From an optimization exercise on the open Yosys and OpenROAD flow, aimed at small area; shortcuts taken in it are not production practice.
In this exercise RTL edits were held to simulation tests only and were not proved equivalent to the original.
The series may have gaps, and a smaller design here may also do less where the tests do not look.
In runs 7 to 11 the design's own scripts or RTL, not TritonCTS, make the clock network.
The clock input has no modelled driver; a real chip could not lean on it and would need a root buffer or a full tree.
With no activity given, the tool overestimates toggling in this design, so its power and IR-drop figures are unreliable.

[flow/design.v]
module debouncer (SIGNAL_I, CLK_I, RST_I, PRESS_O);
    input  [3:0] SIGNAL_I;
    input        CLK_I;
    input        RST_I;      
    output       PRESS_O;    
    parameter [9:0] CNT_MAX = 10'b10_0000_0000;
    reg [9:0] cnt0, cnt1, cnt2, cnt3;
    reg [3:0] sig_out_reg;
    wire [3:0] at_max;
    assign at_max[0] = (cnt0 == CNT_MAX);
    assign at_max[1] = (cnt1 == CNT_MAX);
    assign at_max[2] = (cnt2 == CNT_MAX);
    assign at_max[3] = (cnt3 == CNT_MAX);
    wire [3:0] clr = {4{RST_I}} | ~(SIGNAL_I ^ sig_out_reg) | at_max;
    function [9:0] nxt;
        input [9:0] c;
        begin
            nxt = {c[8:0], ~(c[9] ^ c[6]) ^ (&c[8:0])};
        end
    endfunction
    always @(posedge CLK_I) begin
        cnt0 <= clr[0] ? 10'd0 : nxt(cnt0);
        cnt1 <= clr[1] ? 10'd0 : nxt(cnt1);
        cnt2 <= clr[2] ? 10'd0 : nxt(cnt2);
        cnt3 <= clr[3] ? 10'd0 : nxt(cnt3);
    end
    always @(posedge CLK_I) begin
        if (RST_I) sig_out_reg <= 4'b0000;
        else       sig_out_reg <= sig_out_reg ^ at_max;
    end
    assign PRESS_O = |(at_max & ~sig_out_reg);
endmodule
module UART_TX_CTRL (CLK, RST, E_WRAP, PRESS, UART_TX);
    input  CLK;
    input  RST;       
    input  E_WRAP;    
    input  PRESS;     
    output UART_TX;
    parameter [3:0] S_RST0  = 4'd9;     
    parameter [3:0] S_RST1  = 4'd10;    
    parameter [3:0] S_WAIT  = 4'd11;    
    parameter [3:0] S_IDLE  = 4'd14;    
    parameter [3:0] S_STOP  = 4'd8;
    parameter [6:0] T_0  = 7'b0000000;
    parameter [6:0] T_82 = 7'b0010100;
    parameter [6:0] T_84 = 7'b1010010;
    parameter [6:0] T_85 = 7'b0100100;
    parameter [6:0] T_86 = 7'b1001000;
    reg [3:0] slot;
    reg [6:0] tmr;
    reg [5:0] chr;     
    wire tmr_end = (tmr == T_86);
    wire active  = (slot[3:2] != 2'b10) && (slot != S_WAIT);   
    wire last    = chr[5] ? (chr[4:0] == 5'd23) : (chr[4:0] == 5'd30);
    always @(posedge CLK) begin
        if (RST) slot <= S_RST0;
        else case (slot)
            S_RST0: if (E_WRAP) slot <= S_RST1;
            S_RST1: if (E_WRAP) slot <= S_IDLE;
            S_WAIT: if (PRESS)  slot <= S_IDLE;
            S_STOP: if (tmr_end) slot <= last ? (PRESS ? S_IDLE : S_WAIT) : S_IDLE;
            default: if (tmr_end) slot <= slot + 4'd1;
        endcase
    end
    always @(posedge CLK) begin
        if ((slot == S_RST1) && E_WRAP)          tmr <= T_85;
        else if ((slot == S_WAIT) ||
                 ((slot == S_STOP) && tmr_end && last)) tmr <= T_82;
        else if ((slot == S_STOP) && tmr_end)    tmr <= T_84;
        else if (tmr_end)                        tmr <= T_0;
        else                                     tmr <= {tmr[5:0], ~(tmr[6] ^ tmr[5])};
    end
    always @(posedge CLK) begin
        if ((slot == S_RST1) && E_WRAP)          chr <= 6'd0;
        else if ((slot == S_WAIT) ||
                 ((slot == S_STOP) && tmr_end && last)) chr <= 6'd32;
        else if ((slot == S_STOP) && tmr_end)    chr <= chr + 6'd1;
    end
    function [7:0] rom_byte;
        input [5:0] idx;
        begin
            case (idx)
                6'd0 : rom_byte = 8'h0A;
                6'd1 : rom_byte = 8'h0D;
                6'd2 : rom_byte = 8'h41;
                6'd3 : rom_byte = 8'h52;
                6'd4 : rom_byte = 8'h54;
                6'd5 : rom_byte = 8'h59;
                6'd6 : rom_byte = 8'h20;
                6'd7 : rom_byte = 8'h47;
                6'd8 : rom_byte = 8'h50;
                6'd9 : rom_byte = 8'h49;
                6'd10: rom_byte = 8'h4F;
                6'd11: rom_byte = 8'h2F;
                6'd12: rom_byte = 8'h55;
                6'd13: rom_byte = 8'h41;
                6'd14: rom_byte = 8'h52;
                6'd15: rom_byte = 8'h54;
                6'd16: rom_byte = 8'h20;
                6'd17: rom_byte = 8'h44;
                6'd18: rom_byte = 8'h45;
                6'd19: rom_byte = 8'h4D;
                6'd20: rom_byte = 8'h4F;
                6'd21: rom_byte = 8'h21;
                6'd22: rom_byte = 8'h20;
                6'd23: rom_byte = 8'h20;
                6'd24: rom_byte = 8'h20;
                6'd25: rom_byte = 8'h20;
                6'd26: rom_byte = 8'h20;
                6'd27: rom_byte = 8'h20;
                6'd28: rom_byte = 8'h0A;
                6'd29: rom_byte = 8'h0A;
                6'd30: rom_byte = 8'h0D;
                6'd32: rom_byte = 8'h42;
                6'd33: rom_byte = 8'h75;
                6'd34: rom_byte = 8'h74;
                6'd35: rom_byte = 8'h74;
                6'd36: rom_byte = 8'h6F;
                6'd37: rom_byte = 8'h6E;
                6'd38: rom_byte = 8'h20;
                6'd39: rom_byte = 8'h70;
                6'd40: rom_byte = 8'h72;
                6'd41: rom_byte = 8'h65;
                6'd42: rom_byte = 8'h73;
                6'd43: rom_byte = 8'h73;
                6'd44: rom_byte = 8'h20;
                6'd45: rom_byte = 8'h64;
                6'd46: rom_byte = 8'h65;
                6'd47: rom_byte = 8'h74;
                6'd48: rom_byte = 8'h65;
                6'd49: rom_byte = 8'h63;
                6'd50: rom_byte = 8'h74;
                6'd51: rom_byte = 8'h65;
                6'd52: rom_byte = 8'h64;
                6'd53: rom_byte = 8'h21;
                6'd54: rom_byte = 8'h0A;
                6'd55: rom_byte = 8'h0D;
                default: rom_byte = 8'h00;
            endcase
        end
    endfunction
    wire [7:0] cur_byte = rom_byte(chr);
    assign UART_TX = slot[3] ? ~(slot[2] & slot[1] & slot[0]) : cur_byte[slot[2:0]];
endmodule
module RGB_controller (GCLK, RST, E_WRAP, RED_O, GREEN_O, BLUE_O);
    input  GCLK;
    input  RST;         
    output E_WRAP;
    output RED_O, GREEN_O, BLUE_O;
    parameter [10:0] E_START = 11'b101_1101_0011;    
    parameter [10:0] E_LAST  = 11'b011_1010_0111;    
    parameter [8:0]  VALCOUNTMAX = 9'd383;
    reg [7:0]  wcnt;
    reg [10:0] ecnt;
    reg [8:0]  vcnt;
    assign E_WRAP = (ecnt == E_LAST);
    always @(posedge GCLK) begin
        if (RST) wcnt <= 8'hFF;
        else     wcnt <= wcnt + 8'd1;
    end
    always @(posedge GCLK) begin
        if (RST)         ecnt <= E_START;
        else if (E_WRAP) ecnt <= 11'd0;
        else             ecnt <= {ecnt[9:0], ~(ecnt[10] ^ ecnt[8])};
    end
    always @(posedge GCLK) begin
        if (RST) vcnt <= 9'd0;
        else if (E_WRAP) begin
            if (vcnt == VALCOUNTMAX) vcnt <= 9'd0;
            else                     vcnt <= vcnt + 9'd1;
        end
    end
    wire inc_on = ~wcnt[7] & (vcnt[6:0] > wcnt[6:0]);
    wire dec_on = ~wcnt[7] & (~vcnt[6:0] > wcnt[6:0]);
    reg red, green, blue;
    always @(*) begin
        case (vcnt[8:7])
            2'b00:   begin red = inc_on; green = dec_on; blue = 1'b0;   end
            2'b01:   begin red = dec_on; green = 1'b0;   blue = inc_on; end
            default: begin red = 1'b0;   green = inc_on; blue = dec_on; end
        endcase
    end
    assign RED_O   = red;
    assign GREEN_O = green;
    assign BLUE_O  = blue;
endmodule
module GPIO_demo (
    SW, BTN, CLK, RST, LED, UART_TXD,
    RGB0_Red, RGB0_Green, RGB0_Blue,
    RGB1_Red, RGB1_Green, RGB1_Blue,
    RGB2_Red, RGB2_Green, RGB2_Blue,
    RGB3_Red, RGB3_Green, RGB3_Blue
);
    input  [3:0] SW;
    input  [3:0] BTN;
    input        CLK;
    input        RST;    
    output [3:0] LED;
    output       UART_TXD;
    output       RGB0_Red, RGB0_Green, RGB0_Blue;
    output       RGB1_Red, RGB1_Green, RGB1_Blue;
    output       RGB2_Red, RGB2_Green, RGB2_Blue;
    output       RGB3_Red, RGB3_Green, RGB3_Blue;
    assign LED = SW;
    wire press;      
    debouncer Inst_btn_debounce (
        .SIGNAL_I (BTN),
        .CLK_I    (CLK),
        .RST_I    (RST),
        .PRESS_O  (press)
    );
    wire pwm_red, pwm_green, pwm_blue;
    wire e_wrap;     
    RGB_controller RGB_Core (
        .GCLK    (CLK),
        .RST     (RST),
        .E_WRAP  (e_wrap),
        .RED_O   (pwm_red),
        .GREEN_O (pwm_green),
        .BLUE_O  (pwm_blue)
    );
    assign RGB0_Red = pwm_red;  assign RGB0_Blue = pwm_green;  assign RGB0_Green = pwm_blue;
    assign RGB1_Red = pwm_red;  assign RGB1_Blue = pwm_green;  assign RGB1_Green = pwm_blue;
    assign RGB2_Red = pwm_red;  assign RGB2_Blue = pwm_green;  assign RGB2_Green = pwm_blue;
    assign RGB3_Red = pwm_red;  assign RGB3_Blue = pwm_green;  assign RGB3_Green = pwm_blue;
    UART_TX_CTRL u_uart_tx_ctrl (
        .CLK     (CLK),
        .RST     (RST),
        .E_WRAP  (e_wrap),
        .PRESS   (press),
        .UART_TX (UART_TXD)
    );
endmodule
[flow/run.sh]
#!/bin/bash
# synth_recipe.tcl (not shown) runs the flow's synth.tcl, then flattens the netlist and writes it again
# the make line also repeats each setting of config.mk as NAME=value (left out here)
make -C /OpenROAD-flow-scripts/flow DESIGN_CONFIG=/design/flow/config.mk WORK_HOME=/design/flow/orfs CLKGATE_MAP_FILE= SYNTH_SCRIPT=/design/flow/synth_recipe.tcl finish
[flow/config.mk]
export PLATFORM = sky130hd
export DESIGN_NAME = GPIO_demo
export DESIGN_NICKNAME = GPIO_demo
export VERILOG_FILES = /design/flow/design.v
export SDC_FILE = /design/flow/constraint.sdc
export NUM_CORES = 4
export LEC_CHECK = 0
export CAP_MARGIN = 20
export CORE_MARGIN = 2
export CORE_UTILIZATION = 40
export SLEW_MARGIN = 20
[flow/constraint.sdc]
create_clock -name core_clock -period 10.0 [get_ports {CLK}]
set_input_delay 2.0000 -clock core_clock [delete_from_list [all_inputs] [get_ports {CLK}]]
set_output_delay 2.0000 -clock core_clock [all_outputs]
set_load 0.01 [all_outputs]
**Run 1: sizing map**

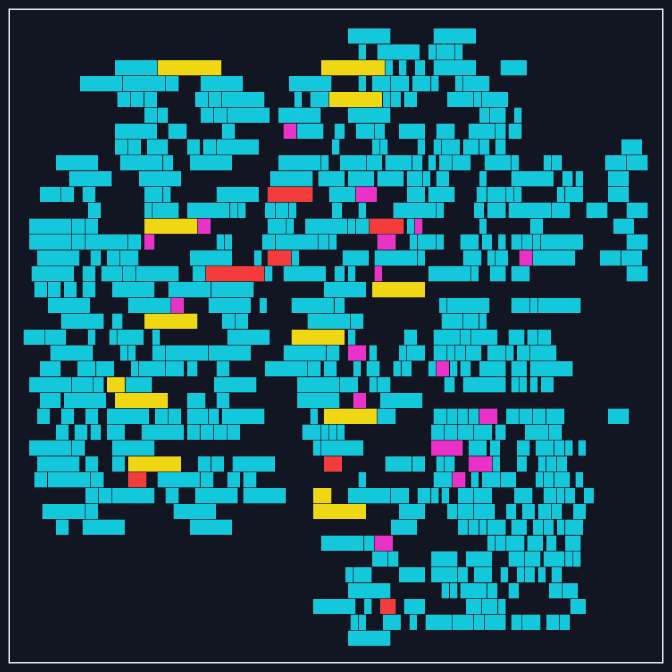
| color | size | cells | share |
|---|---|---|---|
| red | drive 3 to 4 | 7 | 1.3% |
| magenta | drive 2 | 17 | 3.2% |
| cyan | drive 1 or less | 495 | 93% |
| yellow | drive 6 and up | 13 | 2.4% |
post-route standard cell area excluding fillers: 0.005147 mm^2
fin worst setup slack: 4.723 ns
count of buffers not belonging to the clock network in the layout: 19
Area Overhead vs Synth: 10.50%

**Run 1: sequential cells colored by netlist name**

Other sequential cells in the stronger gray, the rest of the logic in the fainter gray.
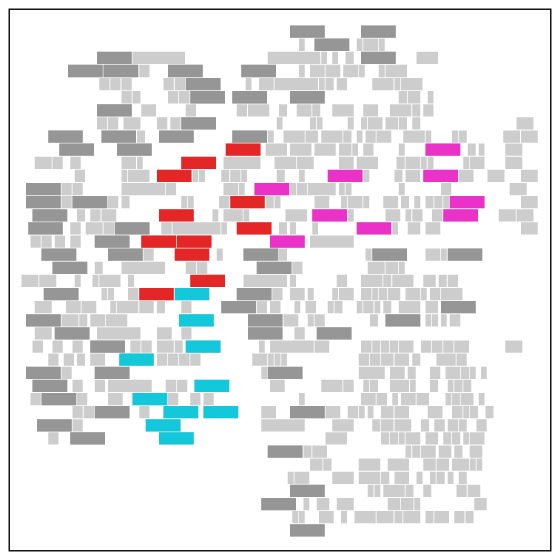
| color | signal | placed flops |
|---|---|---|
| cyan | Inst_btn_debounce.cnt1 | 10 |
| magenta | RGB_Core.vcnt | 9 |
| red | RGB_Core.ecnt | 11 |
sequential fraction of total cell area: 0.3461
FF/Latch Area: 0.001782 mm^2
final standard cell utilization of the core: 0.4527

**Run 1: IR drop over the die**

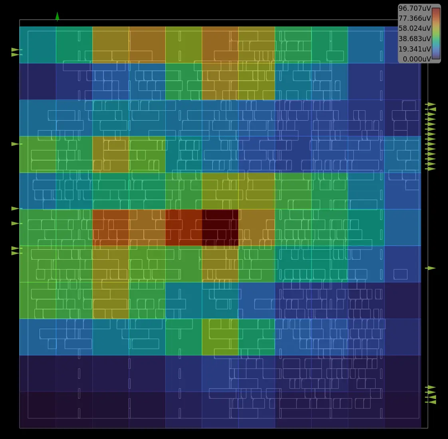

==> results.txt, run 1 <==
### Setup path
- **number of cells on the worst reg-to-reg path** 8
- **Slowest cell on crit path** dfxtp_1
- **worst setup path start** u_uart_tx_ctrl.chr[1]

### Final layout
- **layout net count** 570
- **share of cells above drive strength 1** 0.06955
- **multi-input logic area** 0.002554 mm^2
- **nonclk inv count** 32
- **most used cells in the layout excluding fill and tap cells** dfxtp_1, nand2_1, and2_1

### Synthesis
- **dominant cells by area after synthesis** dfxtp_1, ha_1, and2_1
- **synthesized-area fraction occupied by ao, oa, aoi and oai cells** 0.1257
- **number of nets produced by synthesis** 574
- **Post-synth EDFFs** 0

### Clock network
- **CTS tree** built
- **root buffer cell** clkbuf_16

### Timing
- **post-route minimum period** 5.277 ns

### Place
- **placed wire-length estimate after detailed placement** 6355 um
- **placed standard-cell area** 0.004822 mm^2
- **worst-case setup slack after placement** 5.101 ns

### Floorplan
- **placeable core region** 0.01137 mm^2
- **height of the chip** 111.9 um
- **tapcells inserted** 143
- **chip width** 111.9 um

### Detailed routing
- **met2 wire len** 3958 um
- **routed metal-1 wire length** 4429 um
- **post-detailed-route wirelength per cell** 13.20 um
- **remaining design rule violation count** 0

### Global routing
- **number of antenna violations at the first check in global routing** 0

### Status
- **outcome** no timing/DRC/antenna violations

==> run 2: a larger rewrite; changed files in full <==
==> flow/design.v <==
module debouncer (SIGNAL_I, CLK_I, RST_I, PRESS_O);
    input  [3:0] SIGNAL_I;
    input        CLK_I;
    input        RST_I;      
    output       PRESS_O;    
    parameter [9:0] CNT_POL = 10'b10_1010_1010;
    reg [9:0] cnt_q0, cnt_q1, cnt_q2, cnt_q3;    
    reg [3:0] sig_out_reg;
    wire [9:0] cnt0 = cnt_q0 ^ CNT_POL;
    wire [9:0] cnt1 = cnt_q1 ^ CNT_POL;
    wire [9:0] cnt2 = cnt_q2 ^ CNT_POL;
    wire [9:0] cnt3 = cnt_q3 ^ CNT_POL;
    wire [3:0] low_zero = {~|cnt3[8:0], ~|cnt2[8:0], ~|cnt1[8:0], ~|cnt0[8:0]};
    wire [3:0] at_max   = {cnt3[9], cnt2[9], cnt1[9], cnt0[9]} & low_zero;
    wire [3:0] clr = {4{RST_I}} | ~(SIGNAL_I ^ sig_out_reg) | at_max;
    function [9:0] nxt;
        input [9:0] c;
        input       z;
        begin
            nxt = {c[8:0], c[9] ^ c[6] ^ z};
        end
    endfunction
    always @(posedge CLK_I) begin
        cnt_q0 <= (clr[0] ? 10'd0 : nxt(cnt0, low_zero[0])) ^ CNT_POL;
        cnt_q1 <= (clr[1] ? 10'd0 : nxt(cnt1, low_zero[1])) ^ CNT_POL;
        cnt_q2 <= (clr[2] ? 10'd0 : nxt(cnt2, low_zero[2])) ^ CNT_POL;
        cnt_q3 <= (clr[3] ? 10'd0 : nxt(cnt3, low_zero[3])) ^ CNT_POL;
    end
    always @(posedge CLK_I) begin
        if (RST_I) sig_out_reg <= 4'b0000;
        else       sig_out_reg <= sig_out_reg ^ at_max;
    end
    assign PRESS_O = |(at_max & ~sig_out_reg);
endmodule
module UART_TX_CTRL (CLK, RST, E_WRAP, V_LSB, PRESS, UART_TX);
    input  CLK;
    input  RST;       
    input  E_WRAP;    
    input  V_LSB;     
    input  PRESS;     
    output UART_TX;
    parameter [3:0] S_GUARD = 4'd9;
    parameter [3:0] S_WAIT  = 4'd10;
    parameter [3:0] S_PRESS = 4'd11;
    parameter [3:0] S_SEND  = 4'd13;
    parameter [3:0] S_IDLE  = 4'd14;
    parameter [3:0] S_STOP  = 4'd8;
    parameter [6:0] T_FIRST = 7'd7;     
    parameter [6:0] T_LOAD  = 7'd5;     
    parameter [6:0] T_LAST  = 7'd10;    
    parameter [5:0] C_WELCOME = 6'd33;
    parameter [5:0] C_BUTTON  = 6'd8;
    reg [3:0] slot;
    reg [6:0] tmr;
    reg [5:0] chr;
    wire tmr_end = (tmr == T_LAST);
    wire timed   = (slot < 4'd9) || (slot > 4'd13);    
    wire last    = &chr[4:0];
    always @(posedge CLK) begin
        if (RST) slot <= S_GUARD;
        else case (slot)
            S_GUARD: if (E_WRAP && V_LSB) slot <= S_IDLE;
            S_WAIT:  if (PRESS) slot <= S_PRESS;
            S_STOP:  if (tmr_end) slot <= last ? (PRESS ? S_PRESS : S_WAIT) : S_SEND;
            4'd11, 4'd12, S_SEND: slot <= slot + 4'd1;
            default: if (tmr_end) slot <= slot + 4'd1;
        endcase
    end
    always @(posedge CLK) begin
        if (!timed)       tmr <= T_LOAD;
        else if (tmr_end) tmr <= T_FIRST;
        else              tmr <= {tmr[5:0], tmr[6] ^ tmr[5]};
    end
    always @(posedge CLK) begin
        if (slot == S_GUARD)              chr <= C_WELCOME;
        else if (slot == S_PRESS)         chr <= C_BUTTON;
        else if ((slot == S_STOP) && tmr_end) chr <= chr + 6'd1;
    end
    function [7:0] rom_byte;
        input [5:0] idx;
        begin
            case (idx)
                6'd8 : rom_byte = 8'h42;
                6'd9 : rom_byte = 8'h75;
                6'd10: rom_byte = 8'h74;
                6'd11: rom_byte = 8'h74;
                6'd12: rom_byte = 8'h6F;
                6'd13: rom_byte = 8'h6E;
                6'd14: rom_byte = 8'h20;
                6'd15: rom_byte = 8'h70;
                6'd16: rom_byte = 8'h72;
                6'd17: rom_byte = 8'h65;
                6'd18: rom_byte = 8'h73;
                6'd19: rom_byte = 8'h73;
                6'd20: rom_byte = 8'h20;
                6'd21: rom_byte = 8'h64;
                6'd22: rom_byte = 8'h65;
                6'd23: rom_byte = 8'h74;
                6'd24: rom_byte = 8'h65;
                6'd25: rom_byte = 8'h63;
                6'd26: rom_byte = 8'h74;
                6'd27: rom_byte = 8'h65;
                6'd28: rom_byte = 8'h64;
                6'd29: rom_byte = 8'h21;
                6'd30: rom_byte = 8'h0A;
                6'd31: rom_byte = 8'h0D;
                6'd33: rom_byte = 8'h0A;
                6'd34: rom_byte = 8'h0D;
                6'd35: rom_byte = 8'h41;
                6'd36: rom_byte = 8'h52;
                6'd37: rom_byte = 8'h54;
                6'd38: rom_byte = 8'h59;
                6'd39: rom_byte = 8'h20;
                6'd40: rom_byte = 8'h47;
                6'd41: rom_byte = 8'h50;
                6'd42: rom_byte = 8'h49;
                6'd43: rom_byte = 8'h4F;
                6'd44: rom_byte = 8'h2F;
                6'd45: rom_byte = 8'h55;
                6'd46: rom_byte = 8'h41;
                6'd47: rom_byte = 8'h52;
                6'd48: rom_byte = 8'h54;
                6'd49: rom_byte = 8'h20;
                6'd50: rom_byte = 8'h44;
                6'd51: rom_byte = 8'h45;
                6'd52: rom_byte = 8'h4D;
                6'd53: rom_byte = 8'h4F;
                6'd54: rom_byte = 8'h21;
                6'd55: rom_byte = 8'h20;
                6'd56: rom_byte = 8'h20;
                6'd57: rom_byte = 8'h20;
                6'd58: rom_byte = 8'h20;
                6'd59: rom_byte = 8'h20;
                6'd60: rom_byte = 8'h20;
                6'd61: rom_byte = 8'h0A;
                6'd62: rom_byte = 8'h0A;
                6'd63: rom_byte = 8'h0D;
                default: rom_byte = 8'h00;
            endcase
        end
    endfunction
    wire [7:0] cur_byte = rom_byte(chr);
    assign UART_TX = slot[3] ? ~(slot[2] & slot[1] & slot[0]) : cur_byte[slot[2:0]];
endmodule
module RGB_controller (GCLK, RST, E_WRAP, V_LSB, RED_O, GREEN_O, BLUE_O);
    input  GCLK;
    input  RST;         
    output E_WRAP;
    output V_LSB;
    output RED_O, GREEN_O, BLUE_O;
    parameter [10:0] E_FIRST = 11'd235;    
    parameter [10:0] E_START = 11'd227;    
    parameter [10:0] E_LAST  = 11'd454;    
    parameter [10:0] E_POL   = 11'b010_1010_1010;
    parameter [8:0]  VALCOUNTMAX = 9'd383;
    reg [7:0]  wcnt;
    reg [10:0] ecnt_q;
    reg [8:0]  vcnt;
    wire [10:0] ecnt = ecnt_q ^ E_POL;
    assign E_WRAP = (ecnt == E_LAST);
    assign V_LSB  = vcnt[0];
    always @(posedge GCLK) begin
        if (RST) wcnt <= 8'hFF;
        else     wcnt <= wcnt + 8'd1;
    end
    always @(posedge GCLK) begin
        if (RST)         ecnt_q <= E_START ^ E_POL;
        else if (E_WRAP) ecnt_q <= E_FIRST ^ E_POL;
        else             ecnt_q <= {ecnt[9:0], ecnt[10] ^ ecnt[8]} ^ E_POL;
    end
    always @(posedge GCLK) begin
        if (RST || (E_WRAP && (vcnt == VALCOUNTMAX))) vcnt <= 9'd0;
        else                                          vcnt <= vcnt + {8'd0, E_WRAP};
    end
    wire inc_on = ~wcnt[7] & (vcnt[6:0] > wcnt[6:0]);
    wire dec_on = ~wcnt[7] & (~vcnt[6:0] > wcnt[6:0]);
    reg red, green, blue;
    always @(*) begin
        case (vcnt[8:7])
            2'b00:   begin red = inc_on; green = dec_on; blue = 1'b0;   end
            2'b01:   begin red = dec_on; green = 1'b0;   blue = inc_on; end
            default: begin red = 1'b0;   green = inc_on; blue = dec_on; end
        endcase
    end
    assign RED_O   = red;
    assign GREEN_O = green;
    assign BLUE_O  = blue;
endmodule
module GPIO_demo (
    SW, BTN, CLK, RST, LED, UART_TXD,
    RGB0_Red, RGB0_Green, RGB0_Blue,
    RGB1_Red, RGB1_Green, RGB1_Blue,
    RGB2_Red, RGB2_Green, RGB2_Blue,
    RGB3_Red, RGB3_Green, RGB3_Blue
);
    input  [3:0] SW;
    input  [3:0] BTN;
    input        CLK;
    input        RST;    
    output [3:0] LED;
    output       UART_TXD;
    output       RGB0_Red, RGB0_Green, RGB0_Blue;
    output       RGB1_Red, RGB1_Green, RGB1_Blue;
    output       RGB2_Red, RGB2_Green, RGB2_Blue;
    output       RGB3_Red, RGB3_Green, RGB3_Blue;
    assign LED = SW;
    wire press;      
    debouncer Inst_btn_debounce (
        .SIGNAL_I (BTN),
        .CLK_I    (CLK),
        .RST_I    (RST),
        .PRESS_O  (press)
    );
    wire pwm_red, pwm_green, pwm_blue;
    wire e_wrap;     
    wire v_lsb;      
    RGB_controller RGB_Core (
        .GCLK    (CLK),
        .RST     (RST),
        .E_WRAP  (e_wrap),
        .V_LSB   (v_lsb),
        .RED_O   (pwm_red),
        .GREEN_O (pwm_green),
        .BLUE_O  (pwm_blue)
    );
    assign RGB0_Red = pwm_red;  assign RGB0_Blue = pwm_green;  assign RGB0_Green = pwm_blue;
    assign RGB1_Red = pwm_red;  assign RGB1_Blue = pwm_green;  assign RGB1_Green = pwm_blue;
    assign RGB2_Red = pwm_red;  assign RGB2_Blue = pwm_green;  assign RGB2_Green = pwm_blue;
    assign RGB3_Red = pwm_red;  assign RGB3_Blue = pwm_green;  assign RGB3_Green = pwm_blue;
    UART_TX_CTRL u_uart_tx_ctrl (
        .CLK     (CLK),
        .RST     (RST),
        .E_WRAP  (e_wrap),
        .V_LSB   (v_lsb),
        .PRESS   (press),
        .UART_TX (UART_TXD)
    );
endmodule
**Run 2: IR drop over the die**

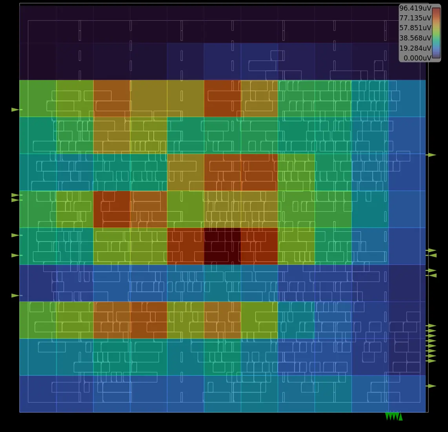

**Run 2: sequential cells colored by netlist name**

Other sequential cells in the stronger gray, the rest of the logic in the fainter gray.
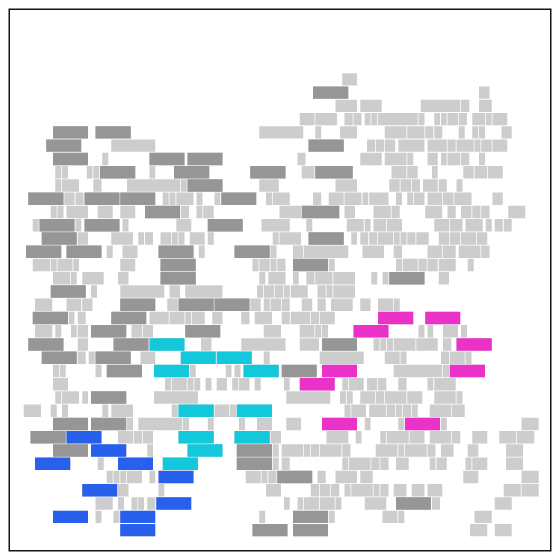
| color | signal | placed flops |
|---|---|---|
| magenta | RGB_Core.vcnt | 9 |
| blue | Inst_btn_debounce.cnt_q2 | 10 |
| cyan | RGB_Core.ecnt_q | 11 |
sequential fraction of total cell area: 0.3561
final standard cell utilization of the core: 0.4561
FF/Latch Area: 0.001784 mm^2

**Run 2: wiring by layer**

Bar = 20 um. Only two layers are drawn.
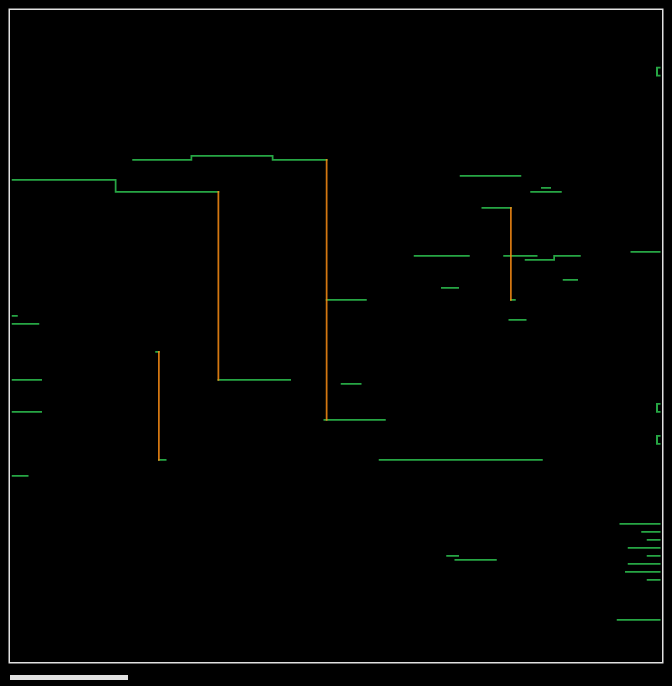
| color | layer | wire length |
|---|---|---|
| orange | met4 | 110 um |
| green | met3 | 264 um |
vias post-DR: 3,397
All-Layer GR Usage: 0.1434
post-detailed-route wirelength per cell: 12.96 um
Final Routed Wirelength: 8529 um

**Run 2: sizing map**

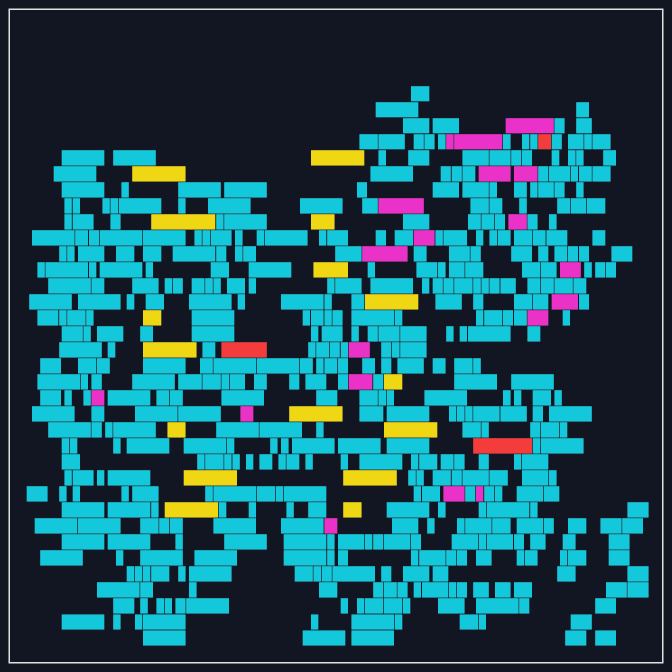
| color | size | cells | share |
|---|---|---|---|
| magenta | drive 2 | 19 | 3.7% |
| cyan | drive 1 or less | 480 | 93% |
| yellow | drive 6 and up | 16 | 3.1% |
| red | drive 3 to 4 | 3 | 0.58% |
Area Overhead vs Synth: 9.819%
count of buffers not belonging to the clock network in the layout: 18
fin worst setup slack: 4.882 ns
post-route standard cell area excluding fillers: 0.005010 mm^2

==> run 2 against run 1 <==
Net effect:
- clock-buffer cell count is the same
- non-clock buffer count shrank 1
- synthesized area shrank 2.1%
- utilization grew 0.34 points
- critical path type unchanged
==> results.txt, run 2 <==
### Floorplan
- **height of the chip** 110.8 um
- **chip width** 110.8 um
- **placeable core region** 0.01098 mm^2
- **tapcells inserted** 140

### Final layout
- **multi-input logic area** 0.002430 mm^2
- **layout net count** 557
- **most used cells in the layout excluding fill and tap cells** dfxtp_1, nor2_1, nand2_1
- **leading cell type in the layout, fill and taps excluded** dfxtp_1
- **nonclk inv count** 32
- **share of cells above drive strength 1** 0.07336

### Setup path
- **data arrival at the endpoint of the critical path** 3.12 ns
- **number of cells on the worst reg-to-reg path** 10
- **Worst setup endpoint** UART_TXD
- **endpoint of the lowest-slack register-to-register path** u_uart_tx_ctrl.slot[0]
- **kind of end point of the critical path** output pin
- **flop-to-flop setup slack** 7.56 ns
- **Slowest cell on crit path** dfxtp_1
- **worst setup path start** u_uart_tx_ctrl.chr[0]
- **cell count along the critical path** 9

### Synthesis
- **Post-synth EDFFs** 0
- **post-synth top area cell** dfxtp_1
- **top cells by instance count after synthesis** dfxtp_1, nor2_1, nand2_1, ha_1, inv_1
- **average cell area after synthesis** 8.790 um^2
- **number of nets produced by synthesis** 563
- **dominant cells by area after synthesis** dfxtp_1, ha_1, nor2_1
- **synthesized-area fraction occupied by ao, oa, aoi and oai cells** 0.1201

### Timing
- **headroom to the max-slew limit** 0.4809
- **Hold Worst Slack** 0.3816 ns
- **aggregate negative setup slack** 0 ns
- **post-route minimum period** 5.118 ns
- **Setup violations, final** 0
- **hold violation total from the final report** 0

### Hold path
- **Min-Delay Path Depth** 1

### Global routing
- **number of antenna violations at the first check in global routing** 0
- **GRT overflow** 0
- **wire length of the first global-routing pass** 14,880 um
- **busiest metal layer after global routing** met2
- **global routing usage on met2** 0.2221

### Detailed routing
- **met2 wire len** 3781 um
- **remaining design rule violation count** 0
- **top routing layer in use** met4
- **routed metal-1 wire length** 4374 um
- **initial drt markers** 159

### Place
- **placed wire-length estimate after detailed placement** 6194 um
- **worst-case setup slack after placement** 5.043 ns
- **placed standard-cell area** 0.004690 mm^2
- **Port Buffer Count** 18

### Clock network
- **CTS tree** built
- **root buffer cell** clkbuf_16
- **cts repair resizes** 0

### Status
- **outcome** no timing/DRC/antenna violations

==> run 2 -> run 3 <==
==> flow/flow/run.sh (new file) <==
#!/bin/bash
# Layout flow: the standard synthesis, then a stronger ABC re-mapping of the
# combinational logic (registers are kept as they are), then the standard ORFS
# flow from floorplan to finish with smaller port buffers and a leaner clock tree.
# Each tool's full output goes to a log file in the work folder.
set -euo pipefail
WORK=$(pwd)
RES=$WORK/orfs/results/$FLOW_PLATFORM/GPIO_demo/base

bash standard.sh synth > $WORK/log_1_standard_synth.txt 2>&1

cp $RES/1_2_yosys.v $RES/1_2_yosys_standard.v
REOPT_IN=$RES/1_2_yosys_standard.v REOPT_OUT=$RES/1_2_yosys.v \
  REOPT_SCRIPT=$WORK/flow/deep.script \
  yosys -c $WORK/flow/reopt.tcl > $WORK/log_2_reopt.txt 2>&1

export BUFFER_PORTS_ARGS="-buffer_cell sky130_fd_sc_hd__buf_1"
if [[ -f $WORK/flow/cts_args.txt ]]; then
  export CTS_ARGS="$(cat $WORK/flow/cts_args.txt)"
fi
bash standard.sh finish > $WORK/log_3_standard_finish.txt 2>&1
==> flow/flow/cts_args.txt (new file) <==
-sink_clustering_enable -repair_clock_nets -dont_use_dummy_load -buf_list sky130_fd_sc_hd__clkbuf_8
==> flow/flow/deep.script (new file) <==
strash
&get -n
&deepsyn -T 60
&put
dch -f
amap
==> flow/flow/reopt.tcl (new file) <==
# Re-map the combinational logic of the standard synthesis netlist with a
# stronger ABC script. Flip-flop cells stay as they are (same names, same cells).
yosys -import
set lib $::env(FLOW_HOME)/platforms/$::env(FLOW_PLATFORM)/lib/sky130_fd_sc_hd__tt_025C_1v80.lib
set top $::env(FLOW_TOP)

read_liberty -ignore_miss_func $lib
blackbox sky130_fd_sc_hd__df* sky130_fd_sc_hd__edf* sky130_fd_sc_hd__sdf* sky130_fd_sc_hd__dl*
read_verilog $::env(REOPT_IN)
hierarchy -top $top
flatten
opt -purge
tee -o $::env(REOPT_OUT).before_stat.txt stat
abc -script $::env(REOPT_SCRIPT) -liberty $lib \
  -dont_use sky130_fd_sc_hd__lpflow_* -dont_use sky130_fd_sc_hd__probe* \
  -dont_use sky130_fd_sc_hd__clkdly* -dont_use sky130_fd_sc_hd__dlygate* \
  -dont_use sky130_fd_sc_hd__dlymetal* -dont_use sky130_fd_sc_hd__clkbuf* \
  -dont_use sky130_fd_sc_hd__clkinv*
read_liberty -lib -overwrite $lib
hierarchy -top $top
opt_clean -purge
hilomap -singleton -hicell sky130_fd_sc_hd__conb_1 HI -locell sky130_fd_sc_hd__conb_1 LO
insbuf -buf sky130_fd_sc_hd__buf_4 A X
splitnets
opt_clean -purge
check -assert -mapped
tee -o $::env(REOPT_OUT).stat.txt stat -liberty $lib
write_verilog -noattr -nohex -nodec $::env(REOPT_OUT)
==> flow/standard.sh (new file) <==
#!/bin/bash
# synth_recipe.tcl (not shown) runs the flow's synth.tcl, then flattens the netlist and writes it again
# the make line also repeats each setting of config.mk as NAME=value (left out here)
make -C /OpenROAD-flow-scripts/flow DESIGN_CONFIG=/design/flow/config.mk WORK_HOME=/design/flow/orfs CLKGATE_MAP_FILE= SYNTH_SCRIPT=/design/flow/synth_recipe.tcl "${@:-finish}"
--- a/flow/config.mk
+++ b/flow/config.mk
@@ -9,3 +9,4 @@
 export CORE_MARGIN = 2
-export CORE_UTILIZATION = 40
+export CORE_UTILIZATION = 65
+export PLACE_DENSITY = 0.8
 export SLEW_MARGIN = 20
removed: flow/run.sh
**Run 3: wiring by layer**

Bar = 20 um. Only two layers are drawn.
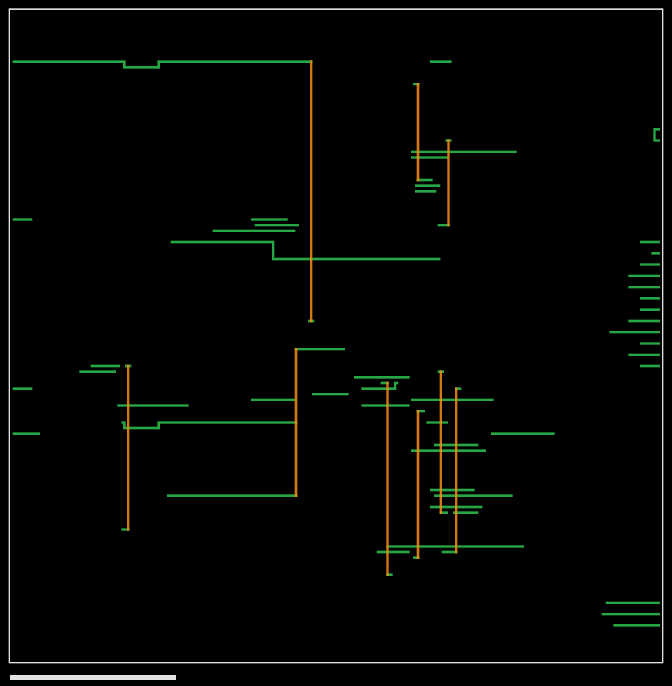
| color | layer | wire length |
|---|---|---|
| green | met3 | 346 um |
| orange | met4 | 168 um |
All-Layer GR Usage: 0.2563
vias post-DR: 3,140

**Run 3: sequential cells colored by instance or generate block**

Bar = 20 um. Other cells in gray.
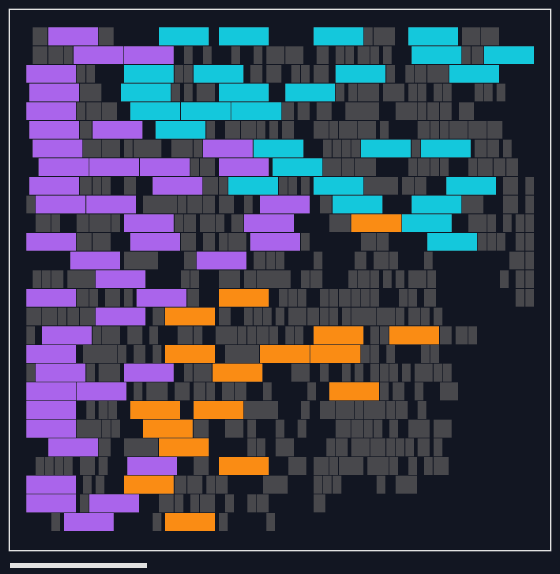
| color | scope | placed flops |
|---|---|---|
| orange | u_uart_tx_ctrl | 17 |
| cyan | RGB_Core | 28 |
| purple | Inst_btn_debounce | 44 |
Die Footprint: 0.006186 mm^2
number of standard cells in the final layout excluding fillers: 538

**Run 3: sizing map**

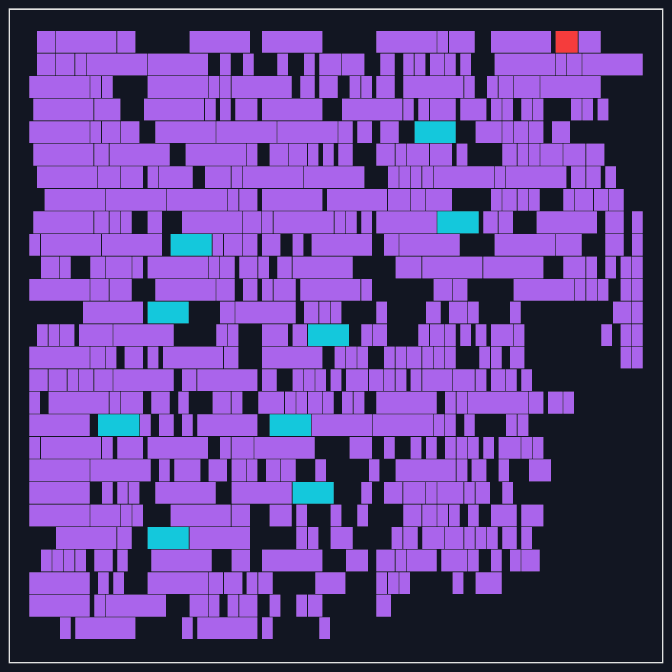
| color | size | cells | share |
|---|---|---|---|
| red | drive 3 to 4 | 1 | 0.21% |
| cyan | drive 6 and up | 9 | 1.9% |
| purple | drive 1 or less | 456 | 98% |
fin worst setup slack: 4.895 ns
count of buffers not belonging to the clock network in the layout: 19

**Run 3: sequential cells colored by netlist name**

Other sequential cells in the stronger gray, the rest of the logic in the fainter gray.
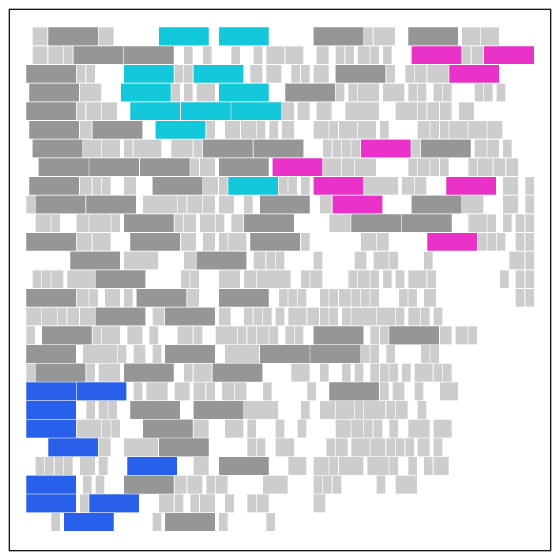
| color | signal | placed flops |
|---|---|---|
| cyan | RGB_Core.ecnt_q | 11 |
| blue | Inst_btn_debounce.cnt_q2 | 10 |
| magenta | RGB_Core.vcnt | 9 |
not colored: 59
final standard cell utilization of the core: 0.7012
sequential fraction of total cell area: 0.4672

==> run 3 against run 2 <==
Net effect:
- maximum frequency up 0.25%
- die area down 50%
- critical path depth up 5
- critical path type unchanged
- cell count down 18%
- synthesized area down 21%
- routed wire length down 11%
- critical endpoint unchanged
- utilization up 25 points
- via count down 7.6%
==> results.txt, run 3 <==
### Final layout
- **most used cells in the layout excluding fill and tap cells** nor2_1, dfxtp_1, inv_1
- **nonclk inv count** 44
- **multi-input logic area** 0.001578 mm^2
- **layout net count** 478
- **Area Overhead vs Synth** 5.285%
- **share of cells above drive strength 1** 0.02146
- **post-route standard cell area excluding fillers** 0.003814 mm^2

### Floorplan
- **chip width** 78.65 um

### Setup path
- **number of cells on the worst reg-to-reg path** 8
- **Worst setup endpoint** UART_TXD
- **Slowest cell on crit path** o311ai_0
- **data arrival at the endpoint of the critical path** 3.10 ns
- **kind of end point of the critical path** output pin

### Timing
- **post-route minimum period** 5.105 ns
- **Hold Worst Slack** 0.3846 ns
- **aggregate negative setup slack** 0 ns
- **Setup violations, final** 0

### Synthesis
- **average cell area after synthesis** 8.032 um^2

### Status
- **outcome** no timing/DRC/antenna violations

### Clock network
- **cts repair resizes** 0
- **root buffer cell** clkbuf_8

### Global routing
- **wire length of the first global-routing pass** 12,510 um
- **global routing usage on met2** 0.4479
- **GRT overflow** 0

### Place
- **Port Buffer Count** 18
- **worst-case setup slack after placement** 5.297 ns
- **placed standard-cell area** 0.003690 mm^2

### Detailed routing
- **initial drt markers** 258
- **routed metal-1 wire length** 3332 um
- **remaining design rule violation count** 0

==> run 3 -> run 4 <==
==> flow/flow/cts_args.txt (replaced) <==
-sink_clustering_enable -repair_clock_nets -dont_use_dummy_load -buf_list sky130_fd_sc_hd__clkbuf_8 -sink_clustering_size 30 -sink_clustering_max_diameter 100
--- a/flow/config.mk
+++ b/flow/config.mk
@@ -9,4 +9,3 @@
 export CORE_MARGIN = 2
-export CORE_UTILIZATION = 65
-export PLACE_DENSITY = 0.8
+export CORE_UTILIZATION = 40
 export SLEW_MARGIN = 20
**Run 4: wiring by layer**

Bar = 20 um. Only two layers are drawn.
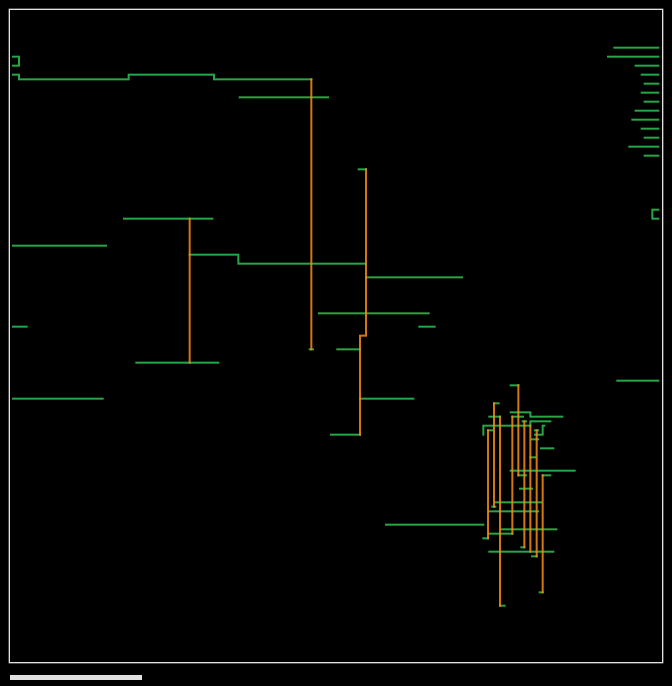
| color | layer | wire length |
|---|---|---|
| orange | met4 | 270 um |
| green | met3 | 352 um |
All-Layer GR Usage: 0.1601
post-detailed-route wirelength per cell: 12.67 um
Final Routed Wirelength: 7161 um
vias post-DR: 2,974

**Run 4: sequential cells colored by netlist name**

Other sequential cells in the stronger gray, the rest of the logic in the fainter gray.
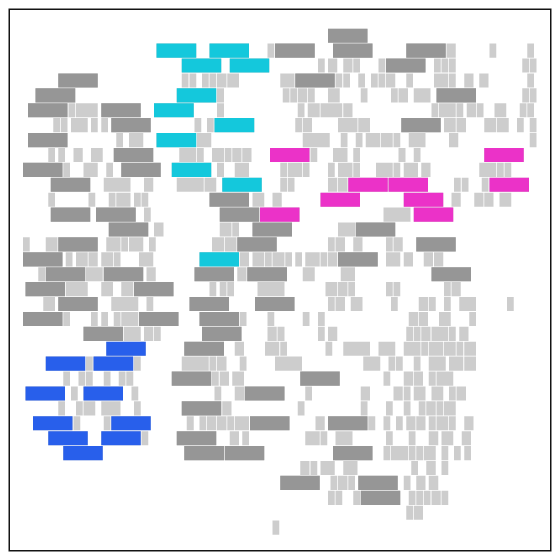
| color | signal | placed flops |
|---|---|---|
| cyan | RGB_Core.ecnt_q | 11 |
| blue | Inst_btn_debounce.cnt_q2 | 10 |
| magenta | RGB_Core.vcnt | 9 |
final standard cell utilization of the core: 0.4392

**Run 4: IR drop over the die**

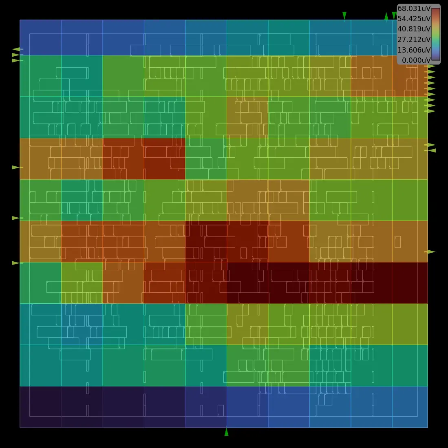

**Run 4: sequential cells colored by instance or generate block**

Bar = 20 um. Other cells in gray.
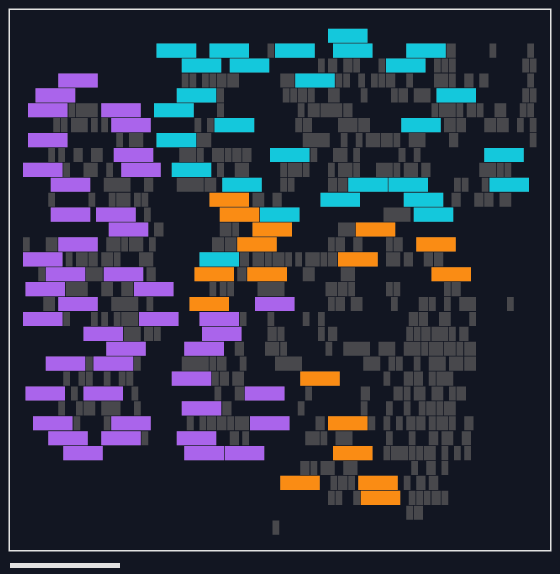
| color | scope | placed flops |
|---|---|---|
| purple | Inst_btn_debounce | 44 |
| orange | u_uart_tx_ctrl | 17 |
| cyan | RGB_Core | 28 |
Die Footprint: 0.009709 mm^2
number of standard cells in the final layout excluding fillers: 565

==> run 4 against run 3 <==
Net effect:
- maximum frequency barely moved
- still clean
- design area barely moved
- sequential share of layout area about the same
- synthesized cell count down 2.0%
- critical endpoint unchanged
==> results.txt, run 4 <==
### Status
- **outcome** no timing/DRC/antenna violations

### Final layout
- **most used cells in the layout excluding fill and tap cells** nor2_1, dfxtp_1, inv_1
- **share of cells above drive strength 1** 0.02188
- **nonclk inv count** 42
- **Area Overhead vs Synth** 6.615%
- **sequential fraction of total cell area** 0.4675
- **layout net count** 469
- **count of buffers not belonging to the clock network in the layout** 19
- **multi-input logic area** 0.001538 mm^2

### Floorplan
- **tapcells inserted** 108
- **placeable core region** 0.008678 mm^2
- **chip width** 98.54 um

### Setup path
- **endpoint of the lowest-slack register-to-register path** u_uart_tx_ctrl.slot[2]
- **cell count along the critical path** 17
- **Worst setup endpoint** UART_TXD
- **number of cells on the worst reg-to-reg path** 11
- **data arrival at the endpoint of the critical path** 3.10 ns
- **Slowest cell on crit path** dfxtp_1
- **flop-to-flop setup slack** 7.66 ns

### Global routing
- **wire length of the first global-routing pass** 12,820 um
- **GRT overflow** 0
- **global routing usage on met2** 0.2616
- **busiest metal layer after global routing** met2
- **number of antenna violations at the first check in global routing** 0

### Hold path
- **Min-Delay Path Depth** 1

### Clock network
- **CTS tree** built

### Detailed routing
- **met2 wire len** 3218 um
- **top routing layer in use** met4

### Synthesis
- **number of nets produced by synthesis** 452
- **average cell area after synthesis** 8.088 um^2

### Timing
- **post-route minimum period** 5.102 ns
- **hold violation total from the final report** 0
- **aggregate negative setup slack** 0 ns
- **headroom to the max-slew limit** 0.5287
- **Setup violations, final** 0
- **fin worst setup slack** 4.898 ns

### Place
- **placed wire-length estimate after detailed placement** 5281 um
- **Port Buffer Count** 18

==> run 4 -> run 5 <==
==> flow/flow/run.sh (replaced) <==
#!/bin/bash
# Layout flow: the standard synthesis, then a stronger ABC re-mapping of the
# combinational logic (registers are kept as they are: same names, same cells),
# then the standard ORFS flow from floorplan to finish, with smaller port buffers
# and clock tree settings from flow/cts_args.txt.
# Each tool's full output goes to a log file of its own in the work folder.
set -euo pipefail
WORK=$(pwd)
RES=$WORK/orfs/results/$FLOW_PLATFORM/GPIO_demo/base
SEEDS="${REOPT_SEEDS:-1 2 3 4}"
DEEP_T="${REOPT_T:-240}"

bash standard.sh synth > $WORK/log_1_standard_synth.txt 2>&1

cp $RES/1_2_yosys.v $RES/1_2_yosys_standard.v
# several ABC runs with different seeds in parallel; keep the smallest result
for s in $SEEDS; do
  sed -e "s/@T@/$DEEP_T/" -e "s/@S@/$s/" $WORK/flow/deep.script.in > $WORK/deep_$s.script
  REOPT_IN=$RES/1_2_yosys_standard.v REOPT_OUT=$WORK/reopt_$s.v \
    REOPT_SCRIPT=$WORK/deep_$s.script \
    yosys -c $WORK/flow/reopt.tcl > $WORK/log_2_reopt_seed$s.txt 2>&1 &
done
wait
best=""; best_area=""
for s in $SEEDS; do
  [[ -f $WORK/reopt_$s.v.stat.txt ]] || continue
  a=$(awk '/Chip area/ {print $NF}' $WORK/reopt_$s.v.stat.txt)
  echo "seed $s area $a" >> $WORK/log_2_reopt_choice.txt
  if [[ -z "$best" ]] || awk -v a=$a -v b=$best_area 'BEGIN {exit !(a < b)}'; then best=$s; best_area=$a; fi
done
echo "chosen seed $best area $best_area" >> $WORK/log_2_reopt_choice.txt
cp $WORK/reopt_$best.v $RES/1_2_yosys.v

export BUFFER_PORTS_ARGS="-buffer_cell sky130_fd_sc_hd__buf_1"
if [[ -f $WORK/flow/cts_args.txt ]]; then
  export CTS_ARGS="$(cat $WORK/flow/cts_args.txt)"
fi
bash standard.sh finish > $WORK/log_3_standard_finish.txt 2>&1
==> flow/flow/cts_args.txt (replaced) <==
-sink_clustering_enable -repair_clock_nets -dont_use_dummy_load -buf_list sky130_fd_sc_hd__clkbuf_8
==> flow/flow/deep.script.in (new file) <==
strash
&get -n
&deepsyn -T @T@ -S @S@
&put
dch -f
amap
--- a/flow/config.mk
+++ b/flow/config.mk
@@ -9,3 +9,4 @@
 export CORE_MARGIN = 2
-export CORE_UTILIZATION = 40
+export CORE_UTILIZATION = 65
+export PLACE_DENSITY = 0.8
 export SLEW_MARGIN = 20
removed: flow/flow/deep.script
**Run 5: IR drop over the die**

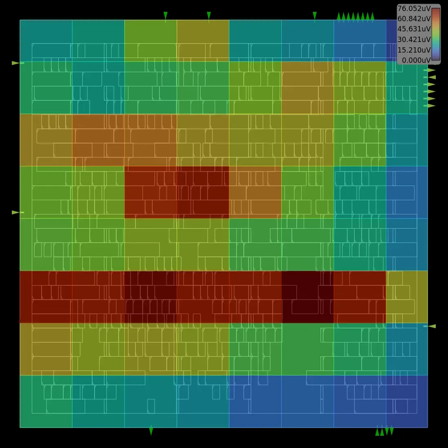

**Run 5: wiring by layer**

Bar = 20 um. Only two layers are drawn.
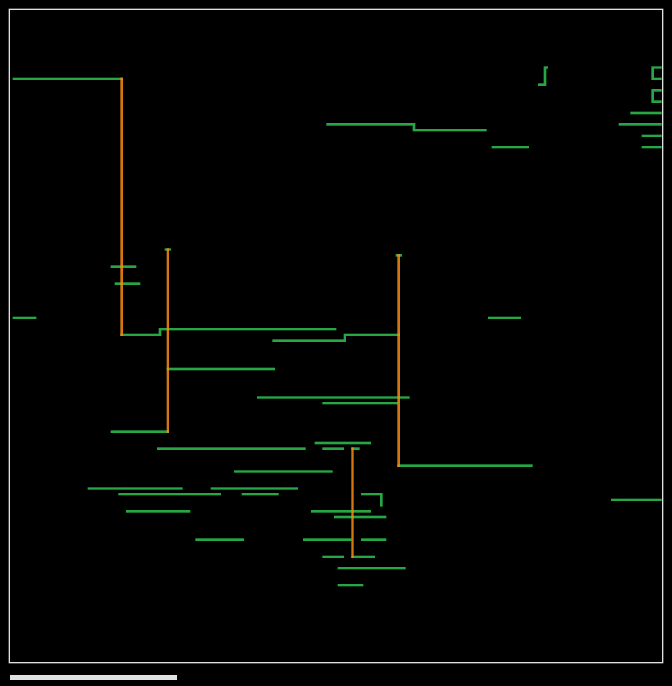
| color | layer | wire length |
|---|---|---|
| orange | met4 | 90.4 um |
| green | met3 | 309 um |
All-Layer GR Usage: 0.2479
post-detailed-route wirelength per cell: 13.71 um
Final Routed Wirelength: 7115 um

**Run 5: sequential cells colored by instance or generate block**

Bar = 20 um. Other cells in gray.
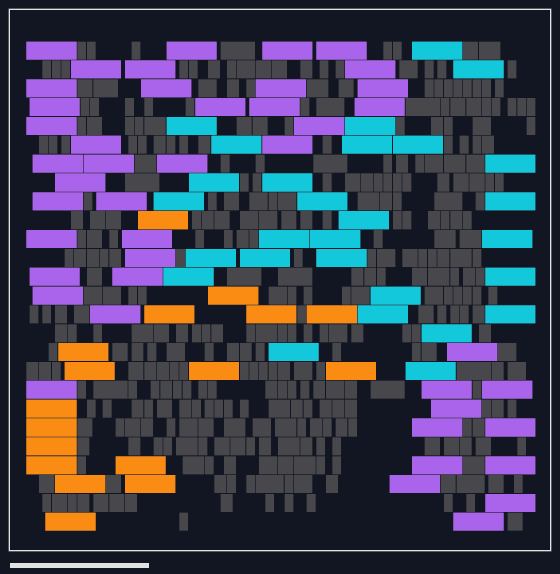
| color | scope | placed flops |
|---|---|---|
| purple | Inst_btn_debounce | 44 |
| cyan | RGB_Core | 28 |
| orange | u_uart_tx_ctrl | 17 |
final standard cell utilization of the core: 0.7190
number of standard cells in the final layout excluding fillers: 519
Die Footprint: 0.006074 mm^2

**Run 5: sequential cells colored by netlist name**

Other sequential cells in the stronger gray, the rest of the logic in the fainter gray.
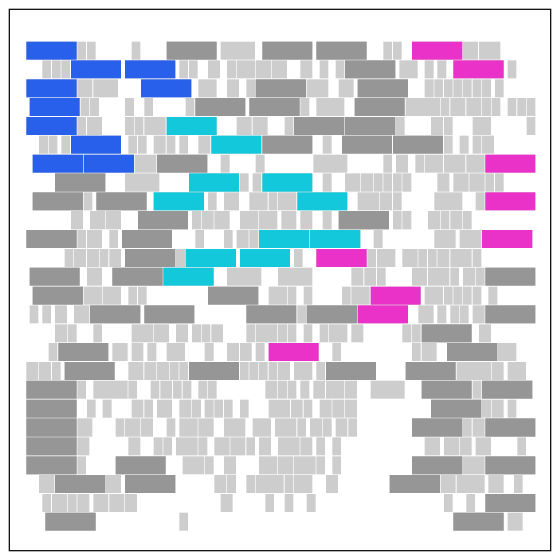
| color | signal | placed flops |
|---|---|---|
| magenta | RGB_Core.vcnt | 9 |
| cyan | RGB_Core.ecnt_q | 11 |
| blue | Inst_btn_debounce.cnt_q2 | 10 |
not colored: 59
FF/Latch Area: 0.001782 mm^2

==> run 5 against run 4 <==
Net effect:
- sequential share of layout area increased by 0.86 points
- synthesized cell count decreased by 1.8%
- maximum frequency increased by 12%
- utilization increased by 28 points
==> results.txt, run 5 <==
### Status
- **outcome** no timing/DRC/antenna violations

### Detailed routing
- **top routing layer in use** met4
- **remaining design rule violation count** 0
- **vias post-DR** 3,006
- **met2 wire len** 3433 um
- **initial drt markers** 182

### Timing
- **Setup violations, final** 0
- **fin worst setup slack** 5.434 ns
- **post-route minimum period** 4.566 ns
- **headroom to the max-slew limit** 0.4098
- **hold violation total from the final report** 0
- **aggregate negative setup slack** 0 ns
- **Hold Worst Slack** 0.3810 ns

### Synthesis
- **average cell area after synthesis** 8.188 um^2
- **number of nets produced by synthesis** 444

### Clock network
- **cts repair resizes** 0
- **CTS tree** built

### Global routing
- **busiest metal layer after global routing** met2
- **global routing usage on met2** 0.4181

### Place
- **Port Buffer Count** 18
- **placed standard-cell area** 0.003618 mm^2
- **worst-case setup slack after placement** 5.835 ns

### Final layout
- **Area Overhead vs Synth** 5.317%
- **post-route standard cell area excluding fillers** 0.003742 mm^2
- **sequential fraction of total cell area** 0.4761
- **count of buffers not belonging to the clock network in the layout** 19
- **multi-input logic area** 0.001509 mm^2
- **share of cells above drive strength 1** 0.02227
- **nonclk inv count** 44
- **most used cells in the layout excluding fill and tap cells** nor2_1, dfxtp_1, inv_1

### Setup path
- **kind of end point of the critical path** output pin
- **flop-to-flop setup slack** 7.15 ns
- **Slowest cell on crit path** dfxtp_1
- **data arrival at the endpoint of the critical path** 2.57 ns
- **Worst setup endpoint** UART_TXD
- **worst setup path start** u_uart_tx_ctrl.chr[1]
- **cell count along the critical path** 10

### Floorplan
- **placeable core region** 0.005205 mm^2
- **tapcells inserted** 70

==> run 5 -> run 6 <==
--- a/flow/design.v
+++ b/flow/design.v
@@ -14,3 +14,3 @@
     wire [3:0] at_max   = {cnt3[9], cnt2[9], cnt1[9], cnt0[9]} & low_zero;
-    wire [3:0] clr = {4{RST_I}} | ~(SIGNAL_I ^ sig_out_reg) | at_max;
+    wire [3:0] clr = {4{RST_I}} | ~(SIGNAL_I ^ sig_out_reg);
     function [9:0] nxt;
@@ -47,7 +47,6 @@
     parameter [3:0] S_STOP  = 4'd8;
-    parameter [6:0] T_FIRST = 7'd7;     
-    parameter [6:0] T_LOAD  = 7'd5;     
-    parameter [6:0] T_LAST  = 7'd10;    
+    parameter [6:0] T_LOAD  = 7'd53;    
+    parameter [6:0] T_LAST  = 7'd107;   
     parameter [5:0] C_WELCOME = 6'd33;
-    parameter [5:0] C_BUTTON  = 6'd8;
+    parameter [5:0] C_BUTTON  = 6'd7;     
     reg [3:0] slot;
@@ -69,10 +68,9 @@
     always @(posedge CLK) begin
-        if (!timed)       tmr <= T_LOAD;
-        else if (tmr_end) tmr <= T_FIRST;
-        else              tmr <= {tmr[5:0], tmr[6] ^ tmr[5]};
+        if (!timed) tmr <= T_LOAD;
+        else        tmr <= {tmr[5:0], tmr[6] ^ tmr[5] ^ tmr_end};
     end
     always @(posedge CLK) begin
-        if (slot == S_GUARD)              chr <= C_WELCOME;
-        else if (slot == S_PRESS)         chr <= C_BUTTON;
-        else if ((slot == S_STOP) && tmr_end) chr <= chr + 6'd1;
+        if (slot == S_GUARD)      chr <= C_WELCOME;
+        else if (slot == S_PRESS) chr <= C_BUTTON;
+        else if (slot == S_SEND)  chr <= chr + 6'd1;
     end
@@ -150,5 +148,4 @@
     output RED_O, GREEN_O, BLUE_O;
-    parameter [10:0] E_FIRST = 11'd235;    
-    parameter [10:0] E_START = 11'd227;    
-    parameter [10:0] E_LAST  = 11'd454;    
+    parameter [10:0] E_START = 11'd614;     
+    parameter [10:0] E_LAST  = 11'd1228;    
     parameter [10:0] E_POL   = 11'b010_1010_1010;
@@ -166,5 +163,4 @@
     always @(posedge GCLK) begin
-        if (RST)         ecnt_q <= E_START ^ E_POL;
-        else if (E_WRAP) ecnt_q <= E_FIRST ^ E_POL;
-        else             ecnt_q <= {ecnt[9:0], ecnt[10] ^ ecnt[8]} ^ E_POL;
+        if (RST) ecnt_q <= E_START ^ E_POL;
+        else     ecnt_q <= {ecnt[9:0], ecnt[10] ^ ecnt[8] ^ E_WRAP} ^ E_POL;
     end
**Run 6: sequential cells colored by instance or generate block**

Bar = 20 um. Other cells in gray.
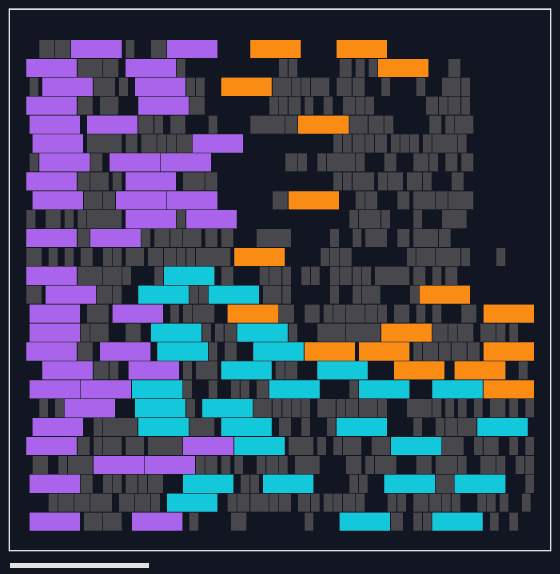
| color | scope | placed flops |
|---|---|---|
| orange | u_uart_tx_ctrl | 17 |
| purple | Inst_btn_debounce | 44 |
| cyan | RGB_Core | 28 |
Die Footprint: 0.006036 mm^2
final standard cell utilization of the core: 0.7189
number of standard cells in the final layout excluding fillers: 507

**Run 6: IR drop over the die**

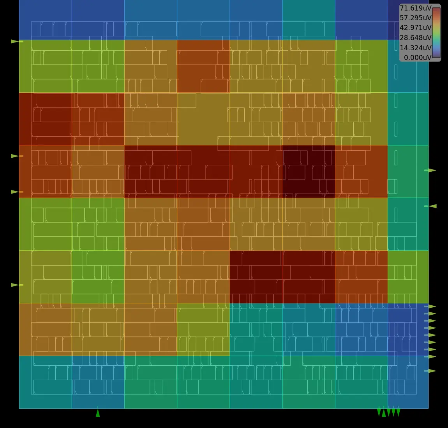

**Run 6: sequential cells colored by netlist name**

Other sequential cells in the stronger gray, the rest of the logic in the fainter gray.
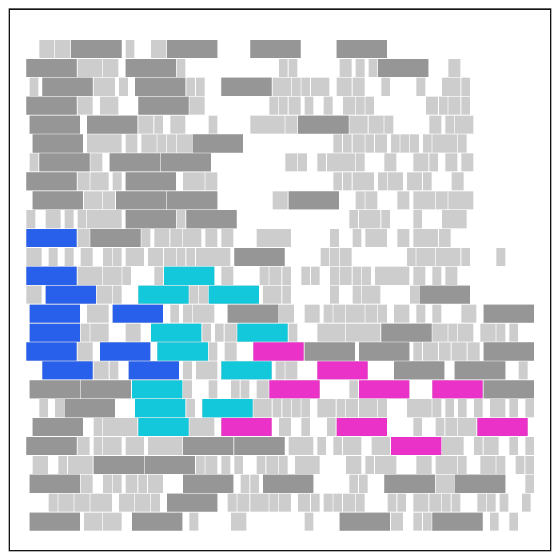
| color | signal | placed flops |
|---|---|---|
| cyan | RGB_Core.ecnt_q | 11 |
| magenta | RGB_Core.vcnt | 9 |
| blue | Inst_btn_debounce.cnt_q2 | 10 |
sequential fraction of total cell area: 0.4791

**Run 6: wiring by layer**

Bar = 20 um. Only two layers are drawn.
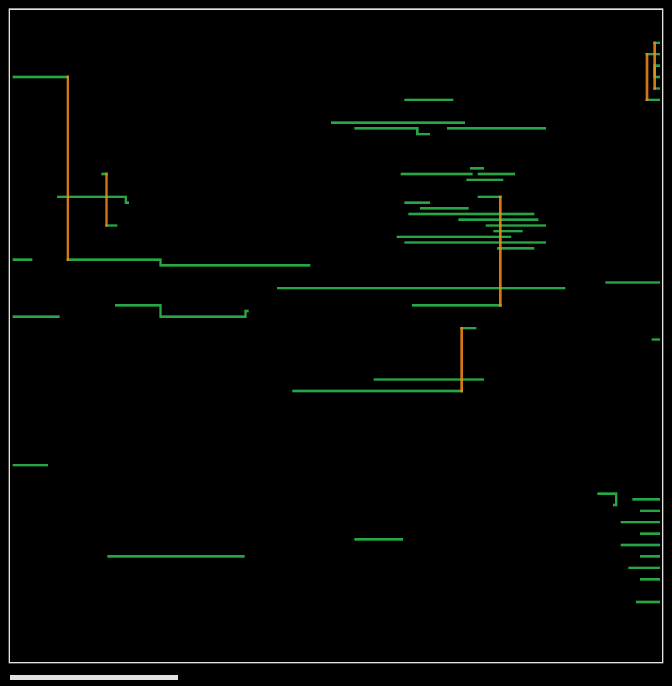
| color | layer | wire length |
|---|---|---|
| green | met3 | 357 um |
| orange | met4 | 59.2 um |
vias post-DR: 2,881
post-detailed-route wirelength per cell: 13.25 um
All-Layer GR Usage: 0.2375

==> run 6 against run 5 <==
Net effect:
- still clean on timing, DRC and antenna
- maximum frequency decreased by 8.1%
- worst hold slack improved by 0.011 ns
- utilization about the same
- critical path type unchanged
- highest routed layer unchanged
==> results.txt, run 6 <==
### Final layout
- **Area Overhead vs Synth** 5.353%
- **post-route standard cell area excluding fillers** 0.003719 mm^2
- **layout net count** 449
- **FF/Latch Area** 0.001782 mm^2
- **count of buffers not belonging to the clock network in the layout** 19
- **nonclk inv count** 37
- **share of cells above drive strength 1** 0.02288
- **multi-input logic area** 0.001511 mm^2
- **most used cells in the layout excluding fill and tap cells** nor2_1, dfxtp_1, inv_1
- **leading cell type in the layout, fill and taps excluded** nor2_1

### Detailed routing
- **remaining design rule violation count** 0
- **top routing layer in use** met4
- **routed metal-1 wire length** 3196 um
- **met2 wire len** 3106 um
- **Final Routed Wirelength** 6719 um

### Place
- **placed standard-cell area** 0.003595 mm^2
- **worst-case setup slack after placement** 5.427 ns
- **placed wire-length estimate after detailed placement** 4924 um

### Clock network
- **cts repair resizes** 0
- **root buffer cell** clkbuf_8
- **Clk pin slew, worst setup/hold paths** 0.06 ns
- **CTS tree** built
- **number of buffers inserted by post-CTS setup repair** 0

### Floorplan
- **placeable core region** 0.005172 mm^2
- **tapcells inserted** 70
- **height of the chip** 77.69 um
- **chip width** 77.69 um

### Global routing
- **wire length of the first global-routing pass** 11,670 um
- **busiest metal layer after global routing** met2
- **met1 track utilization from global routing** 0.3084
- **number of antenna violations at the first check in global routing** 0
- **global routing usage on met2** 0.3931
- **GRT overflow** 0

### Timing
- **Hold Worst Slack** 0.3918 ns
- **post-route minimum period** 4.966 ns
- **fin worst setup slack** 5.034 ns
- **fin crit share** 0.4966
- **Slew @ Worst Pin** 0.9070 ns
- **Setup violations, final** 0
- **hold violation total from the final report** 0

### Setup path
- **Slowest cell on crit path** dfxtp_1
- **data arrival at the endpoint of the critical path** 2.97 ns
- **cell count along the critical path** 12
- **number of cells on the worst reg-to-reg path** 13
- **worst setup path start** u_uart_tx_ctrl.chr[0]
- **endpoint of the lowest-slack register-to-register path** RGB_Core.vcnt[1]
- **Worst setup endpoint** UART_TXD

### Status
- **outcome** no timing/DRC/antenna violations

### Synthesis
- **average cell area after synthesis** 8.364 um^2
- **number of nets produced by synthesis** 432

==> run 6 -> run 7 <==
--- a/flow/flow/run.sh
+++ b/flow/flow/run.sh
@@ -4,3 +4,3 @@
 # then the standard ORFS flow from floorplan to finish, with smaller port buffers
-# and clock tree settings from flow/cts_args.txt.
+# and clock tree settings from flow/cts_args.txt or flow/manual_cts.tcl.
 # Each tool's full output goes to a log file of its own in the work folder.
@@ -9,4 +9,4 @@
 RES=$WORK/orfs/results/$FLOW_PLATFORM/GPIO_demo/base
-SEEDS="${REOPT_SEEDS:-1 2 3 4}"
-DEEP_T="${REOPT_T:-240}"
+SEEDS="${REOPT_SEEDS:-1 2}"
+DEEP_T="${REOPT_T:-60}"
 
@@ -37,2 +37,8 @@
 fi
+# flow/manual_cts.tcl, if present, replaces TritonCTS with a fixed buffer grid
+# (settings in flow/manual_cts.env)
+if [[ -f $WORK/flow/manual_cts.tcl ]]; then
+  export PRE_CTS_TCL=$WORK/flow/manual_cts.tcl
+  set -a; source $WORK/flow/manual_cts.env; set +a
+fi
 bash standard.sh finish > $WORK/log_3_standard_finish.txt 2>&1
==> flow/flow/manual_cts.env (new file) <==
MANUAL_CTS_GX=3
MANUAL_CTS_GY=3
MANUAL_CTS_CELL=sky130_fd_sc_hd__clkbuf_4
MANUAL_CTS_ROOT=sky130_fd_sc_hd__clkbuf_4
==> flow/flow/manual_cts.tcl (new file) <==
# Clock buffering in place of TritonCTS: the clock port drives a few clock
# buffers (MANUAL_CTS_CELL), each driving the clock pins of the flip-flops in
# one cell of a GX x GY grid over the flip-flops (equal counts per strip).
proc clock_tree_synthesis {args} {
  set gx [expr {[info exists ::env(MANUAL_CTS_GX)] ? $::env(MANUAL_CTS_GX) : 2}]
  set gy [expr {[info exists ::env(MANUAL_CTS_GY)] ? $::env(MANUAL_CTS_GY) : 2}]
  set cell [expr {[info exists ::env(MANUAL_CTS_CELL)] ? $::env(MANUAL_CTS_CELL) : "sky130_fd_sc_hd__clkbuf_8"}]
  set block [ord::get_db_block]
  set db [ord::get_db]
  set master [$db findMaster $cell]
  set clknet [[$block findBTerm CLK] getNet]
  set sinks {}
  foreach it [$clknet getITerms] {
    set bb [[$it getInst] getBBox]
    lappend sinks [list [expr {([$bb xMin] + [$bb xMax]) / 2}] [expr {([$bb yMin] + [$bb yMax]) / 2}] $it]
  }
  set sinks [lsort -integer -index 0 $sinks]
  set drv $clknet
  if {$gx * $gy > 4} {
    set rcell [expr {[info exists ::env(MANUAL_CTS_ROOT)] ? $::env(MANUAL_CTS_ROOT) : $cell}]
    set root [odb::dbInst_create $block [$db findMaster $rcell] "clkbuf_manual_root"]
    set drv [odb::dbNet_create $block "clknet_manual_root"]
    $drv setSigType CLOCK
    [$root findITerm A] connect $clknet
    [$root findITerm X] connect $drv
    set sx 0; set sy 0
    foreach s $sinks { set sx [expr {$sx + [lindex $s 0]}]; set sy [expr {$sy + [lindex $s 1]}] }
    $root setLocation [expr {$sx / [llength $sinks]}] [expr {$sy / [llength $sinks]}]
    $root setPlacementStatus PLACED
  }
  set n [llength $sinks]
  puts "manual CTS: $n sinks, ${gx}x${gy} x $cell"
  set g 0
  for {set i 0} {$i < $gx} {incr i} {
    set strip [lsort -integer -index 1 [lrange $sinks [expr {$i * $n / $gx}] [expr {($i + 1) * $n / $gx - 1}]]]
    set m [llength $strip]
    for {set j 0} {$j < $gy} {incr j} {
      set grp [lrange $strip [expr {$j * $m / $gy}] [expr {($j + 1) * $m / $gy - 1}]]
      set buf [odb::dbInst_create $block $master "clkbuf_manual_$g"]
      set net [odb::dbNet_create $block "clknet_manual_$g"]
      $net setSigType CLOCK
      set sx 0; set sy 0
      foreach s $grp {
        set it [lindex $s 2]
        $it disconnect
        $it connect $net
        set sx [expr {$sx + [lindex $s 0]}]; set sy [expr {$sy + [lindex $s 1]}]
      }
      [$buf findITerm A] connect $drv
      [$buf findITerm X] connect $net
      set k [llength $grp]
      $buf setLocation [expr {$sx / $k}] [expr {$sy / $k}]
      $buf setPlacementStatus PLACED
      incr g
    }
  }
  set_propagated_clock [all_clocks]
}
removed: flow/flow/cts_args.txt
**Run 7: sequential cells colored by netlist name**

Other sequential cells in the stronger gray, the rest of the logic in the fainter gray.
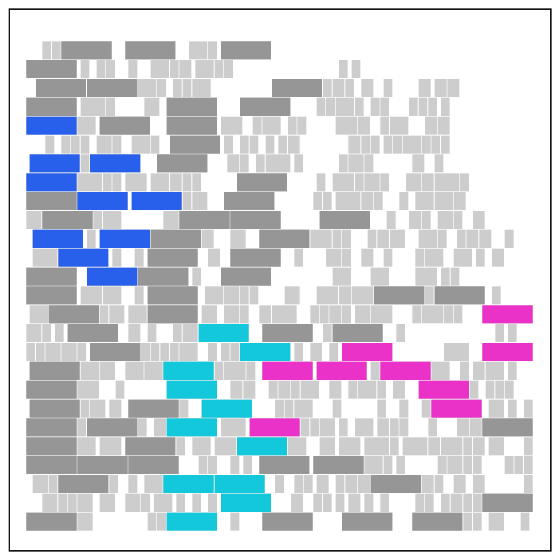
| color | signal | placed flops |
|---|---|---|
| blue | Inst_btn_debounce.cnt_q2 | 10 |
| cyan | RGB_Core.ecnt_q | 11 |
| magenta | RGB_Core.vcnt | 9 |
not colored: 59
final standard cell utilization of the core: 0.7117
sequential fraction of total cell area: 0.4840

**Run 7: sequential cells colored by instance or generate block**

Bar = 20 um. Other cells in gray.
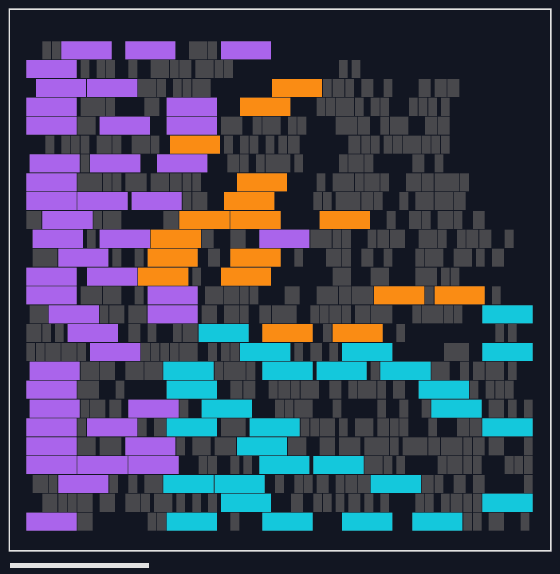
| color | scope | placed flops |
|---|---|---|
| cyan | RGB_Core | 28 |
| orange | u_uart_tx_ctrl | 17 |
| purple | Inst_btn_debounce | 44 |
number of standard cells in the final layout excluding fillers: 519
Die Footprint: 0.006066 mm^2

**Run 7: IR drop over the die**

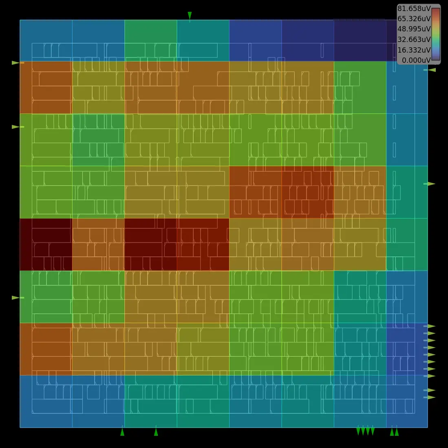

**Run 7: wiring by layer**

Bar = 20 um. Only two layers are drawn.
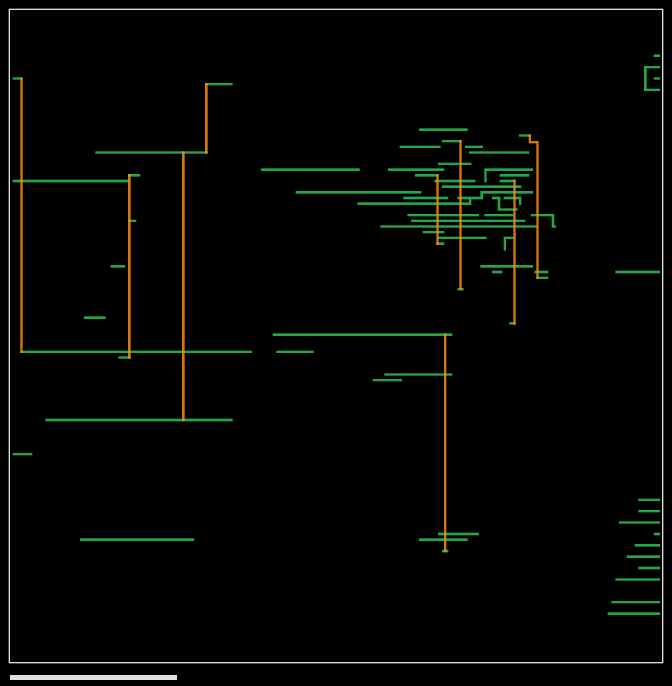
| color | layer | wire length |
|---|---|---|
| orange | met4 | 181 um |
| green | met3 | 385 um |
post-detailed-route wirelength per cell: 14.09 um
vias post-DR: 3,038
All-Layer GR Usage: 0.2411

==> run 7 against run 6 <==
Net effect:
- setup slack better by 0.067 ns
- first-iteration DRC count increased by 51%
==> results.txt, run 7 <==
### Floorplan
- **chip width** 77.89 um
- **placeable core region** 0.005172 mm^2
- **height of the chip** 77.89 um
- **tapcells inserted** 70

### Global routing
- **GRT overflow** 0
- **met1 track utilization from global routing** 0.3137
- **wire length of the first global-routing pass** 12,290 um
- **global routing usage on met2** 0.4319
- **number of antenna violations at the first check in global routing** 0
- **busiest metal layer after global routing** met2

### Clock network
- **cts repair resizes** 0
- **Clk pin slew, worst setup/hold paths** 0.10 ns
- **number of buffers inserted by post-CTS setup repair** 0

### Final layout
- **flip-flop count of the largest register after layout** 11
- **layout net count** 461
- **FF/Latch Area** 0.001782 mm^2
- **most used cells in the layout excluding fill and tap cells** nor2_1, dfxtp_1, nand2_1
- **nonclk inv count** 39
- **leading cell type in the layout, fill and taps excluded** nor2_1
- **multi-input logic area** 0.001523 mm^2
- **share of cells above drive strength 1** 0.02227
- **Area Overhead vs Synth** 3.738%
- **post-route standard cell area excluding fillers** 0.003681 mm^2
- **antenna diode count** 0

### Detailed routing
- **count of nets left with antenna violations after detail routing** 0
- **met2 wire len** 3499 um
- **initial drt markers** 383
- **top routing layer in use** met4

### Timing
- **headroom to the max-slew limit** 0.4185
- **fin crit share** 0.4898
- **Hold Worst Slack** 0.3887 ns
- **aggregate negative setup slack** 0 ns
- **fin worst setup slack** 5.102 ns
- **hold violation total from the final report** 0
- **Slew @ Worst Pin** 0.8663 ns
- **post-route minimum period** 4.898 ns

### Setup path
- **endpoint of the lowest-slack register-to-register path** RGB_Core.vcnt[1]
- **data arrival at the endpoint of the critical path** 2.90 ns
- **kind of end point of the critical path** output pin
- **worst setup path start** u_uart_tx_ctrl.chr[2]
- **Worst setup endpoint** UART_TXD
- **number of cells on the worst reg-to-reg path** 13
- **flop-to-flop setup slack** 6.87 ns
- **Slowest cell on crit path** dfxtp_1

### Synthesis
- **number of nets produced by synthesis** 444

### Hold path
- **Min-Delay Path Depth** 1

### Place
- **placed standard-cell area** 0.003606 mm^2
- **placed wire-length estimate after detailed placement** 5459 um

### Job
- **# Max-Cap Violations** 0

### Status
- **outcome** no timing/DRC/antenna violations

==> run 7 -> run 8 <==
--- a/flow/flow/run.sh
+++ b/flow/flow/run.sh
@@ -9,4 +9,4 @@
 RES=$WORK/orfs/results/$FLOW_PLATFORM/GPIO_demo/base
-SEEDS="${REOPT_SEEDS:-1 2}"
-DEEP_T="${REOPT_T:-60}"
+SEEDS="${REOPT_SEEDS:-1 2 3 4}"
+DEEP_T="${REOPT_T:-240}"
 
**Run 8: sequential cells colored by instance or generate block**

Bar = 20 um. Other cells in gray.
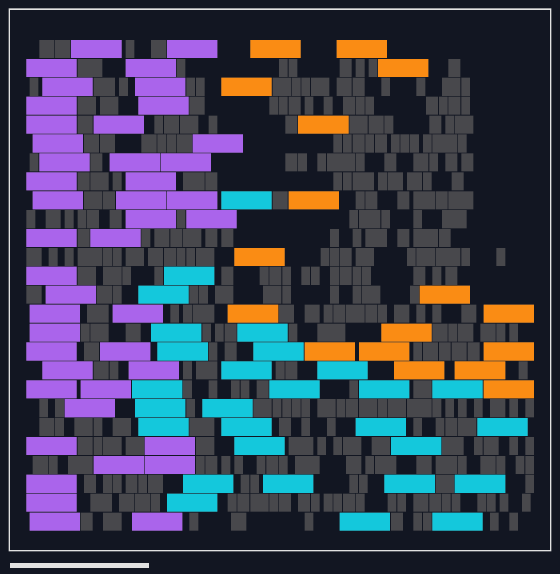
| color | scope | placed flops |
|---|---|---|
| orange | u_uart_tx_ctrl | 17 |
| purple | Inst_btn_debounce | 44 |
| cyan | RGB_Core | 28 |
number of standard cells in the final layout excluding fillers: 508
final standard cell utilization of the core: 0.7095

**Run 8: sequential cells colored by netlist name**

Other sequential cells in the stronger gray, the rest of the logic in the fainter gray.
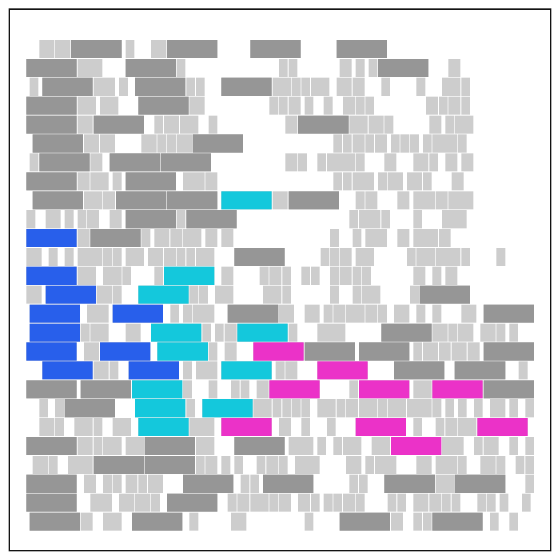
| color | signal | placed flops |
|---|---|---|
| magenta | RGB_Core.vcnt | 9 |
| cyan | RGB_Core.ecnt_q | 11 |
| blue | Inst_btn_debounce.cnt_q2 | 10 |
not colored: 59
sequential fraction of total cell area: 0.4855

**Run 8: sizing map**

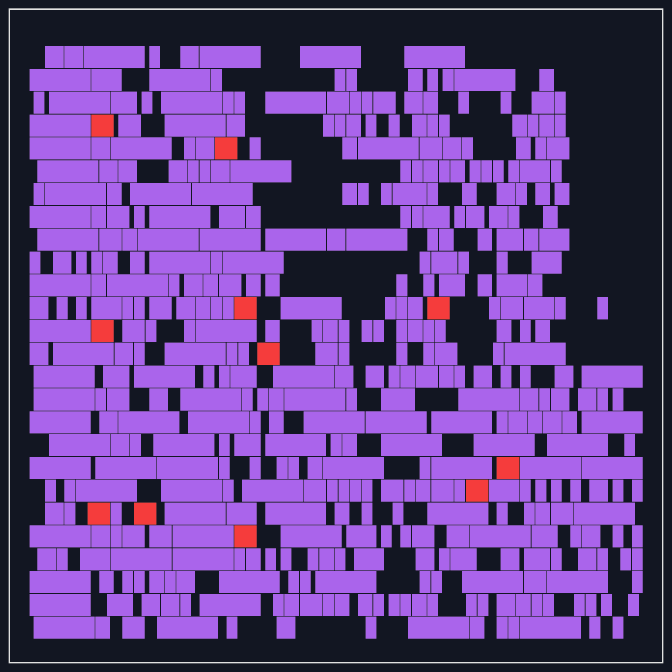
| color | size | cells | share |
|---|---|---|---|
| red | drive 3 to 4 | 11 | 2.5% |
| purple | drive 1 or less | 427 | 97% |
fin worst setup slack: 4.896 ns
post-route standard cell area excluding fillers: 0.003670 mm^2
Area Overhead vs Synth: 3.970%

**Run 8: wiring by layer**

Bar = 20 um. Only two layers are drawn.
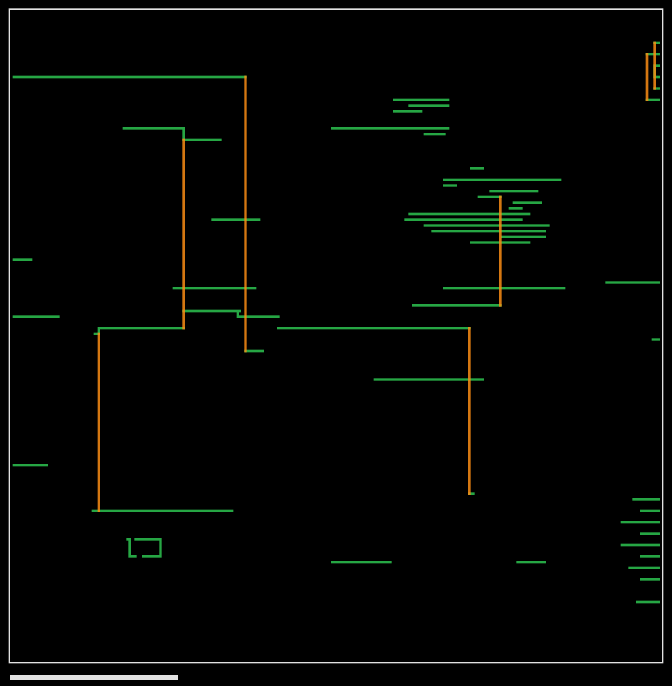
| color | layer | wire length |
|---|---|---|
| green | met3 | 356 um |
| orange | met4 | 120 um |
Final Routed Wirelength: 6781 um
All-Layer GR Usage: 0.2267
vias post-DR: 2,916

==> run 8 against run 7 <==
Net effect:
- die area decreased by 0.50%
- sequential share of layout area up 0.15 points
- design area shrank 0.31%
- critical endpoint unchanged
- maximum frequency decreased by 4.0%
- critical path depth fell by 2
- global-route usage decreased by 1.4 points
- utilization shrank 0.22 points
- setup slack worse by 0.21 ns
- register-to-register slack lost 0.05 ns
==> results.txt, run 8 <==
### Status
- **outcome** no timing/DRC/antenna violations

### Synthesis
- **average cell area after synthesis** 8.364 um^2

### Floorplan
- **height of the chip** 77.69 um
- **placeable core region** 0.005172 mm^2

### Detailed routing
- **count of nets left with antenna violations after detail routing** 0
- **routed metal-1 wire length** 3185 um
- **remaining design rule violation count** 0
- **post-detailed-route wirelength per cell** 13.35 um
- **met2 wire len** 3120 um

### Setup path
- **endpoint of the lowest-slack register-to-register path** RGB_Core.vcnt[1]
- **data arrival at the endpoint of the critical path** 3.10 ns
- **worst setup path start** u_uart_tx_ctrl.chr[0]
- **cell count along the critical path** 12
- **Slowest cell on crit path** dfxtp_1

### Timing
- **fin crit share** 0.5104
- **Setup violations, final** 0
- **post-route minimum period** 5.104 ns

### Global routing
- **number of antenna violations at the first check in global routing** 0
- **busiest metal layer after global routing** met2
- **GRT overflow** 0

### Final layout
- **FF/Latch Area** 0.001782 mm^2
- **share of cells above drive strength 1** 0.02511
- **antenna diode count** 0
- **leading cell type in the layout, fill and taps excluded** nor2_1

### Place
- **Port Buffer Count** 18
- **placed standard-cell area** 0.003595 mm^2

==> run 8 -> run 9 <==
--- a/flow/design.v
+++ b/flow/design.v
@@ -151,3 +151,2 @@
     parameter [10:0] E_POL   = 11'b010_1010_1010;
-    parameter [8:0]  VALCOUNTMAX = 9'd383;
     reg [7:0]  wcnt;
@@ -166,5 +165,9 @@
     end
+    wire v_carry = E_WRAP & (&vcnt[6:0]);
     always @(posedge GCLK) begin
-        if (RST || (E_WRAP && (vcnt == VALCOUNTMAX))) vcnt <= 9'd0;
-        else                                          vcnt <= vcnt + {8'd0, E_WRAP};
+        if (RST) vcnt <= 9'd0;
+        else begin
+            vcnt[6:0] <= vcnt[6:0] + {6'd0, E_WRAP};
+            if (v_carry) vcnt[8:7] <= {vcnt[7], ~vcnt[8] & ~vcnt[7]};
+        end
     end
==> flow/flow/manual_cts.env (replaced) <==
MANUAL_CTS_GX=3
MANUAL_CTS_GY=3
MANUAL_CTS_CELL=sky130_fd_sc_hd__clkbuf_4
MANUAL_CTS_ROOT=sky130_fd_sc_hd__clkbuf_8
MANUAL_CTS_SLEW_PS=105
MANUAL_CTS_UPSIZE=sky130_fd_sc_hd__clkbuf_8
--- a/flow/flow/manual_cts.tcl
+++ b/flow/flow/manual_cts.tcl
@@ -2,3 +2,4 @@
 # buffers (MANUAL_CTS_CELL), each driving the clock pins of the flip-flops in
-# one cell of a GX x GY grid over the flip-flops (equal counts per strip).
+# one group of nearby flip-flops: GX x GY groups, first a grid with equal
+# counts per strip, then refined by k-means on the clock pin positions.
 proc clock_tree_synthesis {args} {
@@ -32,3 +33,4 @@
   puts "manual CTS: $n sinks, ${gx}x${gy} x $cell"
-  set g 0
+  # initial groups: a GX x GY grid with equal counts per strip
+  set groups {}
   for {set i 0} {$i < $gx} {incr i} {
@@ -37,22 +39,72 @@
     for {set j 0} {$j < $gy} {incr j} {
-      set grp [lrange $strip [expr {$j * $m / $gy}] [expr {($j + 1) * $m / $gy - 1}]]
-      set buf [odb::dbInst_create $block $master "clkbuf_manual_$g"]
-      set net [odb::dbNet_create $block "clknet_manual_$g"]
-      $net setSigType CLOCK
-      set sx 0; set sy 0
-      foreach s $grp {
-        set it [lindex $s 2]
-        $it disconnect
-        $it connect $net
-        set sx [expr {$sx + [lindex $s 0]}]; set sy [expr {$sy + [lindex $s 1]}]
-      }
-      [$buf findITerm A] connect $drv
-      [$buf findITerm X] connect $net
-      set k [llength $grp]
-      $buf setLocation [expr {$sx / $k}] [expr {$sy / $k}]
-      $buf setPlacementStatus PLACED
-      incr g
+      lappend groups [lrange $strip [expr {$j * $m / $gy}] [expr {($j + 1) * $m / $gy - 1}]]
     }
   }
+  # refine with a few rounds of k-means on the pin positions
+  set iters [expr {[info exists ::env(MANUAL_CTS_KMEANS)] ? $::env(MANUAL_CTS_KMEANS) : 10}]
+  for {set it 0} {$it < $iters} {incr it} {
+    set cents {}
+    foreach grp $groups {
+      if {[llength $grp] == 0} continue
+      set sx 0; set sy 0
+      foreach s $grp { set sx [expr {$sx + [lindex $s 0]}]; set sy [expr {$sy + [lindex $s 1]}] }
+      lappend cents [list [expr {$sx / [llength $grp]}] [expr {$sy / [llength $grp]}]]
+    }
+    set groups {}
+    foreach c $cents { lappend groups {} }
+    foreach s $sinks {
+      set best 0; set bd -1
+      for {set k 0} {$k < [llength $cents]} {incr k} {
+        set c [lindex $cents $k]
+        set d [expr {abs([lindex $s 0] - [lindex $c 0]) + abs([lindex $s 1] - [lindex $c 1])}]
+        if {$bd < 0 || $d < $bd} { set bd $d; set best $k }
+      }
+      lset groups $best [concat [lindex $groups $best] [list $s]]
+    }
+  }
+  set g 0
+  foreach grp $groups {
+    if {[llength $grp] == 0} continue
+    set buf [odb::dbInst_create $block $master "clkbuf_manual_$g"]
+    set net [odb::dbNet_create $block "clknet_manual_$g"]
+    $net setSigType CLOCK
+    set sx 0; set sy 0
+    foreach s $grp {
+      set it [lindex $s 2]
+      $it disconnect
+      $it connect $net
+      set sx [expr {$sx + [lindex $s 0]}]; set sy [expr {$sy + [lindex $s 1]}]
+    }
+    [$buf findITerm A] connect $drv
+    [$buf findITerm X] connect $net
+    set k [llength $grp]
+    $buf setLocation [expr {$sx / $k}] [expr {$sy / $k}]
+    $buf setPlacementStatus PLACED
+    incr g
+  }
   set_propagated_clock [all_clocks]
+  # leaf buffers whose estimated worst clock-pin slew is over the limit are
+  # upsized, repeatedly, along MANUAL_CTS_UPSIZE (a list of cells)
+  set limit [expr {[info exists ::env(MANUAL_CTS_SLEW_PS)] ? $::env(MANUAL_CTS_SLEW_PS) : 100}]
+  set sizes [expr {[info exists ::env(MANUAL_CTS_UPSIZE)] ? $::env(MANUAL_CTS_UPSIZE) : "sky130_fd_sc_hd__clkbuf_8 sky130_fd_sc_hd__clkbuf_16"}]
+  foreach next $sizes {
+    estimate_parasitics -placement
+    for {set i 0} {$i < $g} {incr i} {
+      set inst [$block findInst "clkbuf_manual_$i"]
+      set worst 0
+      foreach it [[[$inst findITerm X] getNet] getITerms] {
+        if {[$it isInputSignal] || [$it getIoType] eq "INPUT"} {
+          set pin [get_pins [[$it getInst] getName]/[[$it getMTerm] getName]]
+          set sl [expr {[get_property $pin slew_max] * 1000.0}]
+          if {$sl > $worst} { set worst $sl }
+        }
+      }
+      puts "manual CTS: clkbuf_manual_$i [[$inst getMaster] getName] worst clock-pin slew $worst ps (estimate)"
+      if {$worst > $limit} {
+        $inst swapMaster [$db findMaster $next]
+        puts "manual CTS: clkbuf_manual_$i -> $next"
+      }
+    }
+  }
+  estimate_parasitics -placement
 }
**Run 9: sequential cells colored by instance or generate block**

Bar = 20 um. Other cells in gray.
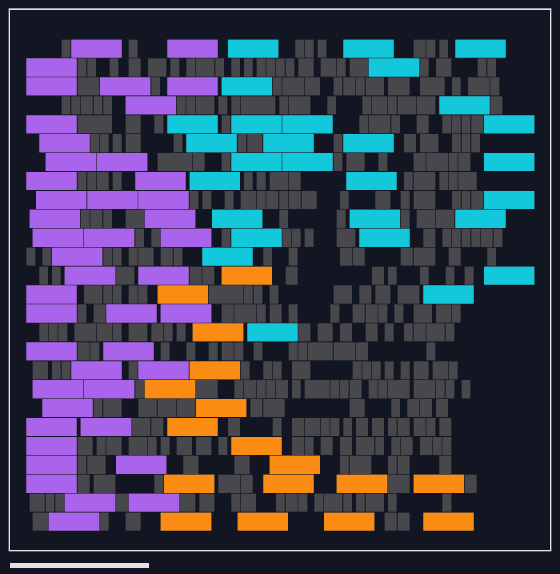
| color | scope | placed flops |
|---|---|---|
| purple | Inst_btn_debounce | 44 |
| cyan | RGB_Core | 28 |
| orange | u_uart_tx_ctrl | 17 |
number of standard cells in the final layout excluding fillers: 521
Die Footprint: 0.006026 mm^2

**Run 9: sizing map**

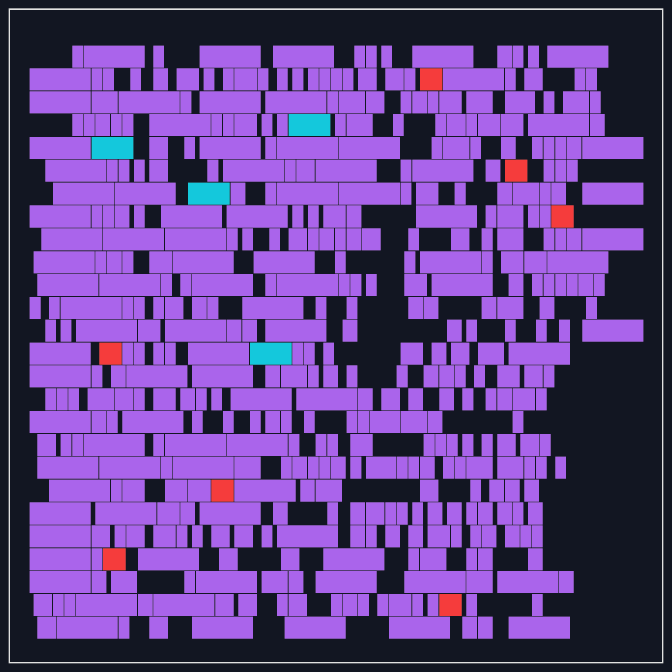
| color | size | cells | share |
|---|---|---|---|
| cyan | drive 6 and up | 4 | 0.89% |
| purple | drive 1 or less | 440 | 98% |
| red | drive 3 to 4 | 7 | 1.6% |
Area Overhead vs Synth: 4.688%
fin worst setup slack: 5.115 ns
post-route standard cell area excluding fillers: 0.003689 mm^2

**Run 9: sequential cells colored by netlist name**

Other sequential cells in the stronger gray, the rest of the logic in the fainter gray.
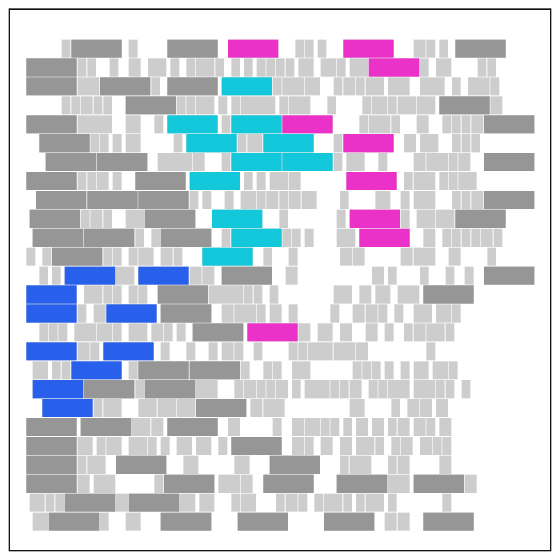
| color | signal | placed flops |
|---|---|---|
| magenta | RGB_Core.vcnt | 9 |
| cyan | RGB_Core.ecnt_q | 11 |
| blue | Inst_btn_debounce.cnt_q2 | 10 |
not colored: 59
sequential fraction of total cell area: 0.4830
final standard cell utilization of the core: 0.7131

**Run 9: wiring by layer**

Bar = 20 um. Only two layers are drawn.
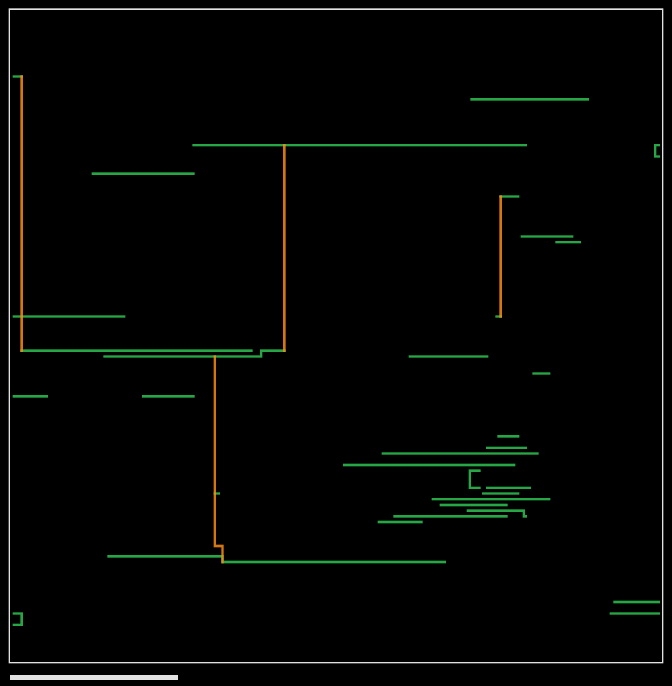
| color | layer | wire length |
|---|---|---|
| orange | met4 | 96.8 um |
| green | met3 | 325 um |
vias post-DR: 2,887
All-Layer GR Usage: 0.2318

==> run 9 against run 8 <==
Net effect:
- still clean
- worst hold slack worse by 0.0067 ns
- register-to-register slack improved by 0.86 ns
- via count fell by 0.99%
- first-iteration DRC count is 52% lower
- cell count grew 2.6%
- highest routed layer unchanged
==> results.txt, run 9 <==
### Status
- **outcome** no timing/DRC/antenna violations

### Place
- **Port Buffer Count** 18

### Clock network
- **cts repair resizes** 0

### Global routing
- **GRT overflow** 0
- **met1 track utilization from global routing** 0.3150
- **wire length of the first global-routing pass** 11,960 um
- **number of antenna violations at the first check in global routing** 0

### Setup path
- **flop-to-flop setup slack** 7.68 ns
- **cell count along the critical path** 14
- **Worst setup endpoint** UART_TXD
- **number of cells on the worst reg-to-reg path** 6

### Detailed routing
- **routed metal-1 wire length** 3150 um
- **initial drt markers** 114
- **top routing layer in use** met4
- **remaining design rule violation count** 0
- **Final Routed Wirelength** 6924 um

### Timing
- **fin crit share** 0.4885
- **Hold Worst Slack** 0.3873 ns
- **Slew @ Worst Pin** 0.7126 ns
- **post-route minimum period** 4.885 ns

### Synthesis
- **number of nets produced by synthesis** 445
- **average cell area after synthesis** 8.100 um^2

### Final layout
- **multi-input logic area** 0.001479 mm^2
- **FF/Latch Area** 0.001782 mm^2
- **flip-flop count of the largest register after layout** 11
- **most used cells in the layout excluding fill and tap cells** dfxtp_1, nor2_1, nand2_1
- **layout net count** 463

### Floorplan
- **height of the chip** 77.63 um
- **chip width** 77.63 um

### Hold path
- **Min-Delay Path Depth** 1

==> run 9 -> run 10 <==
--- a/flow/design.v
+++ b/flow/design.v
@@ -74,3 +74,3 @@
         else if (slot == S_PRESS) chr <= C_BUTTON;
-        else if (slot == S_SEND)  chr <= chr + 6'd1;
+        else if (slot == S_SEND)  chr[4:0] <= chr[4:0] + 5'd1;    
     end
--- a/flow/flow/run.sh
+++ b/flow/flow/run.sh
@@ -9,3 +9,3 @@
 RES=$WORK/orfs/results/$FLOW_PLATFORM/GPIO_demo/base
-SEEDS="${REOPT_SEEDS:-1 2 3 4}"
+SEEDS="${REOPT_SEEDS:-1 2 3 4 5 6}"
 DEEP_T="${REOPT_T:-240}"
**Run 10: sequential cells colored by instance or generate block**

Bar = 20 um. Other cells in gray.
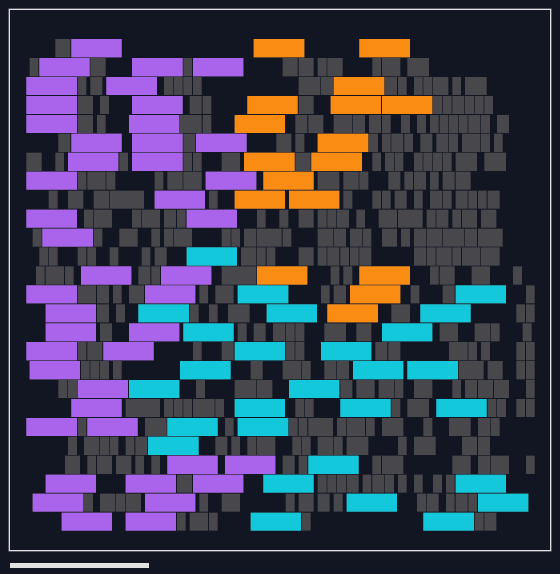
| color | scope | placed flops |
|---|---|---|
| orange | u_uart_tx_ctrl | 17 |
| purple | Inst_btn_debounce | 44 |
| cyan | RGB_Core | 28 |
final standard cell utilization of the core: 0.7109
Die Footprint: 0.006017 mm^2
number of standard cells in the final layout excluding fillers: 518

**Run 10: wiring by layer**

Bar = 20 um. Only two layers are drawn.
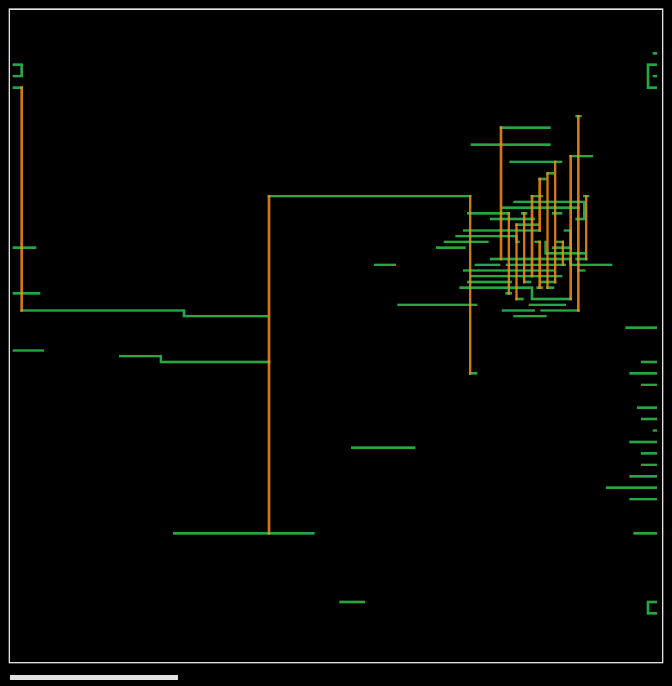
| color | layer | wire length |
|---|---|---|
| orange | met4 | 229 um |
| green | met3 | 351 um |
Final Routed Wirelength: 6574 um
post-detailed-route wirelength per cell: 12.69 um
vias post-DR: 2,993
All-Layer GR Usage: 0.2225

**Run 10: IR drop over the die**

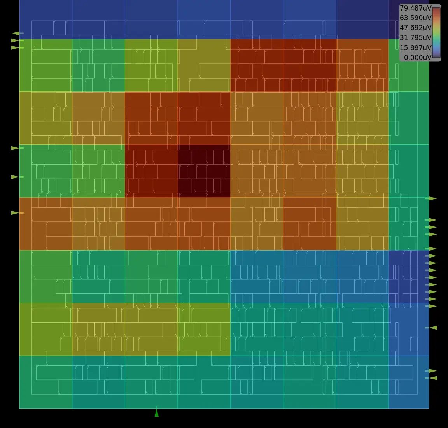

**Run 10: sequential cells colored by netlist name**

Other sequential cells in the stronger gray, the rest of the logic in the fainter gray.
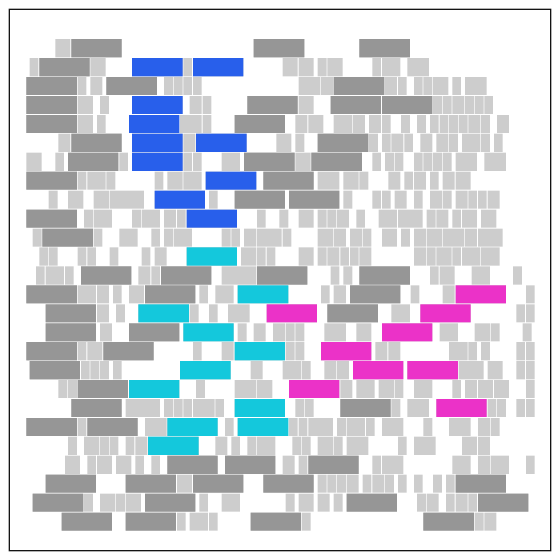
| color | signal | placed flops |
|---|---|---|
| blue | Inst_btn_debounce.cnt_q2 | 10 |
| magenta | RGB_Core.vcnt | 9 |
| cyan | RGB_Core.ecnt_q | 11 |
sequential fraction of total cell area: 0.4845

==> run 10 against run 9 <==
Net effect:
- first-iteration DRC count increased by 110%
- setup slack worse by 0.23 ns
- sequential cell count stayed put
- register-to-register slack better by 0.15 ns
- critical endpoint unchanged
- via count up 3.7%
- critical path depth fell by 1
- synthesized cell count fell by 0.69%
- routed wire length shrank 5.1%
==> results.txt, run 10 <==
### Status
- **outcome** no timing/DRC/antenna violations

### Final layout
- **flip-flop count of the largest register after layout** 11
- **multi-input logic area** 0.001478 mm^2
- **most used cells in the layout excluding fill and tap cells** nor2_1, dfxtp_1, inv_1
- **leading cell type in the layout, fill and taps excluded** nor2_1
- **antenna diode count** 0
- **share of cells above drive strength 1** 0.02455
- **FF/Latch Area** 0.001782 mm^2
- **post-route standard cell area excluding fillers** 0.003677 mm^2

### Setup path
- **kind of end point of the critical path** output pin
- **Slowest cell on crit path** dfxtp_1
- **endpoint of the lowest-slack register-to-register path** RGB_Core.vcnt[8]
- **cell count along the critical path** 13
- **data arrival at the endpoint of the critical path** 3.11 ns

### Global routing
- **global routing usage on met2** 0.3852
- **met1 track utilization from global routing** 0.2993
- **wire length of the first global-routing pass** 11,630 um
- **GRT overflow** 0
- **busiest metal layer after global routing** met2
- **number of antenna violations at the first check in global routing** 0

### Clock network
- **cts repair resizes** 0

### Synthesis
- **number of nets produced by synthesis** 442
- **average cell area after synthesis** 8.144 um^2

### Timing
- **headroom to the max-slew limit** 0.5528
- **Setup violations, final** 0
- **aggregate negative setup slack** 0 ns
- **Hold Worst Slack** 0.3652 ns
- **Slew @ Worst Pin** 0.6668 ns

### Floorplan
- **tapcells inserted** 70
- **height of the chip** 77.57 um
- **placeable core region** 0.005172 mm^2

### Detailed routing
- **top routing layer in use** met4
- **remaining design rule violation count** 0
- **count of nets left with antenna violations after detail routing** 0
- **routed metal-1 wire length** 2996 um

### Place
- **Port Buffer Count** 18

### Hold path
- **Min-Delay Path Depth** 1

==> run 10 -> run 11 <==
--- a/flow/flow/run.sh
+++ b/flow/flow/run.sh
@@ -9,4 +9,4 @@
 RES=$WORK/orfs/results/$FLOW_PLATFORM/GPIO_demo/base
-SEEDS="${REOPT_SEEDS:-1 2 3 4 5 6}"
-DEEP_T="${REOPT_T:-240}"
+SEEDS="${REOPT_SEEDS:-1 2 3 4 5 6 7 8}"
+DEEP_T="${REOPT_T:-150}"
 
==> flow/flow/manual_cts.env (replaced) <==
MANUAL_CTS_GRIDS="3x3 4x2 2x4 3x4 4x3"
MANUAL_CTS_CELL=sky130_fd_sc_hd__clkbuf_4
MANUAL_CTS_ROOT=sky130_fd_sc_hd__clkbuf_4
MANUAL_CTS_SLEW_PS=100
MANUAL_CTS_UPSIZE="sky130_fd_sc_hd__clkbuf_8 sky130_fd_sc_hd__clkbuf_16"
==> flow/flow/manual_cts.tcl (replaced) <==

proc mcts_env {name default} {
  if {[info exists ::env($name)] && $::env($name) ne ""} { return $::env($name) }
  return $default
}

proc mcts_area {cell} {
  return [get_property [lindex [get_lib_cells */$cell] 0] area]
}

# build one tree; returns {area insts nets}
proc mcts_build {gx gy} {
  set cell [mcts_env MANUAL_CTS_CELL sky130_fd_sc_hd__clkbuf_4]
  set rcell [mcts_env MANUAL_CTS_ROOT $cell]
  set limit [mcts_env MANUAL_CTS_SLEW_PS 100]
  set sizes [mcts_env MANUAL_CTS_UPSIZE "sky130_fd_sc_hd__clkbuf_8 sky130_fd_sc_hd__clkbuf_16"]
  set iters [mcts_env MANUAL_CTS_KMEANS 10]
  set block [ord::get_db_block]
  set db [ord::get_db]
  set master [$db findMaster $cell]
  set clknet [[$block findBTerm CLK] getNet]
  set insts {}; set nets {}
  set sinks {}
  foreach it [$clknet getITerms] {
    set bb [[$it getInst] getBBox]
    lappend sinks [list [expr {([$bb xMin] + [$bb xMax]) / 2}] [expr {([$bb yMin] + [$bb yMax]) / 2}] $it]
  }
  set sinks [lsort -integer -index 0 $sinks]
  set n [llength $sinks]
  set drv $clknet
  if {$gx * $gy > 4} {
    set root [odb::dbInst_create $block [$db findMaster $rcell] "clkbuf_manual_root"]
    set drv [odb::dbNet_create $block "clknet_manual_root"]
    $drv setSigType CLOCK
    lappend insts $root; lappend nets $drv
    [$root findITerm A] connect $clknet
    [$root findITerm X] connect $drv
    set sx 0; set sy 0
    foreach s $sinks { set sx [expr {$sx + [lindex $s 0]}]; set sy [expr {$sy + [lindex $s 1]}] }
    $root setLocation [expr {$sx / $n}] [expr {$sy / $n}]
    $root setPlacementStatus PLACED
  }
  set groups {}
  for {set i 0} {$i < $gx} {incr i} {
    set strip [lsort -integer -index 1 [lrange $sinks [expr {$i * $n / $gx}] [expr {($i + 1) * $n / $gx - 1}]]]
    set m [llength $strip]
    for {set j 0} {$j < $gy} {incr j} {
      lappend groups [lrange $strip [expr {$j * $m / $gy}] [expr {($j + 1) * $m / $gy - 1}]]
    }
  }
  for {set it 0} {$it < $iters} {incr it} {
    set cents {}
    foreach grp $groups {
      if {[llength $grp] == 0} continue
      set sx 0; set sy 0
      foreach s $grp { set sx [expr {$sx + [lindex $s 0]}]; set sy [expr {$sy + [lindex $s 1]}] }
      lappend cents [list [expr {$sx / [llength $grp]}] [expr {$sy / [llength $grp]}]]
    }
    set groups {}
    foreach c $cents { lappend groups {} }
    foreach s $sinks {
      set best 0; set bd -1
      for {set k 0} {$k < [llength $cents]} {incr k} {
        set c [lindex $cents $k]
        set d [expr {abs([lindex $s 0] - [lindex $c 0]) + abs([lindex $s 1] - [lindex $c 1])}]
        if {$bd < 0 || $d < $bd} { set bd $d; set best $k }
      }
      lset groups $best [concat [lindex $groups $best] [list $s]]
    }
  }
  set leaves {}
  set g 0
  foreach grp $groups {
    if {[llength $grp] == 0} continue
    set buf [odb::dbInst_create $block $master "clkbuf_manual_$g"]
    set net [odb::dbNet_create $block "clknet_manual_$g"]
    $net setSigType CLOCK
    lappend insts $buf; lappend nets $net; lappend leaves $buf
    set sx 0; set sy 0
    foreach s $grp {
      set it [lindex $s 2]
      $it disconnect
      $it connect $net
      set sx [expr {$sx + [lindex $s 0]}]; set sy [expr {$sy + [lindex $s 1]}]
    }
    [$buf findITerm A] connect $drv
    [$buf findITerm X] connect $net
    set k [llength $grp]
    $buf setLocation [expr {$sx / $k}] [expr {$sy / $k}]
    $buf setPlacementStatus PLACED
    incr g
  }
  set_propagated_clock [all_clocks]
  set worst_all 0
  foreach next [concat $sizes {{}}] {
    estimate_parasitics -placement
    set worst_all 0
    foreach inst $leaves {
      set worst 0
      foreach it [[[$inst findITerm X] getNet] getITerms] {
        if {[$it getIoType] eq "INPUT"} {
          set pin [get_pins [[$it getInst] getName]/[[$it getMTerm] getName]]
          set sl [expr {[get_property $pin slew_max] * 1000.0}]
          if {$sl > $worst} { set worst $sl }
        }
      }
      if {$worst > $worst_all} { set worst_all $worst }
      if {$worst > $limit && $next ne ""} {
        $inst swapMaster [$db findMaster $next]
      }
    }
  }
  set area 0
  foreach inst $insts { set area [expr {$area + [mcts_area [[$inst getMaster] getName]]}] }
  # a tree still over the limit after all upsizing counts as unusable
  if {$worst_all > $limit} { set area [expr {$area + 1e6}] }
  puts "manual CTS: grid ${gx}x${gy}: [llength $leaves] leaves, buffer area $area um2, worst clock-pin slew $worst_all ps (estimate)"
  return [list $area $insts $nets]
}

proc mcts_undo {insts nets} {
  set block [ord::get_db_block]
  set clknet [[$block findBTerm CLK] getNet]
  foreach net $nets {
    foreach it [$net getITerms] {
      set inst [$it getInst]
      if {[lsearch -exact $insts $inst] >= 0} continue
      $it disconnect
      $it connect $clknet
    }
  }
  foreach inst $insts { odb::dbInst_destroy $inst }
  foreach net $nets { odb::dbNet_destroy $net }
}

proc clock_tree_synthesis {args} {
  set grids [mcts_env MANUAL_CTS_GRIDS "3x3"]
  set best ""; set best_area 0
  foreach gr $grids {
    lassign [split $gr x] gx gy
    lassign [mcts_build $gx $gy] area insts nets
    if {$best eq "" || $area < $best_area} { set best $gr; set best_area $area }
    mcts_undo $insts $nets
  }
  puts "manual CTS: chosen grid $best"
  lassign [split $best x] gx gy
  mcts_build $gx $gy
  estimate_parasitics -placement
}
**Run 11: sizing map**

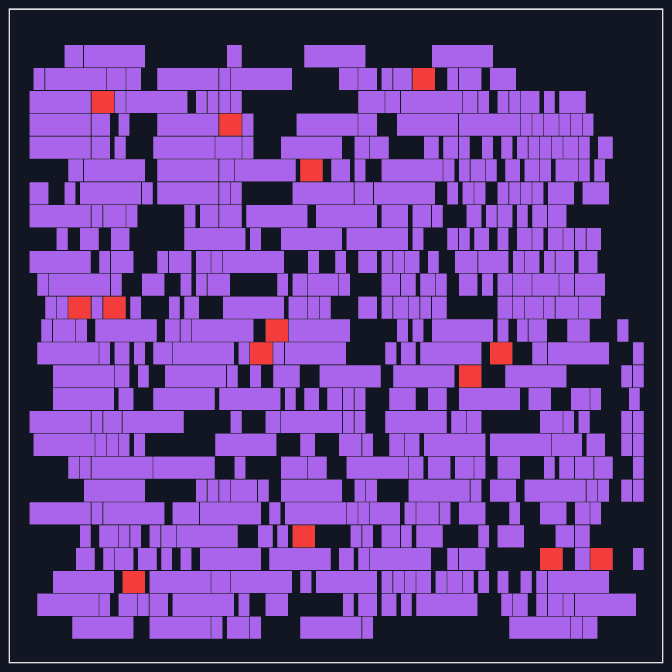
| color | size | cells | share |
|---|---|---|---|
| red | drive 3 to 4 | 14 | 3.1% |
| purple | drive 1 or less | 437 | 97% |
post-route standard cell area excluding fillers: 0.003681 mm^2
Area Overhead vs Synth: 4.623%
fin worst setup slack: 4.745 ns

**Run 11: wiring by layer**

Bar = 20 um. Only two layers are drawn.
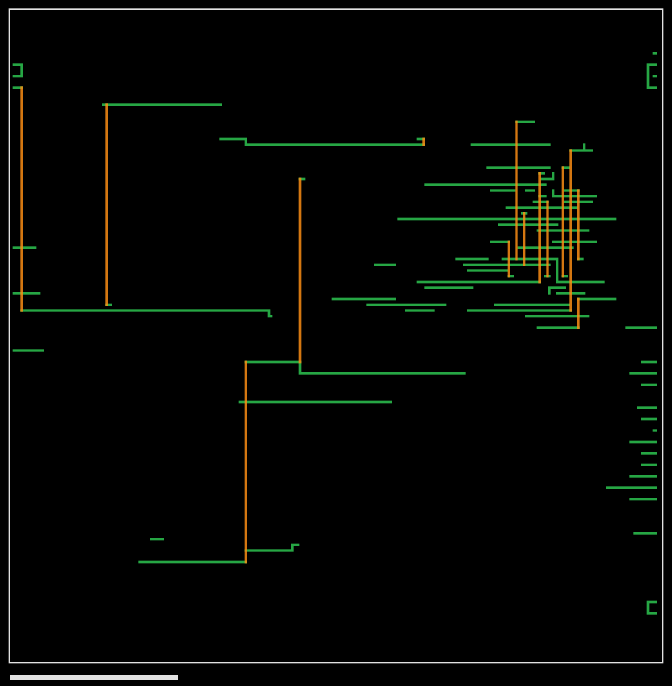
| color | layer | wire length |
|---|---|---|
| orange | met4 | 188 um |
| green | met3 | 427 um |
All-Layer GR Usage: 0.2258
Final Routed Wirelength: 6671 um
vias post-DR: 3,005
post-detailed-route wirelength per cell: 12.80 um

**Run 11: sequential cells colored by netlist name**

Other sequential cells in the stronger gray, the rest of the logic in the fainter gray.
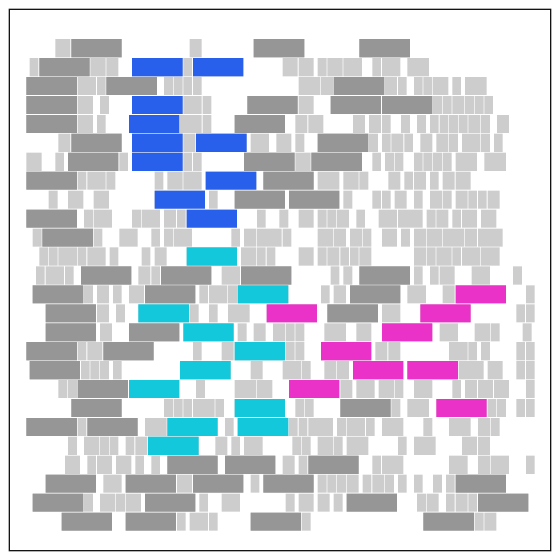
| color | signal | placed flops |
|---|---|---|
| magenta | RGB_Core.vcnt | 9 |
| blue | Inst_btn_debounce.cnt_q2 | 10 |
| cyan | RGB_Core.ecnt_q | 11 |
final standard cell utilization of the core: 0.7117
sequential fraction of total cell area: 0.4840

**Run 11: IR drop over the die**

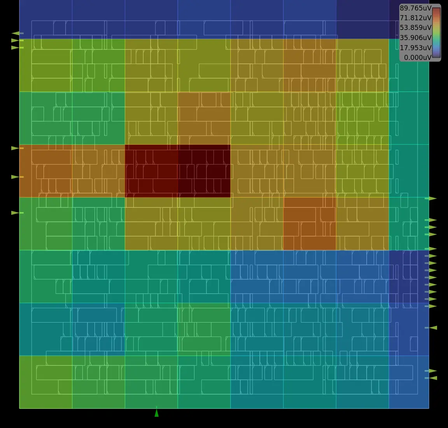

==> run 11 against run 10 <==
Net effect:
- synthesized area unchanged
- utilization grew 0.073 points
- first-iteration DRC count rose by 10%
- clock skew up 0.0029 ns
- maximum frequency shrank 2.7%
- die area is the same
- setup slack lost 0.14 ns
- critical endpoint unchanged
- sequential share of layout area about the same
- synthesized cell count unchanged
- global-route usage up 0.33 points
==> results.txt, run 11 <==
### Final layout
- **nonclk inv count** 43
- **flip-flop count of the largest register after layout** 11
- **multi-input logic area** 0.001478 mm^2
- **layout net count** 463
- **FF/Latch Area** 0.001782 mm^2
- **number of standard cells in the final layout excluding fillers** 521
- **share of cells above drive strength 1** 0.03104
- **antenna diode count** 0

### Setup path
- **endpoint of the lowest-slack register-to-register path** RGB_Core.vcnt[8]
- **Slowest cell on crit path** dfxtp_1
- **Worst setup endpoint** UART_TXD
- **flop-to-flop setup slack** 7.80 ns
- **cell count along the critical path** 13
- **worst setup path start** u_uart_tx_ctrl.chr[2]
- **data arrival at the endpoint of the critical path** 3.26 ns

### Timing
- **headroom to the max-slew limit** 0.5548
- **Slew @ Worst Pin** 0.6638 ns
- **Hold Worst Slack** 0.3790 ns
- **hold violation total from the final report** 0
- **Setup violations, final** 0
- **post-route minimum period** 5.255 ns

### Place
- **worst-case setup slack after placement** 5.404 ns
- **placed wire-length estimate after detailed placement** 4740 um
- **placed standard-cell area** 0.003583 mm^2

### Global routing
- **GRT overflow** 0
- **wire length of the first global-routing pass** 11,790 um
- **busiest metal layer after global routing** met2
- **number of antenna violations at the first check in global routing** 0
- **global routing usage on met2** 0.3861
- **met1 track utilization from global routing** 0.3056

### Job
- **# Max-Cap Violations** 0

### Status
- **outcome** no timing/DRC/antenna violations

### Detailed routing
- **count of nets left with antenna violations after detail routing** 0
- **top routing layer in use** met4
- **met2 wire len** 3051 um
- **initial drt markers** 261

### Floorplan
- **height of the chip** 77.57 um
- **chip width** 77.57 um
- **tapcells inserted** 70
- **Die Footprint** 0.006017 mm^2

### Clock network
- **Clk pin slew, worst setup/hold paths** 0.08 ns


==> layout pictures side by side <==
Sizing map.
Plate I
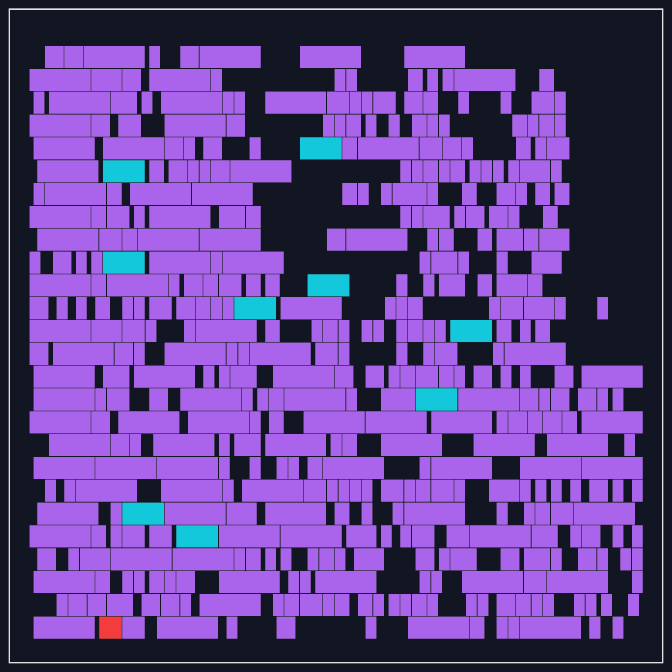
Plate II
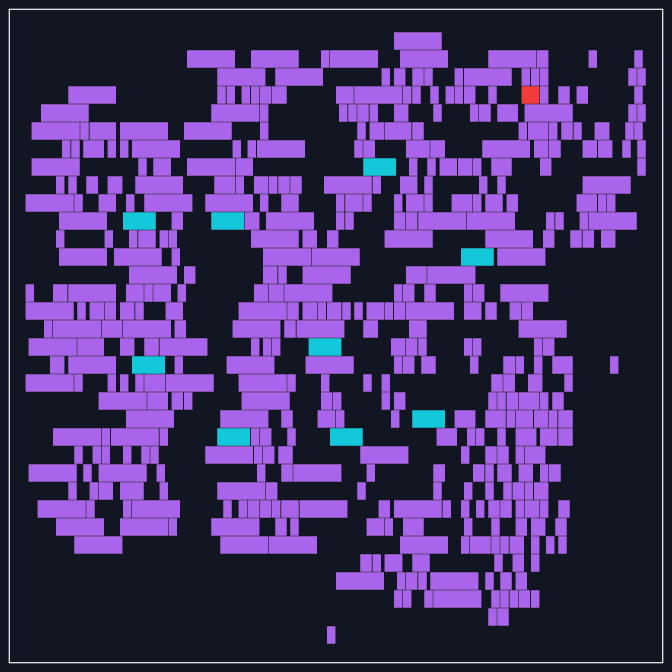
Plate III
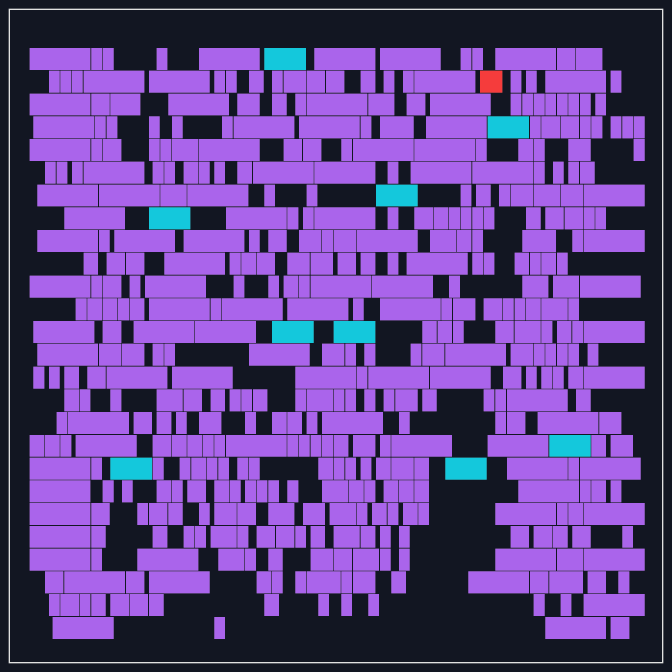
Plate IV
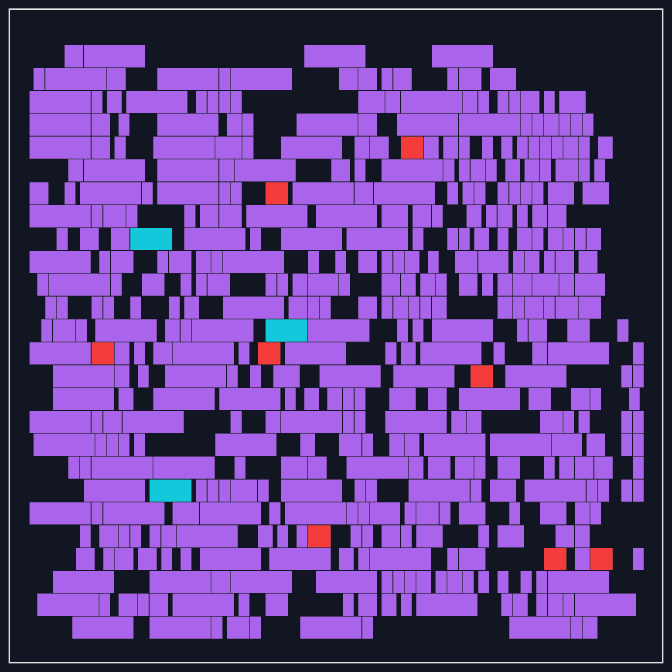
For run 4, see Plate II.
For run 10, see Plate IV.
For run 6, see Plate I.
For run 5, see Plate III.


## Gallery

Sequential cells colored by instance or generate block.
Bar = 20 um. Other cells in gray.
(a)
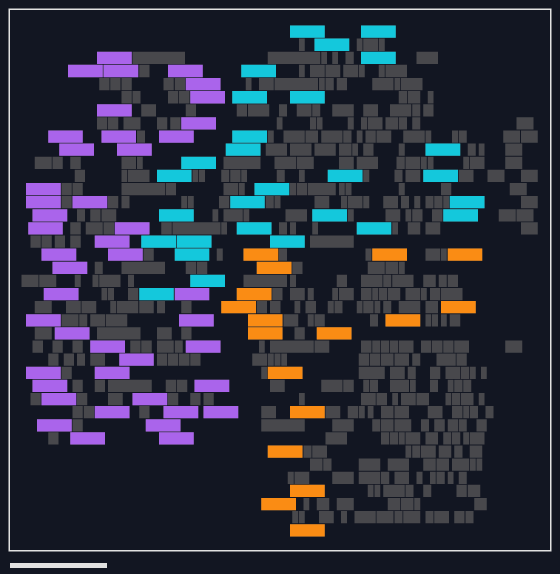
(b)
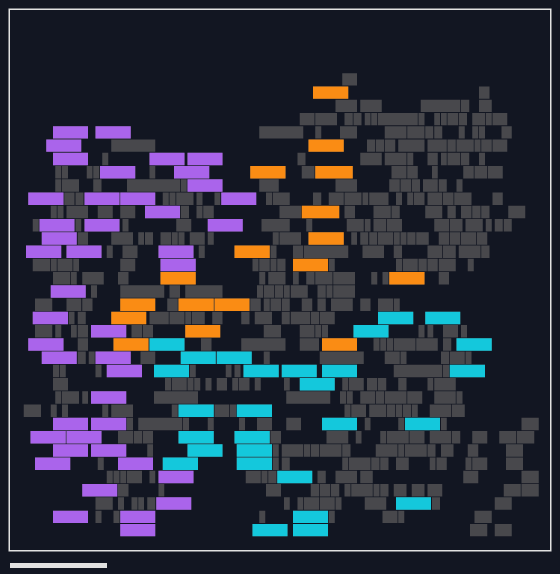
(c)
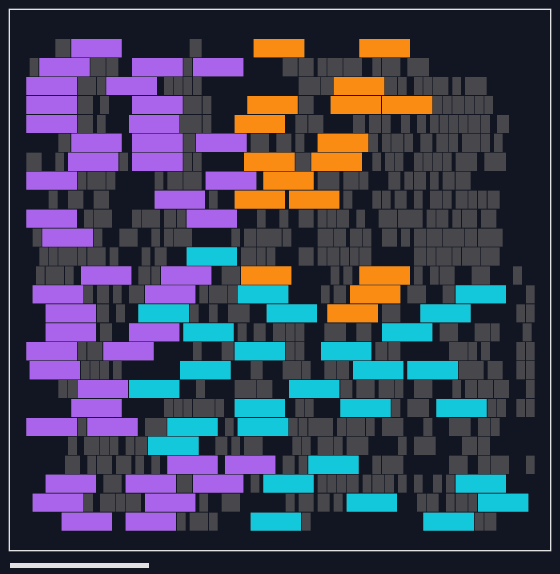
- smallest die: (c)
| from | picture |
|---|---|
| run 11 | (c) |
| run 2 | (b) |
| run 1 | (a) |

## afterwards: timing with drivers on the ports
In the flow no input, the clock included, has a driving cell. The finished layouts below were timed again as built, in two steps. Step 1: set_driving_cell puts a clkbuf_16 on CLK and a buf_2 on each other input, an assumption about the parent block. Step 2 moves the port delays by t, midway between the first and last clock arrival at a register: inputs arrive t later, outputs are due t later. That takes back most of the time a late clock gives input paths. Three values: ideal, step 1, step 2; two values: the first two.
run | t, ns | slack for setup (ns) | worst slew at a driven data input, ns | pins driven straight from the clock port
run 1 | 0.363 | 4.723 / 4.686 / 5.049 | 0.07 | 1
run 2 | 0.367 | 4.882 / 4.846 / 5.213 | 0.06 | 1
run 3 | 0.371 | 4.895 / 4.864 / 5.235 | 0.07 | 1
run 4 | 0.368 | 4.898 / 4.867 / 5.235 | 0.07 | 1
run 5 | 0.368 | 5.434 / 5.405 / 5.773 | 0.06 | 1
run 6 | 0.354 | 5.034 / 5.008 / 5.362 | 0.07 | 1
run 7 | 0.444 | 5.102 / 5.078 / 5.522 | 0.07 | 1
run 8 | 0.438 | 4.896 / 4.869 / 5.306 | 0.07 | 1
run 9 | 0.376 | 5.115 / 5.087 / 5.463 | 0.07 | 1
run 10 | 0.377 | 4.885 / 4.859 / 5.236 | 0.06 | 1
run 11 | 0.462 | 4.745 / 4.720 / 5.182 | 0.06 | 1
After both steps setup and hold are still met in every run listed.
